This design comes from an exercise in tuning for small area, a short achievable clock period and few clock cycles per item on the open sky130 flow, not from production work.
RTL that was checked went through simulation tests only; none was proved equivalent to the original.
Not every run is shown, and edits may drop behaviour that the tests do not exercise.
Only the layout flow was run in runs 3 and 4; the RTL was not checked for function there.

==> flow/design.v <==
package ebpc_pkg;
  localparam logic [5-1:0] ALL_ONES = 5'b00000;
  localparam logic [5-1:0] DBXZ_DBPNZ = 5'b00001;
  localparam logic [5-1:0] TWO_ONES_PREFIX = 5'b00010;
  localparam logic [5-1:0] SINGLE_ONE_PREFIX = 5'b00011;
  parameter int unsigned   LOG_MAX_WORDS = 24;
  parameter int unsigned   LOG_MAX_ZRLE_LEN = 4;
  parameter int unsigned   MAX_ZRLE_LEN = 2**LOG_MAX_ZRLE_LEN;
  parameter int unsigned   LOG_DATA_W = 3;  
  parameter int unsigned   DATA_W = 2**LOG_DATA_W;
  parameter int unsigned   BLOCK_SIZE = 8;
  parameter int unsigned   MAX_SYMB_LEN = BLOCK_SIZE > 3+$clog2(DATA_W) ? (BLOCK_SIZE > 5+$clog2(BLOCK_SIZE) ? BLOCK_SIZE : 5+$clog2(BLOCK_SIZE)): (3+$clog2(DATA_W)> 5+$clog2(BLOCK_SIZE)? 3+$clog2(DATA_W) : 5+$clog2(BLOCK_SIZE));
  typedef enum             {
                            TWO,
                            THREE_PLUS_LOGM,
                            FIVE,
                            FIVE_PLUS_LOGN,
                            N
                            } symb_len_t;
  typedef struct packed {
    logic [0:DATA_W] [BLOCK_SIZE-2:0] dbp;
    logic [DATA_W-1:0]                base;
  } dbp_block_t;
  typedef struct packed {
    logic [MAX_SYMB_LEN-1:0] symb;
    symb_len_t            len;
    logic                 zero;
  } encoding_t;
endpackage  
module fifo_slice
  #(
    parameter int unsigned W = 1
    )
  (
   input  logic  clk_i,
   input  logic  rst_ni,
   input  logic [W-1:0] din_i,
   input  logic  vld_i,
   output logic  rdy_o,
   output logic [W-1:0] dout_o,
   output logic  vld_o,
   input  logic  rdy_i
   );
  logic [W-1:0] data_d, data_q;
  typedef enum  {empty, full} state_t;
  state_t       state_d, state_q;
  assign dout_o = data_q;
  always_comb begin : fsm
    vld_o   = 1'b0;
    rdy_o = 1'b0;
    data_d  = data_q;
    state_d = state_q;
    case (state_q)
      empty: begin
        rdy_o = 1'b1;
        if (vld_i) begin
          state_d = full;
          data_d  = din_i;
        end
      end
      full: begin
        vld_o = 1'b1;
        if (rdy_i) begin
          rdy_o = 1'b1;
          if (vld_i)
            data_d = din_i;
          else
            state_d = empty;
        end
      end
      endcase  
  end  
  always @(posedge clk_i or negedge rst_ni) begin : sequential
    if (~rst_ni) begin
      state_q <= empty;
      data_q  <= '0;
    end else begin
      state_q <= state_d;
      data_q  <= data_d;
    end
  end
endmodule  
import ebpc_pkg::*;
module bpc_buffer
  (
   input logic               clk_i,
   input logic               rst_ni,
   input logic [DATA_W-1:0]  data_i,
   input logic               last_i,
   input logic               vld_i,
   output logic              rdy_o,
   input logic               was_last_i,
   output logic [DATA_W-1:0] data_o,
   output logic              last_o,
   output logic              vld_o,
   input logic               rdy_i,
   output logic              full_o
   );
  typedef enum               {empty, full, last} state_t;
  state_t                    state_d, state_q;
  logic [DATA_W-1:0]         data_d, data_q;
  assign data_o = data_q;
  always_comb begin : fsm
    last_o  = 1'b0;
    rdy_o   = 1'b0;
    vld_o   = 1'b0;
    data_d  = data_q;
    state_d = state_q;
    full_o = 1'b0;
    case(state_q)
      empty : begin
        rdy_o = 1'b1;
        if (vld_i) begin
          data_d = data_i;
          if (last_i)
            state_d = last;
          else
            state_d = full;
        end
      end
      full : begin
        rdy_o = rdy_i;
        full_o = 1'b1;
        if (vld_i) begin
          vld_o = 1'b1;
          last_o = was_last_i;
          if (rdy_i) begin
            data_d = data_i;
            if (last_i)
              state_d = last;
          end
        end else if (was_last_i) begin
          last_o  = 1'b1;
          vld_o   = 1'b1;
          if (rdy_i)
            state_d = empty;
          else
            state_d = last;
        end
      end  
      last : begin
        vld_o  = 1'b1;
        last_o = 1'b1;
        full_o = 1'b1;
        if (rdy_i) begin
          rdy_o = 1'b1;
          if (vld_i) begin
            data_d = data_i;
            if (~last_i)
              state_d = full;
          end else
            state_d = empty;
        end
      end  
    endcase  
  end  
  always_ff @(posedge clk_i or negedge rst_ni) begin : sequential
    if (~rst_ni) begin
      state_q <= empty;
      data_q  <= 'd0;
    end else begin
      state_q <= state_d;
      data_q  <= data_d;
    end
  end
endmodule  
import ebpc_pkg::*;
module shift_streamer
  (
   input logic                        clk_i,
   input logic                        rst_ni,
   input logic [2*DATA_W-1:0]         data_i,
   input logic [$clog2(DATA_W+1)-1:0] shift_i,
   input logic                        flush_i,
   input logic                        vld_i,
   output logic                       rdy_o,
   output logic [DATA_W-1:0]          data_o,
   output logic                       last_o,
   output logic                       vld_o,
   input logic                        rdy_i,
   output logic                       idle_o
   );
  logic [2*DATA_W-1:0]                    stream_reg_d, stream_reg_q;
  logic [$clog2(DATA_W):0]                shift_cnt_d, shift_cnt_q;
  typedef enum                            {empty, filling, flush, full} state_t;
  state_t                                 st_d, st_q;
  assign data_o = stream_reg_q[2*DATA_W-1:DATA_W];
always_comb begin : fsm
  stream_reg_d = stream_reg_q;
  shift_cnt_d  = shift_cnt_q;
  st_d         = st_q;
  last_o       = 1'b0;
  rdy_o        = 1'b0;
  vld_o        = 1'b0;
  idle_o       = 1'b0;
  case (st_q)
    empty: begin
      shift_cnt_d = 'd0;
      rdy_o       = 1'b1;
      idle_o      = 1'b1;
      if (vld_i) begin
        idle_o       = 1'b0;
        stream_reg_d = stream_reg_q | (data_i>>shift_cnt_q);
        if (shift_i == DATA_W)  
          st_d = full;
        else begin
          st_d = filling;
          shift_cnt_d = shift_cnt_q + shift_i;
        end
      end
    end  
    filling: begin
      rdy_o = 1'b1;
      if (vld_i) begin
        stream_reg_d = stream_reg_q |  (data_i>>shift_cnt_q);
        shift_cnt_d  = shift_cnt_q + shift_i;
        if (shift_cnt_d >= DATA_W) begin
          shift_cnt_d = shift_cnt_d - DATA_W;
          st_d        = full;
        end
      end  
      if (flush_i)
        st_d = flush;
    end  
    full: begin
      vld_o  = 1'b1;
      last_o = flush_i && (shift_cnt_q == 'd0);
      if (rdy_i) begin
        rdy_o       = 1'b1;
        if (vld_i) begin
          shift_cnt_d    = shift_cnt_q + shift_i;
          stream_reg_d = {stream_reg_q[DATA_W-1:0], {DATA_W{1'b0}}} | (data_i>>shift_cnt_q);
          if (shift_cnt_d >= DATA_W)
            shift_cnt_d = shift_cnt_d - DATA_W;
          else
            st_d = filling;
        end else begin  
          stream_reg_d      = {stream_reg_q[DATA_W-1:0], {DATA_W{1'b0}}};
            if (shift_cnt_q == 'd0)
              st_d = empty;
            else if (flush_i)
              st_d = flush;
            else
              st_d   = filling;
          end  
      end  
    end  
    flush: begin
      vld_o = 1'b1;
      last_o = 1'b1;
      if (rdy_i) begin
        stream_reg_d = {stream_reg_q[DATA_W-1:0], {DATA_W{1'b0}}};
        if (shift_cnt_q > DATA_W) begin
          shift_cnt_d = shift_cnt_q - DATA_W;
        end else begin
          shift_cnt_d = 'd0;
          st_d        = empty;
        end
      end
    end  
  endcase  
end  
always @(posedge clk_i or negedge rst_ni) begin : sequential
  if (~rst_ni) begin
    st_q         <= empty;
    stream_reg_q <= '0;
    shift_cnt_q  <= '0;
  end else begin
    st_q         <= st_d;
    stream_reg_q <= stream_reg_d;
    shift_cnt_q  <= shift_cnt_d;
  end
end
endmodule  
import ebpc_pkg::*;
module dbx_compressor
  (
   input logic [0:DATA_W] [BLOCK_SIZE-2:0] dbp,
   input logic [$clog2(DATA_W+1)-1:0] dbp_cnt,
   output ebpc_pkg::encoding_t            code_symb
   );
  localparam LOG2N = $clog2(BLOCK_SIZE);
  logic [0:DATA_W] [BLOCK_SIZE-2:0] dbx;
  always_comb begin : dbx_assignment
    for (int i=0; i<DATA_W+1; i++) begin
      if (i<DATA_W)
        dbx[i]         = dbp[i] ^ dbp[i+1];
      else
        dbx[i] = dbp[i];
    end;
  end
  always_comb begin : encode
    automatic logic [LOG2N-1:0] cnt, pos;
    automatic logic prev_was_one, consec_ones, stop;
    automatic logic [BLOCK_SIZE-2:0] dbp_i, dbx_i;
    dbp_i          = dbp[dbp_cnt];
    dbx_i          = dbx[dbp_cnt];
    code_symb.symb = {1'b1, dbx_i};
    code_symb.len  = N;
    code_symb.zero = 1'b0;
    if (|dbx_i == 1'b0) begin
      code_symb.zero        = 1'b1;
      code_symb.symb        = 'd0; 
      code_symb.len         = TWO;
    end else if (&dbx_i == 1'b1) begin
      code_symb.symb    = {ALL_ONES,{(MAX_SYMB_LEN-5){1'b0}}};
      code_symb.len = FIVE;
    end else if (|dbp_i == 1'b0) begin
      code_symb.symb      = {DBXZ_DBPNZ, {(MAX_SYMB_LEN-5){1'b0}}};
      code_symb.len       = FIVE;
    end else begin
      cnt          = 'd0;
      pos          = 'd0;
      prev_was_one = 1'b0;
      consec_ones = 1'b0;
      stop        = 1'b0;
      for (int i=BLOCK_SIZE-2; i>=0; i--) begin
        if (!stop) begin
          cnt = cnt+dbx_i[i];
          if (dbx_i[i]) begin
            if (prev_was_one)
              consec_ones = 1'b1;
            else
              pos           = BLOCK_SIZE-2-i;
            prev_was_one  = 1'b1;
          end else
            prev_was_one = 1'b0;
          if (cnt >2)
            stop = 1'b1;
        end
      end  
      if (cnt==1) begin
        code_symb.symb = {SINGLE_ONE_PREFIX, pos, {(MAX_SYMB_LEN-5-LOG2N){1'b0}}};
        code_symb.len  = FIVE_PLUS_LOGN;
      end else if (cnt==2 && consec_ones) begin
        code_symb.symb = {TWO_ONES_PREFIX, pos, {(MAX_SYMB_LEN-5-LOG2N){1'b0}}};
        code_symb.len  = FIVE_PLUS_LOGN;
      end
    end  
  end  
endmodule  
import ebpc_pkg::*;
module dbp_dbx_enc
  (
   input logic                     clk_i,
   input logic                     rst_ni,
   input logic signed [DATA_W-1:0] data_i,
   input logic                     flush_i,
   input logic                     vld_i,
   output logic                    rdy_o,
   output ebpc_pkg::dbp_block_t              dbp_block_o,
   output logic                    vld_o,
   input logic                     rdy_i,
   output logic                    flush_o,
   output logic                    idle_o,
   output logic                    waiting_for_data_o
);
  logic [0:BLOCK_SIZE-1][DATA_W:0]        diffs_d, diffs_q;
  logic signed [DATA_W-1:0]               last_item_d, last_item_q;
  typedef enum                     {idle, fill, dbx_comp, wait_out} state_t;
  state_t                          state_d, state_q;
  logic [$clog2(BLOCK_SIZE)-1:0]   fill_cnt_d, fill_cnt_q;
  logic                            shift;
  logic [0:DATA_W] [BLOCK_SIZE-2:0] dbp;
  always_comb begin : dbp_assignment
    for (int i=0; i<BLOCK_SIZE-1; i++) begin
      for (int j=0; j<DATA_W+1; j++) begin
        dbp[j][BLOCK_SIZE-2-i] = diffs_q[BLOCK_SIZE-2-i][DATA_W-j];
      end
    end
  end
  assign dbp_block_o.dbp = dbp;
  assign dbp_block_o.base = diffs_q[BLOCK_SIZE-1][DATA_W-1:0];
  always_comb begin : fsm
    diffs_d            = diffs_q;
    state_d            = state_q;
    fill_cnt_d         = fill_cnt_q;
    rdy_o              = 1'b0;
    vld_o              = 1'b0;
    last_item_d        = last_item_q;
    shift              = 1'b0;
    flush_o            = 1'b0;
    idle_o             = 1'b0;
    waiting_for_data_o = 1'b0;
    case (state_q)
      idle: begin
        fill_cnt_d         = BLOCK_SIZE-1;
        rdy_o              = 1'b1;
        last_item_d        = 'd0;
        idle_o             = 1'b1;
        flush_o            = flush_i;
        waiting_for_data_o = 1'b1;
        if (vld_i) begin
          idle_o      = 1'b0;
          last_item_d = data_i;
          flush_o     = 1'b0;
          shift       = 1'b1;
          state_d     = fill;
          fill_cnt_d  = fill_cnt_q-1;
        end
      end  
      fill: begin
        rdy_o = 1'b1;
        waiting_for_data_o = 1'b1;
        if (vld_i) begin
          shift          = 1'b1;
          last_item_d    = data_i;
          fill_cnt_d     = fill_cnt_q-1;
          if (fill_cnt_q == 0) begin
            waiting_for_data_o = 1'b0;
            last_item_d        = 'd0;
            state_d            = wait_out;
          end
        end
      end
      wait_out: begin
        vld_o = 1'b1;
        if (rdy_i) begin
          rdy_o = 1'b1;
          if (vld_i) begin
            shift       = 1'b1;
            last_item_d = data_i;
            fill_cnt_d  = fill_cnt_q-1;
            state_d     = fill;
          end else
            state_d = idle;
        end
      end  
      default:
        state_d = idle;
    endcase  
      diffs_d[0] = data_i - last_item_q;
      for (int i=1; i<BLOCK_SIZE; i++)
        diffs_d[i] = diffs_q[i-1];
  end  
  always @(posedge clk_i or negedge rst_ni) begin : sequential
    if (~rst_ni) begin
      for (int i=0; i<BLOCK_SIZE; i++)
        diffs_q[i] <= 'd0;
      state_q      <= idle;
      fill_cnt_q   <= BLOCK_SIZE-1;
      last_item_q  <= 'd0;
    end else begin
      for (int i=0; i<BLOCK_SIZE; i++)
        if (shift)
          diffs_q[i] <= diffs_d[i];
      state_q         <= state_d;
      fill_cnt_q      <= fill_cnt_d;
      last_item_q     <= last_item_d;
    end
  end  
endmodule : dbp_dbx_enc
import ebpc_pkg::*;
module seq_coder
  (
   input logic               clk_i,
   input logic               rst_ni,
   input ebpc_pkg::dbp_block_t         dbp_block_i,
   input logic               flush_i,
   input logic               vld_i,
   output logic              rdy_o,
   output logic [DATA_W-1:0] data_o,
   output logic              last_o,
   output logic              vld_o,
   input logic               rdy_i,
   output logic              idle_o,
   output logic              waiting_for_data_o
   );
  function logic[$clog2(BLOCK_SIZE+1)-1:0] get_shift(ebpc_pkg::symb_len_t s);
    if (s == FIVE)
      get_shift = 5;
    else if (s == FIVE_PLUS_LOGN)
      get_shift = 5 + $clog2(BLOCK_SIZE-1);
    else
      get_shift = BLOCK_SIZE;
  endfunction 
  ebpc_pkg::dbp_block_t                  dbp_block_from_fifo;
  ebpc_pkg::encoding_t                 code_symb;
  typedef enum               {idle, fill, flush_st} state_t;
  state_t                    state_d, state_q;
  logic [$clog2(DATA_W+1)-1:0] dbx_cnt_d, dbx_cnt_q;
  logic [$clog2(DATA_W+1)-1:0] zero_cnt_d, zero_cnt_q;
  logic                        vld_from_slice, rdy_to_slice;
  logic                        last_was_zero_d, last_was_zero_q;
  logic                        flush;
  logic [DATA_W-1:0]           data;
  logic [$clog2(DATA_W+1)-1:0] shift;
  logic                        shift_vld, shift_rdy;
  logic                          streamer_idle;
  assign waiting_for_data_o = !vld_from_slice;
  always_comb begin : fsm
    automatic logic [$clog2(DATA_W):0] zeros;
    automatic logic write_zero, stall;
    write_zero                 = 1'b0;
    zeros                      = zero_cnt_q;
    state_d                    = state_q;
    dbx_cnt_d                  = dbx_cnt_q;
    zero_cnt_d                 = zero_cnt_q;
    last_was_zero_d            = last_was_zero_q;
    flush                      = 1'b0;
    rdy_to_slice               = 1'b0;
    data                       = 'd0;
    shift_vld                  = 1'b0;
    shift                      = 'd0;
    stall                      = 1'b0;
    idle_o                     = 1'b0;
    case (state_q)
      idle: begin
        zero_cnt_d = 'd0;
        dbx_cnt_d  = DATA_W;
        idle_o     = streamer_idle;
        flush = flush_i;
        if (vld_from_slice) begin
          idle_o    = 1'b0;
          flush = 1'b0;
          shift     = DATA_W;
          data      = dbp_block_from_fifo.base;
          shift_vld = 1'b1;
          if (shift_rdy)
            state_d = fill;
        end
      end
      fill: begin
        shift_vld       = 1'b1;
        if (code_symb.zero) begin
          if (dbx_cnt_q != 'd0) begin
            zero_cnt_d      = zero_cnt_q+1;
            dbx_cnt_d       = dbx_cnt_q-1;
            last_was_zero_d = 1'b1;
            shift_vld       = 1'b0;
          end else begin
            zeros      = zeros + 1;
            write_zero = 1'b1;
          end
        end else begin  
          if (last_was_zero_q) begin 
            write_zero = 1'b1;
            stall = 1'b1;
          end else begin
            shift         = get_shift(code_symb.len);
            data          = {code_symb.symb, {(DATA_W-MAX_SYMB_LEN){1'b0}}};
          end
        end  
        if (write_zero) begin
          if (zeros == 'd1) begin
            shift = 2;
            data  = {2'b01, {DATA_W-2{1'b0}}};
          end else begin
            shift = 3+$clog2(DATA_W);
            data  = {3'b001, $clog2(DATA_W)'(zeros-2), {DATA_W-3-$clog2(DATA_W){1'b0}}};
          end
        end
        if (shift_rdy) begin
          if (write_zero) begin
            last_was_zero_d = 1'b0;
            zero_cnt_d = 'd0;
          end  
          if (~stall) begin
            if (dbx_cnt_q != 'd0) begin
              dbx_cnt_d = dbx_cnt_q-1;
            end else begin
              rdy_to_slice = 1'b1;
              state_d      = idle;
              dbx_cnt_d    = DATA_W;
            end
          end  
        end  
      end  
      default:
        state_d = idle;
    endcase  
  end  
  always @(posedge clk_i or negedge rst_ni) begin : sequential
    if (~rst_ni) begin
      state_q         <= idle;
      dbx_cnt_q       <= DATA_W;
      zero_cnt_q      <= 'd0;
      last_was_zero_q <= 1'b0;
    end else begin
      state_q         <= state_d;
      dbx_cnt_q       <= dbx_cnt_d;
      zero_cnt_q      <= zero_cnt_d;
      last_was_zero_q <= last_was_zero_d;
    end  
  end  
  fifo_slice #(
               .W((DATA_W+1)*(BLOCK_SIZE-1)+DATA_W)
               )
  slice_i (
           .clk_i(clk_i),
           .rst_ni(rst_ni),
           .din_i(dbp_block_i),
           .vld_i(vld_i),
           .rdy_o(rdy_o),
           .dout_o(dbp_block_from_fifo),
           .vld_o(vld_from_slice),
           .rdy_i(rdy_to_slice)
           );
  dbx_compressor
    compressor_i (
                  .dbp(dbp_block_from_fifo.dbp),
                  .dbp_cnt(dbx_cnt_q),
                  .code_symb(code_symb)
                  );
  shift_streamer
    streamer_i (
                .clk_i(clk_i),
                .rst_ni(rst_ni),
                .data_i({data,{DATA_W{1'b0}}}),
                .shift_i(shift),
                .flush_i(flush),
                .vld_i(shift_vld),
                .rdy_o(shift_rdy),
                .data_o(data_o),
                .last_o(last_o),
                .vld_o(vld_o),
                .rdy_i(rdy_i),
                .idle_o(streamer_idle)
                );
endmodule : seq_coder
import ebpc_pkg::*;
module bpc_encoder
  (
   input logic               clk_i,
   input logic               rst_ni,
   input logic [DATA_W-1:0]  data_i,
   input logic               flush_i,
   input logic               vld_i,
   output logic              rdy_o,
   output logic [DATA_W-1:0] data_o,
   output logic              last_o,
   output logic              vld_o,
   input logic               rdy_i,
   output logic              idle_o,
   output logic              waiting_for_data_o
   );
  ebpc_pkg::dbp_block_t                  dbp_enc_to_coder;
  logic                      vld_enc_to_coder;
  logic                      rdy_coder_to_enc;
  logic                      dbp_dbx_idle;
  logic                      dbp_waiting;
  logic                      seq_coder_idle;
  logic                      sc_waiting;
  logic                      flush_dbp_dbx_to_coder;
  assign idle_o = seq_coder_idle && dbp_dbx_idle;
  assign waiting_for_data_o = sc_waiting & dbp_waiting;
  dbp_dbx_enc
    dbp_dbx_i (
               .clk_i(clk_i),
               .rst_ni(rst_ni),
               .data_i(data_i),
               .flush_i(flush_i),
               .vld_i(vld_i),
               .rdy_o(rdy_o),
               .flush_o(flush_dbp_dbx_to_coder),
               .dbp_block_o(dbp_enc_to_coder),
               .vld_o(vld_enc_to_coder),
               .rdy_i(rdy_coder_to_enc),
               .idle_o(dbp_dbx_idle),
               .waiting_for_data_o(dbp_waiting)
               );
  seq_coder
    seq_coder_i (
                 .clk_i(clk_i),
                 .rst_ni(rst_ni),
                 .dbp_block_i(dbp_enc_to_coder),
                 .flush_i(flush_dbp_dbx_to_coder),
                 .vld_i(vld_enc_to_coder),
                 .rdy_o(rdy_coder_to_enc),
                 .data_o(data_o),
                 .last_o(last_o),
                 .vld_o(vld_o),
                 .rdy_i(rdy_i),
                 .idle_o(seq_coder_idle),
                 .waiting_for_data_o(sc_waiting)
                 );
endmodule  
import ebpc_pkg::*;
module zrle
  (
   input logic               clk_i,
   input logic               rst_ni,
   input logic               is_one_i,
   input logic               flush_i,
   input logic               vld_i,
   output logic              rdy_o,
   output logic [DATA_W-1:0] data_o,
   output logic              last_o,
   output logic              vld_o,
   input logic               rdy_i,
   output logic              idle_o
   );
  typedef enum {empty, filling, full, flush, flush_zeros} state_t;
  state_t      state_d, state_q;
  logic [LOG_MAX_ZRLE_LEN-1:0] zero_cnt_d, zero_cnt_q;
  logic [2*DATA_W-1:0]         stream_reg_d, stream_reg_q;
  logic [$clog2(DATA_W):0]     shift_cnt_d, shift_cnt_q;
  assign data_o = stream_reg_q[2*DATA_W-1:DATA_W];
  always_comb begin : fsm
    state_d      = state_q;
    zero_cnt_d   = zero_cnt_q;
    stream_reg_d = stream_reg_q;
    shift_cnt_d  = shift_cnt_q;
    rdy_o        = 1'b0;
    vld_o        = 1'b0;
    idle_o       = 1'b0;
    last_o       = 1'b0;
    case (state_q)
      empty : begin
        rdy_o = 1'b1;
        idle_o = 1'b1;
        if (vld_i) begin
          idle_o = 1'b0;
          state_d = filling;
          if (is_one_i) begin
            shift_cnt_d  = shift_cnt_q + 1;
            stream_reg_d = stream_reg_q | ({1'b1, {2*DATA_W-1{1'b0}}} >> shift_cnt_q);
          end else begin
            zero_cnt_d = zero_cnt_q + 1;
          end
          if (flush_i) begin
            if (is_one_i)
              state_d = flush;
            else
              state_d = flush_zeros;
          end
        end
      end  
      filling : begin
        rdy_o = 1'b1;
        if (vld_i) begin
          if (is_one_i) begin
            zero_cnt_d   = 'd0;
            if (zero_cnt_q != 'd0) begin
              stream_reg_d = stream_reg_q
                             | ({1'b0, LOG_MAX_ZRLE_LEN'(zero_cnt_q-1), 1'b1, {2*DATA_W-LOG_MAX_ZRLE_LEN-2{1'b0}}}
                                         >> shift_cnt_q);
              shift_cnt_d             = shift_cnt_q + 1 + 1 + LOG_MAX_ZRLE_LEN;
            end else begin
              shift_cnt_d  = shift_cnt_q + 1;
              stream_reg_d = stream_reg_q | ({1'b1, {2*DATA_W-1{1'b0}}} >> shift_cnt_q);
            end
          end else if (zero_cnt_q == MAX_ZRLE_LEN-1) begin
            stream_reg_d          = stream_reg_q |
                                    ({1'b0, LOG_MAX_ZRLE_LEN'(MAX_ZRLE_LEN-1), {2*DATA_W-LOG_MAX_ZRLE_LEN-1{1'b0}}}
                                     >> shift_cnt_q);
            shift_cnt_d = shift_cnt_q + 1 + LOG_MAX_ZRLE_LEN;
            zero_cnt_d  = 'd0;
          end else
            zero_cnt_d = zero_cnt_q + 1;
          if (flush_i) begin
            if (zero_cnt_d != 'd0)
              state_d = flush_zeros;
            else
              state_d                  = flush;
          end else if (shift_cnt_d >= DATA_W) begin
            state_d                = full;
            shift_cnt_d            = shift_cnt_d - DATA_W;
          end
        end  
      end  
      flush_zeros : begin
        zero_cnt_d = 'd0;
        stream_reg_d     = stream_reg_q
                           | ({1'b0, LOG_MAX_ZRLE_LEN'(zero_cnt_q-1), {2*DATA_W-LOG_MAX_ZRLE_LEN-1{1'b0}}}
                              >> shift_cnt_q);
        shift_cnt_d = shift_cnt_q + LOG_MAX_ZRLE_LEN + 1;
        state_d = flush;
      end
      full : begin
        vld_o = 1'b1;
        if (rdy_i) begin
          rdy_o        = 1'b1;
          stream_reg_d = {stream_reg_q[DATA_W-1:0], {DATA_W{1'b0}}};
          state_d = filling;
          if (vld_i) begin
            if (is_one_i) begin
              shift_cnt_d                 = shift_cnt_q+1;
              stream_reg_d                = stream_reg_d | ({1'b1, {2*DATA_W-1{1'b0}}} >> shift_cnt_q);
            end else if (zero_cnt_q == MAX_ZRLE_LEN - 1) begin
              shift_cnt_d = shift_cnt_q + 1 + LOG_MAX_ZRLE_LEN;
              stream_reg_d              = stream_reg_d |
                                          ({1'b0, LOG_MAX_ZRLE_LEN'(MAX_ZRLE_LEN-1), {2*DATA_W-LOG_MAX_ZRLE_LEN-1{1'b0}}}
                                           >> shift_cnt_q);
            end else
              zero_cnt_d = zero_cnt_q + 1;
            if (flush_i) begin
              if (zero_cnt_d != 'd0)
                state_d                = flush_zeros;
              else
                state_d = flush;
            end else if (shift_cnt_d >= DATA_W) begin
                state_d                = full;
                shift_cnt_d            = shift_cnt_d - DATA_W;
            end
          end else begin  
            if (shift_cnt_q == 'd0)
              state_d = empty;
            else
              state_d = filling;
          end  
        end
      end  
      flush : begin
        vld_o = 1'b1;
        if (shift_cnt_q <= DATA_W)
          last_o = 1'b1;
        if (rdy_i) begin
          stream_reg_d = {stream_reg_q[DATA_W-1:0], {DATA_W{1'b0}}};
          if (shift_cnt_q > DATA_W)
            shift_cnt_d = shift_cnt_q-DATA_W;
          else begin
            shift_cnt_d = 'd0;
            state_d     = empty;
          end
      end
      end  
    endcase  
  end
always @(posedge clk_i or negedge rst_ni) begin
  if (~rst_ni) begin
    state_q         <= empty;
    zero_cnt_q      <= 'd0;
    stream_reg_q    <= 'd0;
    shift_cnt_q     <= 'd0;
  end else begin
    state_q      <= state_d;
    zero_cnt_q   <= zero_cnt_d;
    stream_reg_q <= stream_reg_d;
    shift_cnt_q  <= shift_cnt_d;
  end
end
endmodule  
module done_gen
  (
   input logic  clk_i,
   input logic  rst_ni,
   input logic  vld_to_znz_i,
   input logic  znz_last_i,
   input logic  znz_hs_active_i,
   input logic  bpc_idle_i,
   input logic  bpc_last_i,
   input logic  bpc_last_hs_active_i,
   input logic  bpc_was_last_i,
   input logic  bpc_was_last_hs_active_i,
   output logic blk_done_o
   );
  logic        znz_fin, bpc_fin;
  logic signed [3:0] diff_d, diff_q;
  assign znz_fin = znz_last_i && znz_hs_active_i;
  assign bpc_fin = bpc_last_i && bpc_last_hs_active_i;
  always_comb begin : fsm
    diff_d     = diff_q;
    blk_done_o = 1'b0;
    if (znz_fin && bpc_fin) begin
      blk_done_o = 1'b1;
    end else if (znz_fin) begin
      blk_done_o = (diff_q < 0);
      diff_d     = diff_q + 1;
    end else if (bpc_fin) begin
      blk_done_o = (diff_q > 0);
      diff_d     = diff_q - 1;
    end
  end
  always_ff @(posedge clk_i, negedge rst_ni) begin : sequential
    if (~rst_ni) begin
      diff_q <= '0;
    end else begin
      diff_q <= diff_d;
    end
  end
endmodule
import ebpc_pkg::*;
module ebpc_encoder
  (
   input logic               clk_i,
   input logic               rst_ni,
   input logic [DATA_W-1:0]  data_i,
   input logic               last_i,
   input logic               vld_i,
   output logic              rdy_o,
   output logic              idle_o,
   output logic [DATA_W-1:0] znz_data_o,
   output logic              znz_last_o,
   output logic              znz_vld_o,
   input logic               znz_rdy_i,
   output logic [DATA_W-1:0] bpc_data_o,
   output logic              bpc_last_o,
   output logic              bpc_vld_o,
   input logic               bpc_rdy_i,
   output logic              blk_done_o
   );
  logic [DATA_W-1:0]         data_reg_d, data_reg_q;
  logic                      last_d, last_q;
  logic                      flush;
  logic                      data_reg_en;
  logic [DATA_W-1:0]         data_to_bpc;
  logic                      vld_to_bpc, rdy_from_bpc;
  logic                      vld_to_znz, rdy_from_znz;
  logic                      is_one_to_znz;
  logic                      bpc_idle, bpc_waiting;
  logic                      last_from_bpc;
  logic                      znz_idle;
  logic [DATA_W-1:0]         data_from_bpc;
  logic                      vld_from_bpc, rdy_to_bpc;
  logic                      bpc_was_last;
  logic                      bpc_buf_full;
  typedef enum               {idle, running, wait_rdy, flush_st, last_bpc} state_t;
  logic                      wait_rdy_d, wait_rdy_q;
  state_t                    state_d, state_q;
  logic [$clog2(BLOCK_SIZE)-1:0] block_cnt_d, block_cnt_q;
  assign last_d = last_i;
  assign data_reg_d = data_i;
  always_comb begin : fsm
    automatic logic rdy_to_wait_for;
    automatic logic incr_block_cnt;
    incr_block_cnt = 1'd0;
    state_d        = state_q;
    block_cnt_d    = block_cnt_q;
    wait_rdy_d     = wait_rdy_q;
    block_cnt_d    = block_cnt_q;
    data_to_bpc    = data_reg_q;
    vld_to_bpc     = 1'b0;
    is_one_to_znz  = 1'b0;
    vld_to_znz     = 1'b0;
    data_reg_en    = 1'b0;
    rdy_o          = 1'b0;
    idle_o         = 1'b0;
    flush          = 1'b0;
    bpc_was_last   = 1'b0;
    case (state_q)
      idle : begin
        rdy_o = 1'b1;
        if (vld_i) begin
          data_reg_en = 1'b1;
          state_d     = running;
        end
      end
      running : begin
        if (data_reg_q != '0) begin
          is_one_to_znz = 1'b1;
          vld_to_bpc    = 1'b1;
          vld_to_znz    = 1'b1;
          if (rdy_from_bpc && rdy_from_znz) begin
            incr_block_cnt = 1'b1;
            if (last_q)
              state_d  = flush_st;
            else begin
              rdy_o = 1'b1;
              if (vld_i)
                data_reg_en = 1'b1;
              else
                state_d = idle;
            end
          end else if (rdy_from_bpc || rdy_from_znz) begin  
            wait_rdy_d = rdy_from_znz;
            state_d    = wait_rdy;
          end
        end else begin  
          vld_to_znz = 1'b1;
          if (rdy_from_znz) begin
            if (last_q) begin
              if (bpc_idle) begin
                bpc_was_last = 1'b1;
                state_d = idle;
              end else begin
                state_d = flush_st;
              end
            end else begin
              rdy_o = 1'b1;
              if (vld_i) begin
                data_reg_en    = 1'b1;
              end else begin
                state_d = idle;
              end
            end  
          end  
        end  
      end  
      wait_rdy : begin
        is_one_to_znz = 1'b1;
        if (wait_rdy_q) begin
          vld_to_bpc = 1'b1;
          rdy_to_wait_for = rdy_from_bpc;
        end else begin  
          vld_to_znz = 1'b1;
          rdy_to_wait_for = rdy_from_znz;
        end
        if (rdy_to_wait_for) begin
          incr_block_cnt = 1'b1;
          if (last_q)
            state_d = flush_st;
          else begin
              rdy_o = 1'b1;
            if (vld_i) begin
              data_reg_en = 1'b1;
              state_d     = running;
            end else
              state_d = idle;
          end
        end
      end  
      flush_st : begin
        data_to_bpc = 'd0;
        if (block_cnt_q > 0) begin
          vld_to_bpc = 1'b1;
          if (rdy_from_bpc)
            incr_block_cnt = 1'b1;
        end else if (~bpc_idle)
          flush = 1'b1;
        else begin
          bpc_was_last = 1'b1;
          state_d = idle;
        end
      end  
      default : begin
        state_d = idle;
      end
    endcase  
    if (incr_block_cnt)
      if (block_cnt_q == BLOCK_SIZE-1)
        block_cnt_d = 'd0;
      else
        block_cnt_d = block_cnt_q + 1;
  end  
  always @(posedge clk_i or negedge rst_ni) begin : sequential
    if (~rst_ni) begin
      data_reg_q  <= 'd0;
      last_q     <= 'd0;
      wait_rdy_q  <= 1'b0;
      state_q     <= idle;
      block_cnt_q <= 'd0;
    end else begin
      if (data_reg_en) begin
        data_reg_q  <= data_reg_d;
        last_q     <= last_d;
      end
      wait_rdy_q  <= wait_rdy_d;
      state_q     <= state_d;
      block_cnt_q <= block_cnt_d;
    end
  end  
  bpc_encoder
    bpc_encoder_i (
                   .clk_i(clk_i),
                   .rst_ni(rst_ni),
                   .data_i(data_to_bpc),
                   .flush_i(flush),
                   .vld_i(vld_to_bpc),
                   .rdy_o(rdy_from_bpc),
                   .data_o(data_from_bpc),
                   .last_o(last_from_bpc),
                   .vld_o(vld_from_bpc),
                   .rdy_i(rdy_to_bpc),
                   .idle_o(bpc_idle),
                   .waiting_for_data_o(bpc_waiting)
                   );
  bpc_buffer
    bpc_buf_i (
               .clk_i(clk_i),
               .rst_ni(rst_ni),
               .data_i(data_from_bpc),
               .last_i(last_from_bpc),
               .vld_i(vld_from_bpc),
               .rdy_o(rdy_to_bpc),
               .was_last_i(bpc_was_last),
               .data_o(bpc_data_o),
               .last_o(bpc_last_o),
               .vld_o(bpc_vld_o),
               .rdy_i(bpc_rdy_i),
               .full_o(bpc_buf_full)
               );
  zrle
    zrle_i (
            .clk_i(clk_i),
            .rst_ni(rst_ni),
            .is_one_i(is_one_to_znz),
            .flush_i(last_q),
            .vld_i(vld_to_znz),
            .rdy_o(rdy_from_znz),
            .data_o(znz_data_o),
            .last_o(znz_last_o),
            .vld_o(znz_vld_o),
            .rdy_i(znz_rdy_i),
            .idle_o(znz_idle)
            );
  done_gen
    done_gen_i(
               .clk_i(clk_i),
               .rst_ni(rst_ni),
               .vld_to_znz_i(vld_to_znz),
               .znz_last_i(znz_last_o),
               .znz_hs_active_i(znz_vld_o && znz_rdy_i),
               .bpc_idle_i(bpc_idle),
               .bpc_last_i(bpc_last_o),
               .bpc_last_hs_active_i(bpc_vld_o && bpc_rdy_i),
               .bpc_was_last_i(bpc_was_last),
               .bpc_was_last_hs_active_i((vld_from_bpc && rdy_to_bpc) || ~bpc_buf_full),
               .blk_done_o(blk_done_o)
               );
endmodule  
==> flow/run.sh <==
#!/bin/bash
# synth_recipe.tcl (not shown) runs the flow's synth.tcl, then flattens the netlist and writes it again
# the make line also repeats each setting of config.mk as NAME=value (left out here)
make -C /OpenROAD-flow-scripts/flow DESIGN_CONFIG=/design/flow/config.mk WORK_HOME=/design/flow/orfs CLKGATE_MAP_FILE= SYNTH_SCRIPT=/design/flow/synth_recipe.tcl finish
==> flow/config.mk <==
export PLATFORM = sky130hd
export DESIGN_NAME = ebpc_encoder
export DESIGN_NICKNAME = ebpc_encoder
export VERILOG_FILES = /design/flow/design.v
export SDC_FILE = /design/flow/constraint.sdc
export NUM_CORES = 4
export LEC_CHECK = 0
export CAP_MARGIN = 20
export CORE_MARGIN = 2
export CORE_UTILIZATION = 40
export PLACE_DENSITY = 0.6
export SLEW_MARGIN = 20
==> flow/constraint.sdc <==
create_clock -name core_clock -period 12.0 [get_ports {clk_i}]
set_input_delay 2.4000 -clock core_clock [delete_from_list [all_inputs] [get_ports {clk_i}]]
set_output_delay 2.4000 -clock core_clock [all_outputs]
set_load 0.01 [all_outputs]
**Run 1: cells colored by class**

Fill, decap, tap and diode cells in gray.
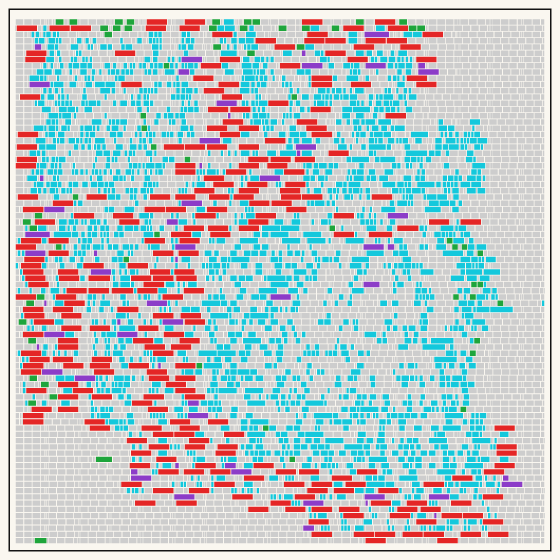
Purple is clock drivers and dummy loads, cells 58, share of their area 4.7%. Cyan is all other logic, cells 1995, share of their area 62%. Red is flip-flops, cells 274, share of their area 31%. Green is other buffers and delay cells, cells 62, share of their area 2.6%.
Seq/total area: 30.0%
cell area after layout: 22900 µm²
# rows: 84

**Run 1: supply network**

Pins as bars on the die edge.
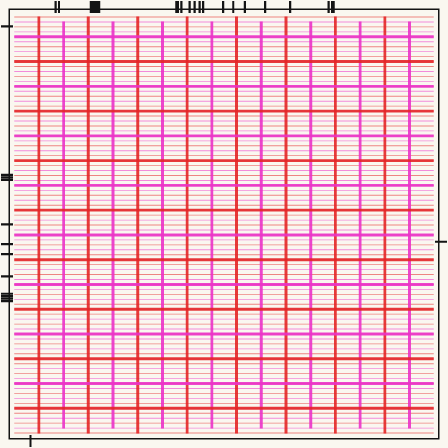
Magenta is VDD. Red is VSS.
85 met1 rails follow the rows. 16 straps on met4.
core box area: 52700 µm²
Die X: 235 µm
chip height: 235 µm

**Run 1: worst path highlighted**

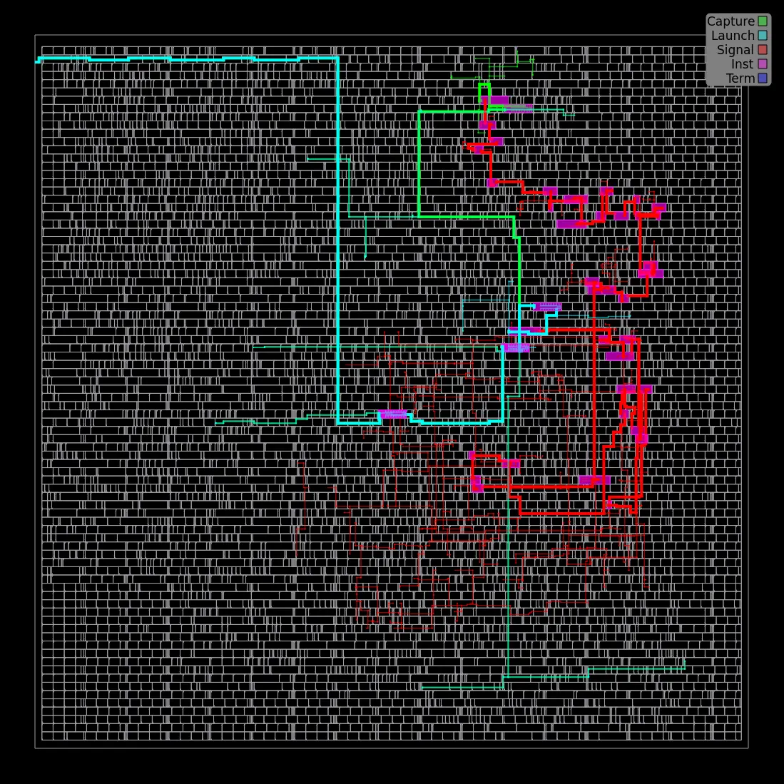
post-route setup slack: 1.26 ns
setup tns final: 0 ns
final core occ: 43.4%

==> run notes, run 1 <==
* Status: finished clean
* Non-clk invs at 70
* Min Tclk post-route at roughly 11 ns
* Grt met3 use at under 10%
* Non-clock buffer area fraction after layout at between 2 and 2.5%
* Multiplexer share of the synthesized area at between 10% and 20%
* CLK BUF at between 40 and 50
* Global-route wire length before repair at ~110 mm
* Largest family of logic cells by synthesized area: compound AO/OA/AOI/OAI gates
* Worst setup SP type: flip-flop
* Starting Density at 40.6%
* Top sig layer: met4
* Hold endpoint: bpc_encoder_i.dbp_dbx_i.diffs_q[1]
* Pre-CTS WS at ~1.4 ns
* First-pass iteration count of the detailed router at 7
* Setup Skew at between 0.02 and 0.025 ns
* CTS clk-pin slew, worst paths at roughly 0.06 ns
* Post-DP HPWL at 46.9 mm
* Input/output buffers at 35
* Number of global-route vias before repair at 18700
* Initial antenna violation count at 1
* CP delay by family, top: compound AO/OA/AOI/OAI gates
* # Max-Cap Violations at 0
* Ys async rst share at 100%
* Yosys top cell by area: dfrtp_1
* Synth Warn # at 9
* Num tapcells at just under 700
* Hold path depth at 2
* Post-synth EDFFs at 0
* Post-CTS setup repair buffer count at 0
* Sequential share of the synthesized area at 32.1%
* Worst slew pin tran at 1.09 ns
* Largest net degree at the start of global routing at ~170
* Register area at between 6000 and 7000 µm²
* Final Hold Vio Count at 0
* Cts repair resizes at 0
* Simple-gate share of the synthesized area at a little under a fifth
* HP Start: bpc_encoder_i.dbp_dbx_i.diffs_q[1]
* FFs & Latches at 274
* Largest class: multi-input combinational cells
* Hold Crit Class: flip-flop to flip-flop
* Compound-Gate Fraction of Synth Area at between 20% and 30%
* Die ar. at approximately 55000 µm²
* Number of DRC markers in iteration 0 at between 1500 and 2000
* Root buf cell: clkbuf_16
* Average cell area after synthesis at approximately 9 µm²
* Slew HR at a little over a quarter
* Mapped cell area at about 21000 µm²
* GR met2 Demand/Resource at 36.9%
Testbench counts for the RTL of run 1, summed over its fixed seeds: cycles 35,656, words 28,155.
**Run 1: local utilization**

The die is cut into 24 by 24 equal tiles; white is low, dark blue is high, 0 to 100% covered.
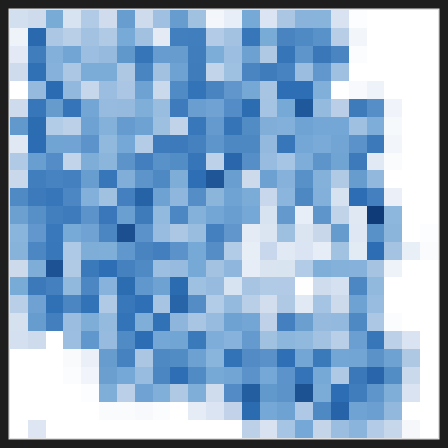

## Run 2: files that changed since run 1, shown whole
==> flow/design.v <==
package ebpc_pkg;
  localparam logic [5-1:0] ALL_ONES = 5'b00000;
  localparam logic [5-1:0] DBXZ_DBPNZ = 5'b00001;
  localparam logic [5-1:0] TWO_ONES_PREFIX = 5'b00010;
  localparam logic [5-1:0] SINGLE_ONE_PREFIX = 5'b00011;
  parameter int unsigned   LOG_MAX_WORDS = 24;
  parameter int unsigned   LOG_MAX_ZRLE_LEN = 4;
  parameter int unsigned   MAX_ZRLE_LEN = 2**LOG_MAX_ZRLE_LEN;
  parameter int unsigned   LOG_DATA_W = 3;  
  parameter int unsigned   DATA_W = 2**LOG_DATA_W;
  parameter int unsigned   BLOCK_SIZE = 8;
  parameter int unsigned   MAX_SYMB_LEN = BLOCK_SIZE > 3+$clog2(DATA_W) ? (BLOCK_SIZE > 5+$clog2(BLOCK_SIZE) ? BLOCK_SIZE : 5+$clog2(BLOCK_SIZE)): (3+$clog2(DATA_W)> 5+$clog2(BLOCK_SIZE)? 3+$clog2(DATA_W) : 5+$clog2(BLOCK_SIZE));
  typedef enum             {
                            TWO,
                            THREE_PLUS_LOGM,
                            FIVE,
                            FIVE_PLUS_LOGN,
                            N
                            } symb_len_t;
  typedef struct packed {
    logic [0:DATA_W] [BLOCK_SIZE-2:0] dbp;
    logic [DATA_W-1:0]                base;
  } dbp_block_t;
  typedef struct packed {
    logic [MAX_SYMB_LEN-1:0] symb;
    symb_len_t            len;
    logic                 zero;
  } encoding_t;
endpackage  
module shift_streamer #(
  parameter int unsigned IW = 8    
) (
  input  logic          clk_i,
  input  logic          rst_ni,
  input  logic          vld_i,
  input  logic [IW-1:0] data_i,    
  input  logic [3:0]    len_i,
  input  logic          end_i,
  output logic          room_o,
  output logic [7:0]    data_o,
  output logic          last_o,
  output logic          vld_o,
  input  logic          rdy_i
);
  logic [15:0] acc_d, acc_q;
  logic [4:0]  cnt_d, cnt_q;
  logic [1:0]  lb_d, lb_q;       
  logic [7:0]  o_d, o_q;
  logic        ol_d, ol_q, ov_d, ov_q;
  assign room_o = (cnt_q <= 5'(16 - IW));
  assign data_o = o_q;
  assign last_o = ol_q;
  assign vld_o  = ov_q;
  always_comb begin
    logic [15:0] a;
    logic [4:0]  t, tp;
    logic [1:0]  lbn;
    logic        move;
    a   = acc_q;
    t   = cnt_q;
    if (vld_i) begin
      a = acc_q | ({data_i, {(16-IW){1'b0}}} >> cnt_q);
      t = cnt_q + 5'(len_i);
    end
    tp  = t;
    lbn = lb_q;
    if (vld_i && end_i) begin
      if (t <= 5'd8) begin
        tp  = 5'd8;
        lbn = lb_q | 2'b10;
      end else begin
        tp  = 5'd16;
        lbn = lb_q | 2'b01;
      end
    end
    move = (tp >= 5'd8) && (!ov_q || rdy_i);
    o_d  = o_q;
    ol_d = ol_q;
    if (move) begin
      acc_d = {a[7:0], 8'd0};
      cnt_d = tp - 5'd8;
      lb_d  = {lbn[0], 1'b0};
      o_d   = a[15:8];
      ol_d  = lbn[1];
      ov_d  = 1'b1;
    end else begin
      acc_d = a;
      cnt_d = tp;
      lb_d  = lbn;
      ov_d  = ov_q && !rdy_i;
    end
  end
  always_ff @(posedge clk_i or negedge rst_ni) begin
    if (~rst_ni) begin
      acc_q <= '0;
      cnt_q <= '0;
      lb_q  <= '0;
      ov_q  <= 1'b0;
    end else begin
      acc_q <= acc_d;
      cnt_q <= cnt_d;
      lb_q  <= lb_d;
      ov_q  <= ov_d;
    end
  end
  always_ff @(posedge clk_i) begin
    o_q  <= o_d;
    ol_q <= ol_d;
  end
endmodule
import ebpc_pkg::*;
module dbx_compressor (
  input  logic [BLOCK_SIZE-2:0] dbp_i,
  input  logic [BLOCK_SIZE-2:0] dbx_i,
  output logic [7:0]            symb_o,
  output logic                  short_o     
);
  always_comb begin
    logic single, pair;
    logic [2:0] pos;
    single = 1'b0;
    pair   = 1'b0;
    pos    = '0;
    for (int i = 0; i < 7; i++)
      if (dbx_i == 7'(1 << i)) begin
        single = 1'b1;
        pos    = 3'(6 - i);
      end
    for (int i = 0; i < 6; i++)
      if (dbx_i == 7'(3 << i)) begin
        pair = 1'b1;
        pos  = 3'(5 - i);
      end
    short_o = 1'b0;
    if (&dbx_i) begin
      symb_o  = {ALL_ONES, 3'b000};
      short_o = 1'b1;
    end else if (~|dbp_i) begin
      symb_o  = {DBXZ_DBPNZ, 3'b000};
      short_o = 1'b1;
    end else if (single)
      symb_o = {SINGLE_ONE_PREFIX, pos};
    else if (pair)
      symb_o = {TWO_ONES_PREFIX, pos};
    else
      symb_o = {1'b1, dbx_i};
  end
endmodule
import ebpc_pkg::*;
module dbp_dbx_enc (
  input  logic                                   clk_i,
  input  logic                                   rst_ni,
  input  logic                                   take_i,     
  input  logic                                   nz_i,
  input  logic                                   last_i,
  input  logic [DATA_W-1:0]                      data_i,
  input  logic                                   coder_free_i,
  output logic                                   nz_ok_o,    
  output logic                                   xfer_o,     
  output logic                                   tag_o,      
  output logic [DATA_W-1:0]                      base_o,
  output logic [1:BLOCK_SIZE-1][DATA_W:0]        diffs_o
);
  logic [DATA_W-1:0]                 base_q;
  logic [1:BLOCK_SIZE-1][DATA_W:0]   slot_q;
  logic [DATA_W-1:0]                 prev_q;
  logic [3:0]                        n_q, n_d, n_base;
  logic                              sealed_q, sealed_d;
  logic [DATA_W:0]                   diff, negprev;
  assign nz_ok_o = (sealed_q || n_q == 4'd8) ? coder_free_i : 1'b1;
  assign xfer_o  = coder_free_i && (sealed_q || (n_q == 4'd8 && take_i && nz_i));
  assign tag_o   = sealed_q;
  assign base_o  = base_q;
  assign diff    = {data_i[DATA_W-1], data_i} - {prev_q[DATA_W-1], prev_q};
  assign negprev = (DATA_W+1)'(0) - {prev_q[DATA_W-1], prev_q};
  always_comb begin
    for (int k = 1; k < BLOCK_SIZE; k++) begin
      if (4'(k) < n_q)
        diffs_o[k] = slot_q[k];
      else if (4'(k) == n_q)
        diffs_o[k] = negprev;
      else
        diffs_o[k] = '0;
    end
  end
  always_comb begin
    n_base   = xfer_o ? 4'd0 : n_q;
    n_d      = n_base;
    sealed_d = xfer_o ? 1'b0 : sealed_q;
    if (take_i && nz_i)
      n_d = n_base + 4'd1;
    if (take_i && last_i)
      sealed_d = 1'b1;
  end
  always_ff @(posedge clk_i or negedge rst_ni) begin
    if (~rst_ni) begin
      n_q      <= '0;
      sealed_q <= 1'b0;
    end else begin
      n_q      <= n_d;
      sealed_q <= sealed_d;
    end
  end
  always_ff @(posedge clk_i) begin
    if (take_i && nz_i) begin
      prev_q <= data_i;
      if (n_base == 4'd0)
        base_q <= data_i;
      for (int k = 1; k < BLOCK_SIZE; k++)
        if (n_base == 4'(k))
          slot_q[k] <= diff;
    end
  end
endmodule
import ebpc_pkg::*;
module seq_coder (
  input  logic                            clk_i,
  input  logic                            rst_ni,
  input  logic                            xfer_i,
  input  logic                            tag_i,
  input  logic [DATA_W-1:0]               base_i,
  input  logic [1:BLOCK_SIZE-1][DATA_W:0] diffs_i,
  input  logic                            room_i,     
  output logic                            free_o,     
  output logic                            vld_o,
  output logic [7:0]                      code_o,
  output logic [3:0]                      len_o,
  output logic                            end_o
);
  logic [1:BLOCK_SIZE-1][DATA_W:0] e_d, e_q;
  logic [BLOCK_SIZE-2:0]           q_q, q_d;       
  logic [BLOCK_SIZE-2:0]           p, x;
  logic [3:0]                      s_d, s_q;       
  logic [3:0]                      zr_d, zr_q;     
  logic                            busy_d, busy_q, tag_d, tag_q;
  logic [7:0]                      symb;
  logic                            symb_short;
  assign free_o = !busy_q && room_i;
  always_comb
    for (int k = 1; k < BLOCK_SIZE; k++)
      p[BLOCK_SIZE-1-k] = e_q[k][0];
  assign x = p ^ q_q;
  dbx_compressor compressor_i (
    .dbp_i  (p),
    .dbx_i  (x),
    .symb_o (symb),
    .short_o(symb_short)
  );
  always_comb begin
    logic adv;
    logic [3:0] zeros;
    adv    = 1'b0;
    busy_d = busy_q;
    tag_d  = tag_q;
    s_d    = s_q;
    zr_d   = zr_q;
    e_d    = e_q;
    q_d    = q_q;
    vld_o  = 1'b0;
    code_o = '0;
    len_o  = '0;
    end_o  = 1'b0;
    zeros  = zr_q;
    if (xfer_i) begin
      vld_o  = 1'b1;
      code_o = base_i;
      len_o  = 4'd8;
      busy_d = 1'b1;
      tag_d  = tag_i;
      s_d    = '0;
      zr_d   = '0;
      e_d    = diffs_i;
      q_d    = '0;
    end else if (busy_q) begin
      if (x == '0 && s_q != 4'(DATA_W)) begin
        adv  = 1'b1;
        zr_d = zr_q + 4'd1;
      end else if (room_i) begin
        vld_o = 1'b1;
        if (x == '0 || zr_q != '0) begin
          if (x == '0)
            zeros = zr_q + 4'd1;
          if (zeros == 4'd1) begin
            code_o = 8'b01000000;
            len_o  = 4'd2;
          end else begin
            code_o = {3'b001, 3'(zeros - 4'd2), 2'b00};
            len_o  = 4'd6;
          end
          zr_d = '0;
        end else begin
          code_o = symb;
          len_o  = symb_short ? 4'd5 : 4'd8;
        end
        if (x == '0 || zr_q == '0) begin
          if (s_q == 4'(DATA_W)) begin
            busy_d = 1'b0;
            end_o  = tag_q;
          end else
            adv = 1'b1;
        end
      end
      if (adv) begin
        s_d = s_q + 4'd1;
        q_d = p;
        for (int k = 1; k < BLOCK_SIZE; k++)
          e_d[k] = e_q[k] >> 1;
      end
    end
  end
  always_ff @(posedge clk_i or negedge rst_ni) begin
    if (~rst_ni) busy_q <= 1'b0;
    else         busy_q <= busy_d;
  end
  always_ff @(posedge clk_i) begin
    tag_q <= tag_d;
    s_q   <= s_d;
    zr_q  <= zr_d;
    e_q   <= e_d;
    q_q   <= q_d;
  end
endmodule
module zrle (
  input  logic       clk_i,
  input  logic       rst_ni,
  input  logic       vld_i,       
  input  logic       nz_i,        
  input  logic       last_i,      
  output logic [5:0] code_o,      
  output logic [3:0] len_o
);
  logic [3:0] zc_d, zc_q;
  always_comb begin
    zc_d   = zc_q;
    code_o = '0;
    len_o  = '0;
    if (nz_i) begin
      zc_d = '0;
      if (zc_q != '0) begin
        code_o = {1'b0, zc_q - 4'd1, 1'b1};
        len_o  = 4'd6;
      end else begin
        code_o = 6'b100000;
        len_o  = 4'd1;
      end
    end else if (zc_q == 4'd15 || last_i) begin
      zc_d   = '0;
      code_o = {1'b0, zc_q, 1'b0};
      len_o  = 4'd5;
    end else begin
      zc_d = zc_q + 4'd1;
    end
  end
  always_ff @(posedge clk_i or negedge rst_ni) begin
    if (~rst_ni) zc_q <= '0;
    else if (vld_i) zc_q <= zc_d;
  end
endmodule
module done_gen (
  input  logic clk_i,
  input  logic rst_ni,
  input  logic znz_fin_i,
  input  logic bpc_fin_i,
  output logic blk_done_o
);
  logic signed [3:0] diff_d, diff_q;
  logic              done_d, done_q;
  assign blk_done_o = done_q;
  always_comb begin
    diff_d = diff_q;
    done_d = 1'b0;
    if (znz_fin_i && bpc_fin_i) begin
      done_d = 1'b1;
    end else if (znz_fin_i) begin
      done_d = (diff_q < 0);
      diff_d = diff_q + 4'sd1;
    end else if (bpc_fin_i) begin
      done_d = (diff_q > 0);
      diff_d = diff_q - 4'sd1;
    end
  end
  always_ff @(posedge clk_i or negedge rst_ni) begin
    if (~rst_ni) begin
      diff_q <= '0;
      done_q <= 1'b0;
    end else begin
      diff_q <= diff_d;
      done_q <= done_d;
    end
  end
endmodule
import ebpc_pkg::*;
module ebpc_encoder
  (
   input logic               clk_i,
   input logic               rst_ni,
   input logic [DATA_W-1:0]  data_i,
   input logic               last_i,
   input logic               vld_i,
   output logic              rdy_o,
   output logic              idle_o,
   output logic [DATA_W-1:0] znz_data_o,
   output logic              znz_last_o,
   output logic              znz_vld_o,
   input logic               znz_rdy_i,
   output logic [DATA_W-1:0] bpc_data_o,
   output logic              bpc_last_o,
   output logic              bpc_vld_o,
   input logic               bpc_rdy_i,
   output logic              blk_done_o
   );
  logic              iv_q;
  logic [DATA_W-1:0] id_q;
  logic              il_q, inz_q;
  logic              take;
  logic              znz_room, nz_ok;
  logic [5:0]        znz_code;
  logic [3:0]        znz_len;
  logic              coder_free, xfer, xfer_tag;
  logic [DATA_W-1:0] base;
  logic [1:BLOCK_SIZE-1][DATA_W:0] diffs;
  logic              bpc_room, code_vld, code_end;
  logic [7:0]        code;
  logic [3:0]        code_len;
  assign idle_o = 1'b0;
  assign take   = iv_q && znz_room && (!inz_q || nz_ok);
  assign rdy_o  = !iv_q || (znz_room && (!inz_q || nz_ok));
  always_ff @(posedge clk_i or negedge rst_ni) begin
    if (~rst_ni)
      iv_q <= 1'b0;
    else if (rdy_o)
      iv_q <= vld_i;
  end
  always_ff @(posedge clk_i) begin
    if (rdy_o) begin
      id_q  <= data_i;
      il_q  <= last_i;
      inz_q <= |data_i;
    end
  end
  zrle zrle_i (
    .clk_i (clk_i),
    .rst_ni(rst_ni),
    .vld_i (take),
    .nz_i  (inz_q),
    .last_i(il_q),
    .code_o(znz_code),
    .len_o (znz_len)
  );
  shift_streamer #(.IW(6)) znz_pack_i (
    .clk_i (clk_i),
    .rst_ni(rst_ni),
    .vld_i (take),
    .data_i(znz_code),
    .len_i (znz_len),
    .end_i (il_q),
    .room_o(znz_room),
    .data_o(znz_data_o),
    .last_o(znz_last_o),
    .vld_o (znz_vld_o),
    .rdy_i (znz_rdy_i)
  );
  dbp_dbx_enc collect_i (
    .clk_i       (clk_i),
    .rst_ni      (rst_ni),
    .take_i      (take),
    .nz_i        (inz_q),
    .last_i      (il_q),
    .data_i      (id_q),
    .coder_free_i(coder_free),
    .nz_ok_o     (nz_ok),
    .xfer_o      (xfer),
    .tag_o       (xfer_tag),
    .base_o      (base),
    .diffs_o     (diffs)
  );
  seq_coder coder_i (
    .clk_i  (clk_i),
    .rst_ni (rst_ni),
    .xfer_i (xfer),
    .tag_i  (xfer_tag),
    .base_i (base),
    .diffs_i(diffs),
    .room_i (bpc_room),
    .free_o (coder_free),
    .vld_o  (code_vld),
    .code_o (code),
    .len_o  (code_len),
    .end_o  (code_end)
  );
  shift_streamer #(.IW(8)) bpc_pack_i (
    .clk_i (clk_i),
    .rst_ni(rst_ni),
    .vld_i (code_vld),
    .data_i(code),
    .len_i (code_len),
    .end_i (code_end),
    .room_o(bpc_room),
    .data_o(bpc_data_o),
    .last_o(bpc_last_o),
    .vld_o (bpc_vld_o),
    .rdy_i (bpc_rdy_i)
  );
  done_gen done_gen_i (
    .clk_i     (clk_i),
    .rst_ni    (rst_ni),
    .znz_fin_i (znz_vld_o && znz_rdy_i && znz_last_o),
    .bpc_fin_i (bpc_vld_o && bpc_rdy_i && bpc_last_o),
    .blk_done_o(blk_done_o)
  );
endmodule  
**Run 2: local utilization**

The die is cut into 18 by 18 equal tiles; white is low, dark blue is high, 0 to 100% covered.
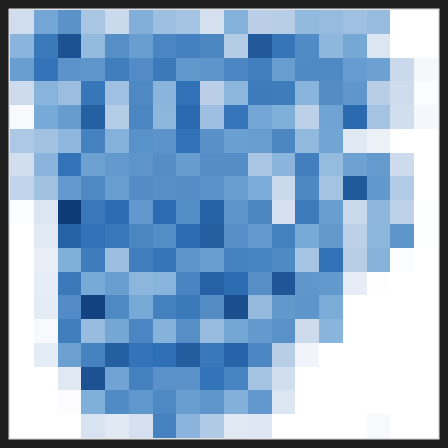
The fullest tile reaches 96%. 6.8% of the tiles are over 75% full. The densest ninth of the die: middle. The mean over all tiles is 42%. The emptiest ninth of the die: bottom right.
Starting Density: 40.4%
core box area: 31400 µm²
final core occ: 45.4%

**Run 2: worst path highlighted**

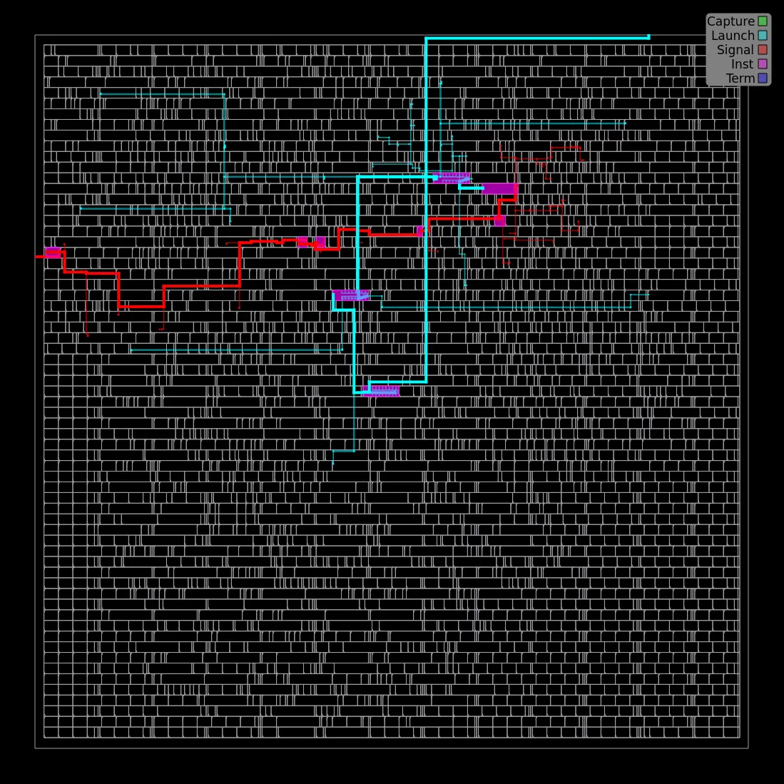
post-route setup slack: 6.19 ns
min Tclk post-route: 5.81 ns
Finished Layout Cells: 1616

==> run 2 against run 1 <==
Still clean on timing, DRC and antenna. Wire length fell by 57%. Count of clock-buffer cells in the layout fell by 6. Final cell count fell by 47%. Design area fell by 38%. Non-clock buffer count fell by 17. Die area fell by 40%. Register-to-register slack improved by 5.0 ns. Critical path depth fell by 31. Synthesized area fell by 41%. Via count fell by 52%. Critical path type is now flip-flop to primary output. Largest cell class is now flip-flops and latches. Highest routed layer unchanged.
==> run notes, run 2 <==
* Status: finished clean (unchanged)
* Multiplexer share of the synthesized area at 2.90% (was 10.9%)
* Compound-Gate Fraction of Synth Area at 15.6% (was 22.6%)
* Die X at 182 µm (was 235 µm)
* Post-CTS setup repair buffer count at 0 (unchanged)
* Die ar. at 33100 µm² (was 55200 µm²)
* CTS clk-pin slew, worst paths at 0.06 ns (about the same)
* Hold path depth at 2 (unchanged)
* Pre-CTS WS at 6.31 ns (was 1.37 ns)
* Num tapcells at 402 (was 688)
* Largest class: flip-flops and latches (was multi-input combinational cells)
* Cts repair resizes at 0 (unchanged)
* # rows at 65 (was 84)
* First-pass iteration count of the detailed router at 5 (was 7)
* Chip height at 182 µm (was 235 µm)
* Slew HR at 36.0% (was 27.1%)
* Hold endpoint: znz_pack_i.acc_q[7] (was bpc_encoder_i.dbp_dbx_i.diffs_q[1])
* Average cell area after synthesis at 10.8 µm² (was 8.75 µm²)
* Cell area after layout at 14300 µm² (was 22900 µm²)
* Largest net degree at the start of global routing at 80 (was 168)
* Global-route wire length before repair at 47.9 mm (was 107 mm)
* Worst slew pin tran at 0.957 ns (was 1.09 ns)
* Synth Warn # at 8 (was 9)
* Root buf cell: clkbuf_16 (unchanged)
* Largest family of logic cells by synthesized area: compound AO/OA/AOI/OAI gates (unchanged)
* Final Hold Vio Count at 0 (unchanged)
* Setup Skew at 0.0118 ns (was 0.0219 ns)
* Non-clock buffer area fraction after layout at 2.95% (was 2.49%)
* Post-DP HPWL at 19.0 mm (was 46.9 mm)
* Ys async rst share at 25.6% (was 100%)
* Worst setup SP type: flip-flop (unchanged)
* Number of DRC markers in iteration 0 at 749 (was 1913)
* Non-clk invs at 52 (was 70)
* Simple-gate share of the synthesized area at 15.3% (was 19.2%)
* Grt met3 use at 2.35% (was 4.31%)
* Yosys top cell by area: edfxtp_1 (was dfrtp_1)
* FFs & Latches at 250 (was 274)
* Initial antenna violation count at 0 (was 1)
* HP Start: znz_pack_i.acc_q[7] (was bpc_encoder_i.dbp_dbx_i.diffs_q[1])
Testbench counts for the RTL of run 2, summed over its fixed seeds: cycles 29,400, words 28,155.
**Run 2: where the registers sit**

Other sequential cells in the stronger gray, the rest of the logic in the fainter gray.
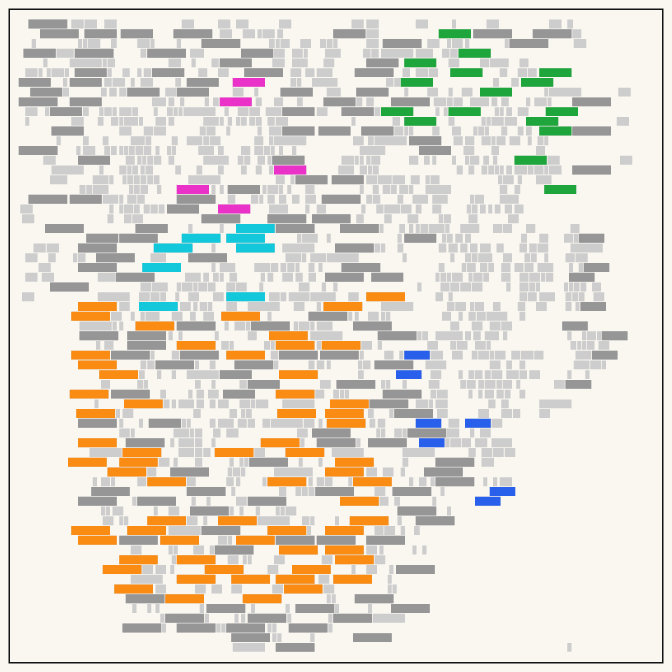
Orange is collect_i.slot_q, placed flops 63. Green is bpc_pack_i.acc_q, placed flops 16, where top right. Blue is coder_i.q_q, placed flops 7. Cyan is collect_i.prev_q, placed flops 8. Magenta is znz_pack_i.cnt_q, placed flops 5.
Another 151 sequential cells are not colored.
Seq/total area: 49.3%
register area: 7040 µm²

**Run 2: cells colored by class**

Fill, decap, tap and diode cells in gray.
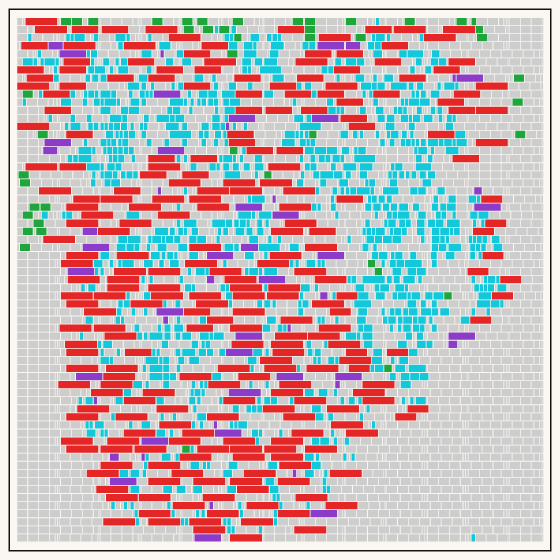

==> run 3, diff against run 2 <==
--- a/flow/design.v
+++ b/flow/design.v
@@ -158,6 +158,9 @@
   output logic                                   nz_ok_o,    
   output logic                                   xfer_o,     
   output logic                                   tag_o,      
+  output logic                                   open_o,     
+  output logic                                   res_nz_o,   
+  output logic                                   res_last_o, 
   output logic [DATA_W-1:0]                      base_o,
   output logic [1:BLOCK_SIZE-1][DATA_W:0]        diffs_o
 );
@@ -168,8 +171,11 @@
   logic                              sealed_q, sealed_d;
   logic [DATA_W:0]                   diff, negprev;
   assign nz_ok_o = (sealed_q || n_q == 4'd8) ? coder_free_i : 1'b1;
-  assign xfer_o  = coder_free_i && (sealed_q || (n_q == 4'd8 && take_i && nz_i));
-  assign tag_o   = sealed_q;
+  assign xfer_o     = coder_free_i && (sealed_q || n_q == 4'd8);
+  assign tag_o      = sealed_q || (take_i && last_i && !nz_i);
+  assign open_o     = !tag_o && !(take_i && nz_i);
+  assign res_nz_o   = take_i && nz_i;
+  assign res_last_o = take_i && last_i && !nz_i && n_q == 4'd0;
   assign base_o  = base_q;
   assign diff    = {data_i[DATA_W-1], data_i} - {prev_q[DATA_W-1], prev_q};
   assign negprev = (DATA_W+1)'(0) - {prev_q[DATA_W-1], prev_q};
@@ -189,7 +195,7 @@
     sealed_d = xfer_o ? 1'b0 : sealed_q;
     if (take_i && nz_i)
       n_d = n_base + 4'd1;
-    if (take_i && last_i)
+    if (take_i && last_i && (nz_i || n_base != 4'd0))
       sealed_d = 1'b1;
   end
   always_ff @(posedge clk_i or negedge rst_ni) begin
@@ -218,6 +224,9 @@
   input  logic                            rst_ni,
   input  logic                            xfer_i,
   input  logic                            tag_i,
+  input  logic                            open_i,
+  input  logic                            res_nz_i,
+  input  logic                            res_last_i,
   input  logic [DATA_W-1:0]               base_i,
   input  logic [1:BLOCK_SIZE-1][DATA_W:0] diffs_i,
   input  logic                            room_i,     
@@ -232,7 +241,7 @@
   logic [BLOCK_SIZE-2:0]           p, x;
   logic [3:0]                      s_d, s_q;       
   logic [3:0]                      zr_d, zr_q;     
-  logic                            busy_d, busy_q, tag_d, tag_q;
+  logic                            busy_d, busy_q, tag_d, tag_q, open_d, open_q;
   logic [7:0]                      symb;
   logic                            symb_short;
   assign free_o = !busy_q && room_i;
@@ -252,6 +261,13 @@
     adv    = 1'b0;
     busy_d = busy_q;
     tag_d  = tag_q;
+    open_d = open_q;
+    if (open_q && res_nz_i)
+      open_d = 1'b0;
+    if (open_q && res_last_i) begin
+      open_d = 1'b0;
+      tag_d  = 1'b1;
+    end
     s_d    = s_q;
     zr_d   = zr_q;
     e_d    = e_q;
@@ -267,6 +283,7 @@
       len_o  = 4'd8;
       busy_d = 1'b1;
       tag_d  = tag_i;
+      open_d = open_i;
       s_d    = '0;
       zr_d   = '0;
       e_d    = diffs_i;
@@ -275,7 +292,7 @@
       if (x == '0 && s_q != 4'(DATA_W)) begin
         adv  = 1'b1;
         zr_d = zr_q + 4'd1;
-      end else if (room_i) begin
+      end else if (room_i && !(s_q == 4'(DATA_W) && open_q)) begin
         vld_o = 1'b1;
         if (x == '0 || zr_q != '0) begin
           if (x == '0)
@@ -309,8 +326,13 @@
     end
   end
   always_ff @(posedge clk_i or negedge rst_ni) begin
-    if (~rst_ni) busy_q <= 1'b0;
-    else         busy_q <= busy_d;
+    if (~rst_ni) begin
+      busy_q <= 1'b0;
+      open_q <= 1'b0;
+    end else begin
+      busy_q <= busy_d;
+      open_q <= open_d;
+    end
   end
   always_ff @(posedge clk_i) begin
     tag_q <= tag_d;
@@ -422,20 +444,47 @@
   logic              bpc_room, code_vld, code_end;
   logic [7:0]        code;
   logic [3:0]        code_len;
+  logic              xfer_open, res_nz, res_last;
+  logic              cv_q, ce_q, code_free;
+  logic [7:0]        cd_q;
+  logic [3:0]        cl_q;
   assign idle_o = 1'b0;
   assign take   = iv_q && znz_room && (!inz_q || nz_ok);
-  assign rdy_o  = !iv_q || (znz_room && (!inz_q || nz_ok));
+  logic              sv_q;
+  logic [DATA_W-1:0] sd_q;
+  logic              sl_q, snz_q;
+  logic              accept, main_load;
+  assign rdy_o     = !sv_q;
+  assign accept    = vld_i && !sv_q;
+  assign main_load = take || !iv_q;
   always_ff @(posedge clk_i or negedge rst_ni) begin
-    if (~rst_ni)
+    if (~rst_ni) begin
       iv_q <= 1'b0;
-    else if (rdy_o)
-      iv_q <= vld_i;
+      sv_q <= 1'b0;
+    end else begin
+      if (main_load) begin
+        iv_q <= sv_q || accept;
+        sv_q <= 1'b0;
+      end else if (accept)
+        sv_q <= 1'b1;
+    end
   end
   always_ff @(posedge clk_i) begin
-    if (rdy_o) begin
-      id_q  <= data_i;
-      il_q  <= last_i;
-      inz_q <= |data_i;
+    if (main_load) begin
+      if (sv_q) begin
+        id_q  <= sd_q;
+        il_q  <= sl_q;
+        inz_q <= snz_q;
+      end else begin
+        id_q  <= data_i;
+        il_q  <= last_i;
+        inz_q <= |data_i;
+      end
+    end
+    if (!sv_q) begin
+      sd_q  <= data_i;
+      sl_q  <= last_i;
+      snz_q <= |data_i;
     end
   end
   zrle zrle_i (
@@ -471,6 +520,9 @@
     .nz_ok_o     (nz_ok),
     .xfer_o      (xfer),
     .tag_o       (xfer_tag),
+    .open_o      (xfer_open),
+    .res_nz_o    (res_nz),
+    .res_last_o  (res_last),
     .base_o      (base),
     .diffs_o     (diffs)
   );
@@ -479,22 +531,39 @@
     .rst_ni (rst_ni),
     .xfer_i (xfer),
     .tag_i  (xfer_tag),
+    .open_i (xfer_open),
+    .res_nz_i  (res_nz),
+    .res_last_i(res_last),
     .base_i (base),
     .diffs_i(diffs),
-    .room_i (bpc_room),
+    .room_i (code_free),
     .free_o (coder_free),
     .vld_o  (code_vld),
     .code_o (code),
     .len_o  (code_len),
     .end_o  (code_end)
   );
+  assign code_free = !cv_q || bpc_room;
+  always_ff @(posedge clk_i or negedge rst_ni) begin
+    if (~rst_ni)
+      cv_q <= 1'b0;
+    else if (code_free)
+      cv_q <= code_vld;
+  end
+  always_ff @(posedge clk_i) begin
+    if (code_free) begin
+      cd_q <= code;
+      cl_q <= code_len;
+      ce_q <= code_end;
+    end
+  end
   shift_streamer #(.IW(8)) bpc_pack_i (
     .clk_i (clk_i),
     .rst_ni(rst_ni),
-    .vld_i (code_vld),
-    .data_i(code),
-    .len_i (code_len),
-    .end_i (code_end),
+    .vld_i (cv_q && bpc_room),
+    .data_i(cd_q),
+    .len_i (cl_q),
+    .end_i (ce_q),
     .room_o(bpc_room),
     .data_o(bpc_data_o),
     .last_o(bpc_last_o),
--- a/flow/config.mk
+++ b/flow/config.mk
@@ -5,6 +5,7 @@
 export SDC_FILE = /design/flow/constraint.sdc
 export NUM_CORES = 4
 export LEC_CHECK = 0
+export ABC_CLOCK_PERIOD_IN_PS = 3500
 export CAP_MARGIN = 20
 export CORE_MARGIN = 2
 export CORE_UTILIZATION = 40
**Run 3: cells colored by class**

Fill, decap, tap and diode cells in gray.
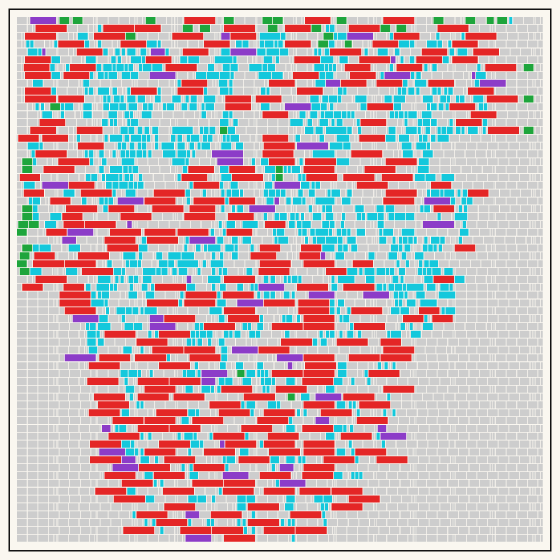
Purple is clock drivers and dummy loads, cells 56, share of their area 7.4%. Green is other buffers and delay cells, cells 41, share of their area 2.7%. Red is flip-flops, cells 276, share of their area 53%. Cyan is all other logic, cells 878, share of their area 37%.
# rows: 67
Seq/total area: 50.6%

**Run 3: where the registers sit**

Other sequential cells in the stronger gray, the rest of the logic in the fainter gray.
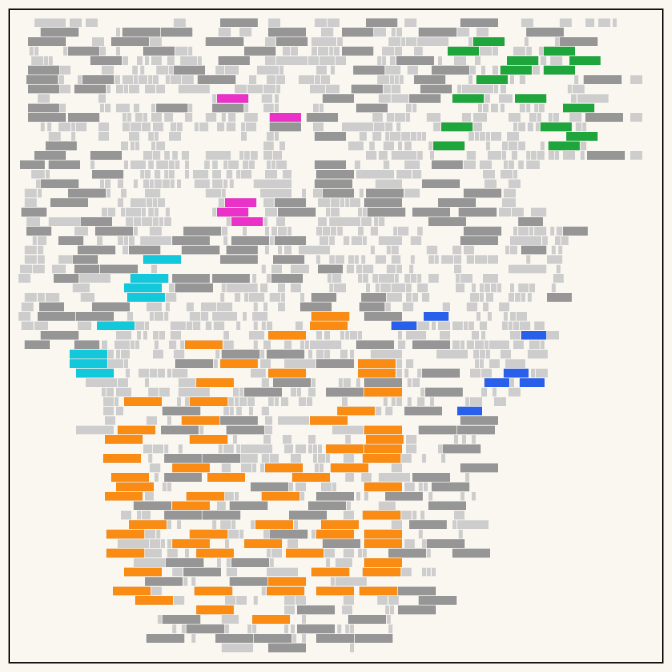
Orange is collect_i.slot_q, placed flops 63. Magenta is znz_pack_i.cnt_q, placed flops 5. Green is bpc_pack_i.acc_q, placed flops 16, where top right. Cyan is collect_i.prev_q, placed flops 8, where left middle. Blue is coder_i.q_q, placed flops 7, where right middle.
register area: 7700 µm²
final core occ: 45.7%

==> run 3 against run 2 <==
First-iteration DRC count grew 9.2%. Sequential share of layout area grew 1.3 points. Global-route usage shrank 0.86 points. Largest cell class unchanged. Synthesized area grew 5.9%. Non-clock buffer count shrank 4. Design area grew 6.7%. Still clean on timing, DRC and antenna. Via count is the same. Die area grew 5.8%. Setup slack gained 1.3 ns.
==> run notes, run 3 <==
* Status: finished clean (unchanged)
* Setup Skew at 0.0151 ns (was 0.0118 ns)
* Top sig layer: met4 (unchanged)
* Post-DP HPWL at 19.0 mm (about the same)
* Hold endpoint: snz_q (was znz_pack_i.acc_q[7])
* Ys async rst share at 24.3% (was 25.6%)
* Global-route wire length before repair at 48.0 mm (was 47.9 mm)
* Hold Crit Class: flip-flop to flip-flop (unchanged)
* Largest family of logic cells by synthesized area: compound AO/OA/AOI/OAI gates (unchanged)
* Number of global-route vias before repair at 9003 (was 9007)
* Die ar. at 35100 µm² (was 33100 µm²)
* Post-CTS setup repair buffer count at 0 (unchanged)
* Multiplexer share of the synthesized area at 4.56% (was 2.90%)
* Number of DRC markers in iteration 0 at 818 (was 749)
* Hold path depth at 1 (was 2)
* CLK BUF at 42 (was 38)
* Sequential share of the synthesized area at 57.3% (was 55.5%)
* Compound-Gate Fraction of Synth Area at 13.9% (was 15.6%)
* Pre-CTS WS at 7.54 ns (was 6.31 ns)
* Synth Warn # at 8 (unchanged)
* Worst setup SP type: flip-flop (unchanged)
* Post-synth EDFFs at 184 (was 171)
* Num tapcells at 448 (was 402)
* Die X at 187 µm (was 182 µm)
* Initial antenna violation count at 0 (unchanged)
* Root buf cell: clkbuf_16 (unchanged)
* Core box area at 33300 µm² (was 31400 µm²)
* Cell area after layout at 15200 µm² (was 14300 µm²)
* Input/output buffers at 35 (unchanged)
* Yosys top cell by area: edfxtp_1 (unchanged)
* HP Start: snz_q (was znz_pack_i.acc_q[7])
* # Max-Cap Violations at 0 (unchanged)
* Largest class: flip-flops and latches (unchanged)
* First-pass iteration count of the detailed router at 5 (unchanged)
* Slew HR at 22.8% (was 36.0%)
* Non-clock buffer area fraction after layout at 2.58% (was 2.95%)
* Setup tns final at 0 ns (unchanged)
* Non-clk invs at 64 (was 52)
* GP Congestion at 0.863 (was 0.859)
* Average cell area after synthesis at 11.0 µm² (was 10.8 µm²)
* Mapped cell area at 13400 µm² (was 12700 µm²)
* Largest net degree at the start of global routing at 93 (was 80)
* Most frequent cells in the layout: 190 x nor2_1, 184 x edfxtp_1, 96 x nand2_1, 67 x dfrtp_1, 62 x inv_1 (was 172 x nor2_1, 171 x edfxtp_1, 89 x nand2_1, 64 x dfrtp_1, 51 x a21oi_1)
* Final Hold Vio Count at 0 (unchanged)
* Simple-gate share of the synthesized area at 13.7% (was 15.3%)
* R2R setup slack at 7.46 ns (was 6.23 ns)
* GR met2 Demand/Resource at 27.7% (was 28.2%)
* Post-route setup slack at 7.46 ns (was 6.19 ns)
* Worst slew pin tran at 1.15 ns (was 0.957 ns)
* Starting Density at 40.4% (about the same)
* Grt met3 use at 2.55% (was 2.35%)
* CP delay by family, top: simple AND/OR/NAND/NOR gates (was compound AO/OA/AOI/OAI gates)
* Chip height at 187 µm (was 182 µm)
**Run 3: worst path highlighted**

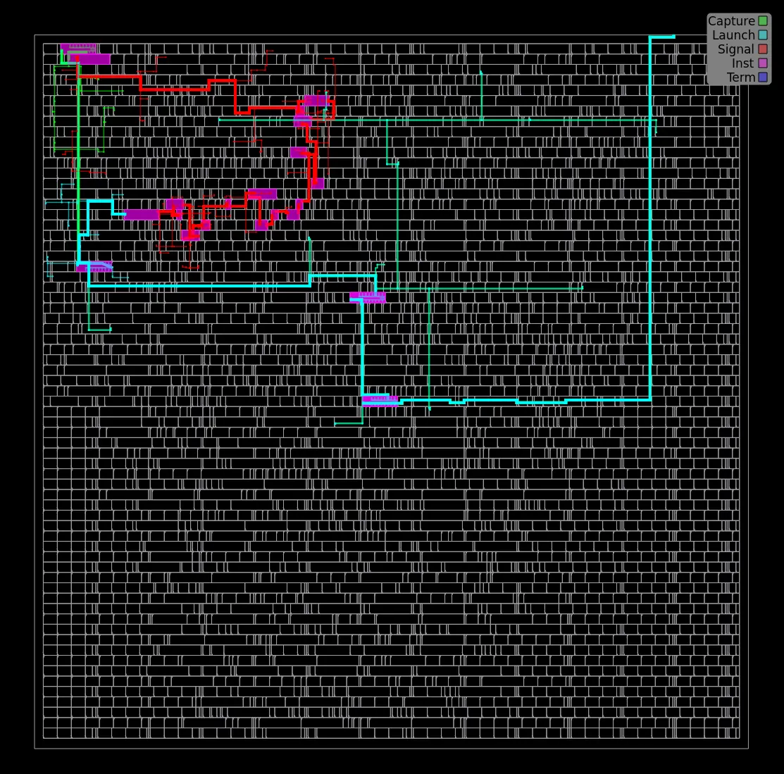
min Tclk post-route: 4.54 ns
Finished Layout Cells: 1699

==> run 4, diff against run 3 <==
--- a/flow/config.mk
+++ b/flow/config.mk
@@ -5,7 +5,6 @@
 export SDC_FILE = /design/flow/constraint.sdc
 export NUM_CORES = 4
 export LEC_CHECK = 0
-export ABC_CLOCK_PERIOD_IN_PS = 3500
 export CAP_MARGIN = 20
 export CORE_MARGIN = 2
 export CORE_UTILIZATION = 40
**Run 4: local utilization**

The die is cut into 19 by 19 equal tiles; white is low, dark blue is high, 0 to 100% covered.
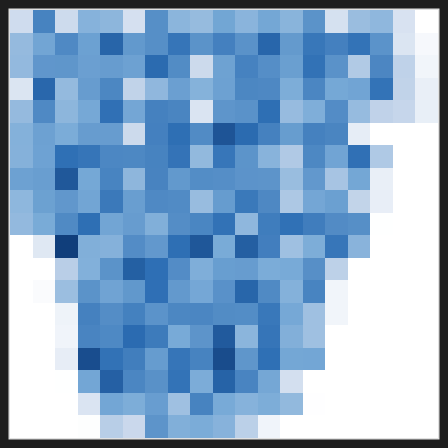
core box area: 33300 µm²
Starting Density: 40.4%

**Run 4: supply network**

Pins as bars on the die edge.
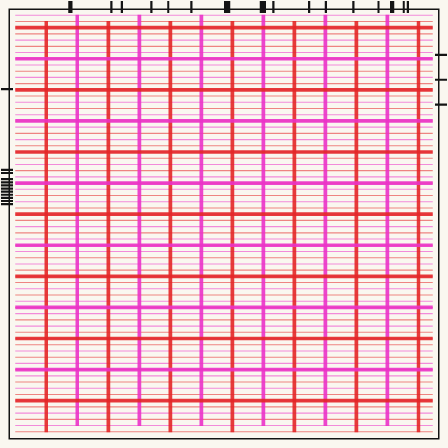
Magenta is VDD. Red is VSS.
68 met1 rails follow the rows. 37 signal pins sit on the boundary. The core has 67 rows.
chip height: 187 µm
Die X: 187 µm

==> run 4 against run 3 <==
Flip-flop and latch count unchanged. Critical path depth unchanged. Register-to-register slack about the same. Clock skew unchanged. Via count unchanged. Sequential share of layout area unchanged. Critical endpoint unchanged.
==> run notes, run 4 <==
* GR met2 Demand/Resource at 27.7% (unchanged)
* R2R setup slack at 7.46 ns (about the same)
* Worst setup SP type: flip-flop (unchanged)
* Hold Crit Class: flip-flop to flip-flop (unchanged)
* Status: finished clean (unchanged)
* CTS clk-pin slew, worst paths at 0.06 ns (about the same)
* Average cell area after synthesis at 11.0 µm² (unchanged)
* Min Tclk post-route at 4.54 ns (unchanged)
* Largest net degree at the start of global routing at 93 (unchanged)
* Non-clock buffer area fraction after layout at 2.58% (unchanged)
* Register area at 7700 µm² (unchanged)
* GP Congestion at 0.863 (unchanged)
* Global-route wire length before repair at 48.0 mm (unchanged)
* First-pass iteration count of the detailed router at 5 (unchanged)
* CP delay by family, top: simple AND/OR/NAND/NOR gates (unchanged)
* Compound-Gate Fraction of Synth Area at 13.9% (unchanged)
* Final Hold Vio Count at 0 (unchanged)
* Post-synth EDFFs at 184 (unchanged)
* Post-route setup slack at 7.46 ns (unchanged)
* Yosys top cell by area: edfxtp_1 (unchanged)
* Setup tns final at 0 ns (unchanged)
* Hold endpoint: snz_q (unchanged)
* Sequential share of the synthesized area at 57.3% (unchanged)
* Number of global-route vias before repair at 9003 (unchanged)
* Root buf cell: clkbuf_16 (unchanged)
==> run 5, diff against run 4 <==
--- a/flow/design.v
+++ b/flow/design.v
@@ -46,16 +46,16 @@
   logic [4:0]  cnt_d, cnt_q;
   logic [1:0]  lb_d, lb_q;       
   logic [7:0]  o_d, o_q;
-  logic        ol_d, ol_q, ov_d, ov_q;
+  logic        ol_d, ol_q, ov_d, ov_q, ovo_q;
   assign room_o = (cnt_q <= 5'(16 - IW));
   assign data_o = o_q;
   assign last_o = ol_q;
-  assign vld_o  = ov_q;
+  assign vld_o  = ovo_q;    
   always_comb begin
     logic [15:0] a;
     logic [4:0]  t, tp;
     logic [1:0]  lbn;
-    logic        move;
+    logic        move, ge8;
     a   = acc_q;
     t   = cnt_q;
     if (vld_i) begin
@@ -73,7 +73,15 @@
         lbn = lb_q | 2'b01;
       end
     end
-    move = (tp >= 5'd8) && (!ov_q || rdy_i);
+    ge8 = (cnt_q >= 5'd8);
+    if (vld_i) begin
+      for (int l = 1; l <= IW; l++)
+        if (len_i == 4'(l))
+          ge8 = (cnt_q >= 5'(8 - l));
+      if (end_i)
+        ge8 = 1'b1;
+    end
+    move = ge8 && (!ov_q || rdy_i);
     o_d  = o_q;
     ol_d = ol_q;
     if (move) begin
@@ -96,7 +104,9 @@
       cnt_q <= '0;
       lb_q  <= '0;
       ov_q  <= 1'b0;
+      ovo_q <= 1'b0;
     end else begin
+      ovo_q <= ov_d;
       acc_q <= acc_d;
       cnt_q <= cnt_d;
       lb_q  <= lb_d;
@@ -241,6 +251,8 @@
   logic [BLOCK_SIZE-2:0]           p, x;
   logic [3:0]                      s_d, s_q;       
   logic [3:0]                      zr_d, zr_q;     
+  logic                            xz_d, xz_q;     
+  logic                            sl_d, sl_q;     
   logic                            busy_d, busy_q, tag_d, tag_q, open_d, open_q;
   logic [7:0]                      symb;
   logic                            symb_short;
@@ -277,6 +289,8 @@
     len_o  = '0;
     end_o  = 1'b0;
     zeros  = zr_q;
+    xz_d   = xz_q;
+    sl_d   = sl_q;
     if (xfer_i) begin
       vld_o  = 1'b1;
       code_o = base_i;
@@ -288,14 +302,19 @@
       zr_d   = '0;
       e_d    = diffs_i;
       q_d    = '0;
+      sl_d   = 1'b0;
+      xz_d   = 1'b1;
+      for (int k = 1; k < BLOCK_SIZE; k++)
+        if (diffs_i[k][0])
+          xz_d = 1'b0;
     end else if (busy_q) begin
-      if (x == '0 && s_q != 4'(DATA_W)) begin
+      if (xz_q && !sl_q) begin
         adv  = 1'b1;
         zr_d = zr_q + 4'd1;
-      end else if (room_i && !(s_q == 4'(DATA_W) && open_q)) begin
+      end else if (room_i && !(sl_q && open_q)) begin
         vld_o = 1'b1;
-        if (x == '0 || zr_q != '0) begin
-          if (x == '0)
+        if (xz_q || zr_q != '0) begin
+          if (xz_q)
             zeros = zr_q + 4'd1;
           if (zeros == 4'd1) begin
             code_o = 8'b01000000;
@@ -309,8 +328,8 @@
           code_o = symb;
           len_o  = symb_short ? 4'd5 : 4'd8;
         end
-        if (x == '0 || zr_q == '0) begin
-          if (s_q == 4'(DATA_W)) begin
+        if (xz_q || zr_q == '0) begin
+          if (sl_q) begin
             busy_d = 1'b0;
             end_o  = tag_q;
           end else
@@ -318,8 +337,13 @@
         end
       end
       if (adv) begin
-        s_d = s_q + 4'd1;
-        q_d = p;
+        s_d  = s_q + 4'd1;
+        sl_d = (s_q == 4'(DATA_W-1));
+        q_d  = p;
+        xz_d = 1'b1;
+        for (int k = 1; k < BLOCK_SIZE; k++)
+          if (e_q[k][1] != p[BLOCK_SIZE-1-k])
+            xz_d = 1'b0;
         for (int k = 1; k < BLOCK_SIZE; k++)
           e_d[k] = e_q[k] >> 1;
       end
@@ -336,6 +360,8 @@
   end
   always_ff @(posedge clk_i) begin
     tag_q <= tag_d;
+    xz_q  <= xz_d;
+    sl_q  <= sl_d;
     s_q   <= s_d;
     zr_q  <= zr_d;
     e_q   <= e_d;
@@ -454,19 +480,24 @@
   logic [DATA_W-1:0] sd_q;
   logic              sl_q, snz_q;
   logic              accept, main_load;
-  assign rdy_o     = !sv_q;
+  logic              rdy_q;    
+  assign rdy_o     = rdy_q;
   assign accept    = vld_i && !sv_q;
   assign main_load = take || !iv_q;
   always_ff @(posedge clk_i or negedge rst_ni) begin
     if (~rst_ni) begin
-      iv_q <= 1'b0;
-      sv_q <= 1'b0;
+      iv_q  <= 1'b0;
+      sv_q  <= 1'b0;
+      rdy_q <= 1'b1;
     end else begin
       if (main_load) begin
-        iv_q <= sv_q || accept;
-        sv_q <= 1'b0;
-      end else if (accept)
-        sv_q <= 1'b1;
+        iv_q  <= sv_q || accept;
+        sv_q  <= 1'b0;
+        rdy_q <= 1'b1;
+      end else if (accept) begin
+        sv_q  <= 1'b1;
+        rdy_q <= 1'b0;
+      end
     end
   end
   always_ff @(posedge clk_i) begin
--- a/flow/config.mk
+++ b/flow/config.mk
@@ -5,6 +5,7 @@
 export SDC_FILE = /design/flow/constraint.sdc
 export NUM_CORES = 4
 export LEC_CHECK = 0
+export ABC_AREA = 1
 export CAP_MARGIN = 20
 export CORE_MARGIN = 2
 export CORE_UTILIZATION = 40
**Run 5: worst path highlighted**

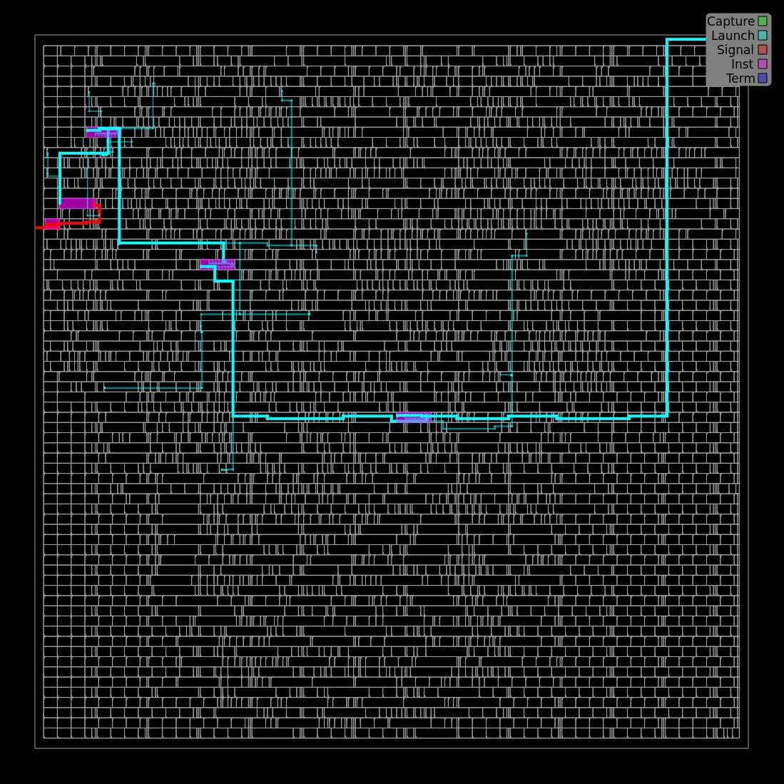
final core occ: 45.7%
Finished Layout Cells: 2002
post-route setup slack: 8.03 ns
min Tclk post-route: 3.97 ns

**Run 5: cells colored by class**

Fill, decap, tap and diode cells in gray.
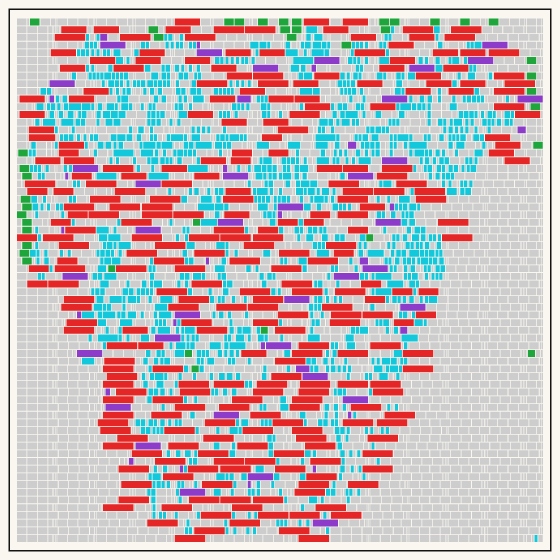
Cyan is all other logic, cells 1166, share of their area 39%. Purple is clock drivers and dummy loads, cells 61, share of their area 6.9%. Green is other buffers and delay cells, cells 41, share of their area 2.6%. Red is flip-flops, cells 279, share of their area 51%.
core box area: 34400 µm²
Seq/total area: 49.5%
# rows: 68
cell area after layout: 15700 µm²

**Run 5: local utilization**

The die is cut into 19 by 19 equal tiles; white is low, dark blue is high, 0 to 100% covered.
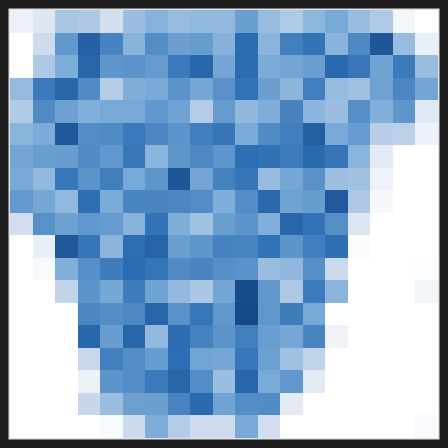
21% of the tiles are nearly empty. The emptiest ninth of the die: bottom right. The mean over all tiles is 42%. 8.3% of the tiles are over 75% full. The fullest tile reaches 90%.
Starting Density: 40.5%

==> run 5 against run 4 <==
Wire length rose by 6.0%. Critical path depth fell by 14. Non-clock buffer count did not move. Sequential share of layout area fell by 1.2 points. Fmax rose by 14%. Count of clock-buffer cells in the layout did not move. Die area rose by 3.5%. Synthesized cell count rose by 22%. Final cell count rose by 18%. First-iteration DRC count rose by 11%. Critical path type is now flip-flop to primary output. Highest routed layer unchanged.
==> run notes, run 5 <==
* Die ar. at 36300 µm² (was 35100 µm²)
* Simple-gate share of the synthesized area at 21.5% (was 13.7%)
* GP Congestion at 0.842 (was 0.863)
* Ys async rst share at 24.4% (was 24.3%)
* HP Start: sd_q[7] (was snz_q)
* Post-CTS setup repair buffer count at 0 (unchanged)
* Synth Warn # at 8 (unchanged)
* Number of DRC markers in iteration 0 at 904 (was 818)
* CLK BUF at 42 (unchanged)
* CP max FO at 2 (was 26)
* Multiplexer share of the synthesized area at 0.153% (was 4.56%)
* Hold Crit Class: flip-flop to flip-flop (unchanged)
* Average cell area after synthesis at 9.35 µm² (was 11.0 µm²)
* Cts repair resizes at 0 (unchanged)
* Die X at 191 µm (was 187 µm)
* Post-synth EDFFs at 185 (was 184)
* Setup Skew at 0.0228 ns (was 0.0151 ns)
* CP delay by family, top: flip-flops (was simple AND/OR/NAND/NOR gates)
* Fmax at 0.252 GHz (was 0.220 GHz)
* Pre-CTS WS at 7.73 ns (was 7.54 ns)
* Grt met3 use at 2.63% (was 2.55%)
* First-pass iteration count of the detailed router at 7 (was 5)
* Status: finished clean (unchanged)
* Top sig layer: met4 (unchanged)
* GR met2 Demand/Resource at 28.1% (was 27.7%)
* Register area at 7780 µm² (was 7700 µm²)
* Global-route wire length before repair at 51.4 mm (was 48.0 mm)
* CP arrival at 1.57 ns (was 4.76 ns)
* Most frequent cells in the layout: 435 x nand2_1, 185 x edfxtp_1, 138 x inv_1, 101 x o21ai_0, 79 x nor2_1 (was 190 x nor2_1, 184 x edfxtp_1, 96 x nand2_1, 67 x dfrtp_1, 62 x inv_1)
* Final Hold Vio Count at 0 (unchanged)
* Worst setup SP type: flip-flop (unchanged)
* Largest net degree at the start of global routing at 82 (was 93)
* Mapped cell area at 13900 µm² (was 13400 µm²)
* R2R setup slack at 8.42 ns (was 7.46 ns)
* Input/output buffers at 35 (unchanged)
* Slew HR at 18.3% (was 22.8%)
* FFs & Latches at 279 (was 276)
* Largest class: flip-flops and latches (unchanged)
* Worst slew pin tran at 1.22 ns (was 1.15 ns)
* Largest family of logic cells by synthesized area: simple AND/OR/NAND/NOR gates (was compound AO/OA/AOI/OAI gates)
* Non-clock buffer area fraction after layout at 2.50% (was 2.58%)
* Hold endpoint: sd_q[7] (was snz_q)
* Hold path depth at 2 (was 1)
* Compound-Gate Fraction of Synth Area at 10.7% (was 13.9%)
* DRT antenna net count at 0 (unchanged)
* CTS clk-pin slew, worst paths at 0.06 ns (about the same)
Testbench counts for the RTL of run 5, summed over its fixed seeds: cycles 29,247, words 28,155.
**Run 5: supply network**

Pins as bars on the die edge.
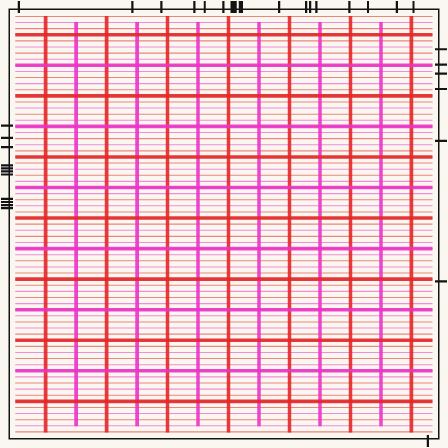

==> run 6, diff against run 5 <==
--- a/flow/config.mk
+++ b/flow/config.mk
@@ -5,7 +5,6 @@
 export SDC_FILE = /design/flow/constraint.sdc
 export NUM_CORES = 4
 export LEC_CHECK = 0
-export ABC_AREA = 1
 export CAP_MARGIN = 20
 export CORE_MARGIN = 2
 export CORE_UTILIZATION = 40
**Run 6: supply network**

Pins as bars on the die edge.
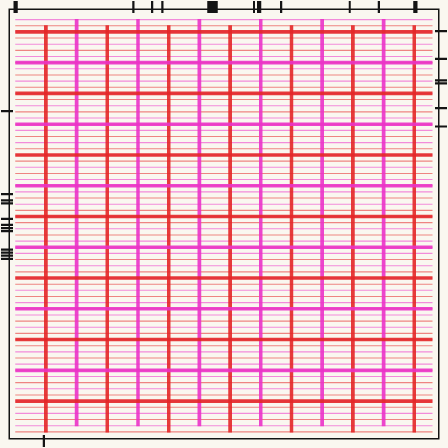
Die X: 189 µm
chip height: 189 µm
core box area: 33600 µm²

**Run 6: worst path highlighted**

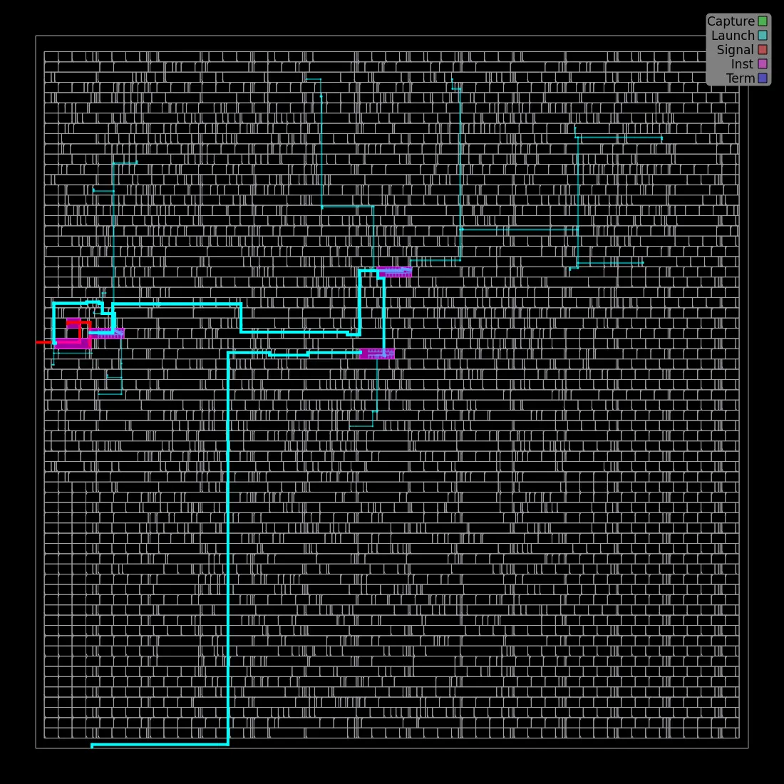
post-route setup slack: 8.00 ns
final core occ: 45.6%
Finished Layout Cells: 1741
min Tclk post-route: 4.00 ns

==> run 6 against run 5 <==
Final cell count is 13% lower. Flip-flop and latch count stayed put. Hold slack better by 0.027 ns. Core utilization is 0.14 points lower. Setup slack worse by 0.028 ns. Fmax is 0.70% lower. Synthesized cell count is 15% lower. Critical path type unchanged. Largest cell class unchanged.
==> run notes, run 6 <==
* Status: finished clean (unchanged)
* Hold endpoint: sd_q[0] (was sd_q[7])
* Compound-Gate Fraction of Synth Area at 14.9% (was 10.7%)
* CP delay by family, top: buffers and inverters (was flip-flops)
* Synth Warn # at 8 (unchanged)
* Setup Skew at 0.0171 ns (was 0.0228 ns)
* Hold path depth at 1 (was 2)
* Hold Crit Class: flip-flop to flip-flop (unchanged)
* Cts repair resizes at 0 (unchanged)
* Die ar. at 35800 µm² (was 36300 µm²)
* Final Hold Vio Count at 0 (unchanged)
* Pre-CTS WS at 7.59 ns (was 7.73 ns)
* Multiplexer share of the synthesized area at 3.01% (was 0.153%)
* Number of DRC markers in iteration 0 at 736 (was 904)
* Slew HR at 30.5% (was 18.3%)
* Mapped cell area at 13700 µm² (was 13900 µm²)
* Post-DP HPWL at 19.8 mm (was 20.8 mm)
* Grt met3 use at 1.74% (was 2.63%)
* Worst slew pin tran at 1.03 ns (was 1.22 ns)
* Yosys top cell by area: edfxtp_1 (unchanged)
* Num tapcells at 448 (was 455)
* Largest net degree at the start of global routing at 69 (was 82)
* Setup tns final at 0 ns (unchanged)
* CP arrival at 1.60 ns (was 1.57 ns)
* R2R setup slack at 8.62 ns (was 8.42 ns)
* Simple-gate share of the synthesized area at 15.3% (was 21.5%)
* Most frequent cells in the layout: 201 x nor2_1, 185 x edfxtp_1, 91 x nand2_1, 67 x dfrtp_1, 60 x a21oi_1 (was 435 x nand2_1, 185 x edfxtp_1, 138 x inv_1, 101 x o21ai_0, 79 x nor2_1)
* CP max FO at 2 (unchanged)
* Root buf cell: clkbuf_16 (unchanged)
* Sequential share of the synthesized area at 56.7% (was 55.9%)
* # Max-Cap Violations at 0 (unchanged)
* Ys async rst share at 24.4% (unchanged)
**Run 6: local utilization**

The die is cut into 19 by 19 equal tiles; white is low, dark blue is high, 0 to 100% covered.
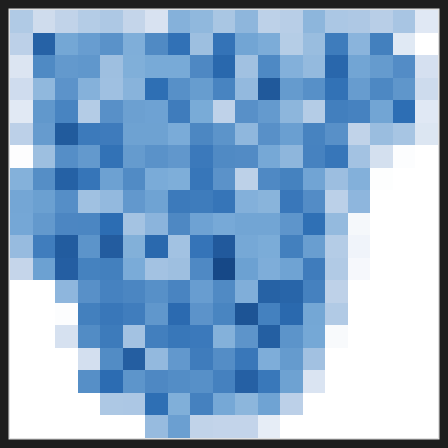
Starting Density: 40.8%

[re-timing with driven ports]
How much do the figures lean on ideal ports? The routed layouts below were timed once more, with nothing changed but the port constraints.
Step 1 (the two cells are an assumption about what drives the block):
set clk [get_ports {clk_i}]
set_driving_cell -lib_cell sky130_fd_sc_hd__clkbuf_16 $clk
set_driving_cell -lib_cell sky130_fd_sc_hd__buf_2 [delete_from_list [all_inputs] $clk]
Step 2 moves the port delays by t, midway between the first and last clock arrival at a register: inputs arrive t later, outputs are due t later. That takes back most of the time a late clock gives input paths.
Three values: no drivers, after step 1, after step 2; two values: the first two.
| run | t (ns) | setup slack, ns | slew at the worst register clock pin (ns) | cell pins on the clock port's net |
|---|---|---|---|---|
| run 1 | 0.663 | 1.261 / 1.261 / 1.261 | 0.07 / 0.07 | 1 |
| run 2 | 0.596 | 6.194 / 6.144 / 6.233 | 0.06 / 0.06 | 1 |
| run 3 | 0.598 | 7.459 / 7.459 / 7.459 | 0.06 / 0.06 | 1 |
| run 4 | 0.598 | 7.459 / 7.459 / 7.459 | 0.06 / 0.06 | 1 |
| run 5 | 0.559 | 8.029 / 7.978 / 7.721 | 0.06 / 0.06 | 1 |
| run 6 | 0.587 | 8.002 / 7.951 / 7.602 | 0.06 / 0.06 | 1 |
After both steps setup and hold are still met in every run listed. For run 6, which loses most, drivers alone change the setup slack by -0.051 ns; drivers and shift together by -0.400 ns.
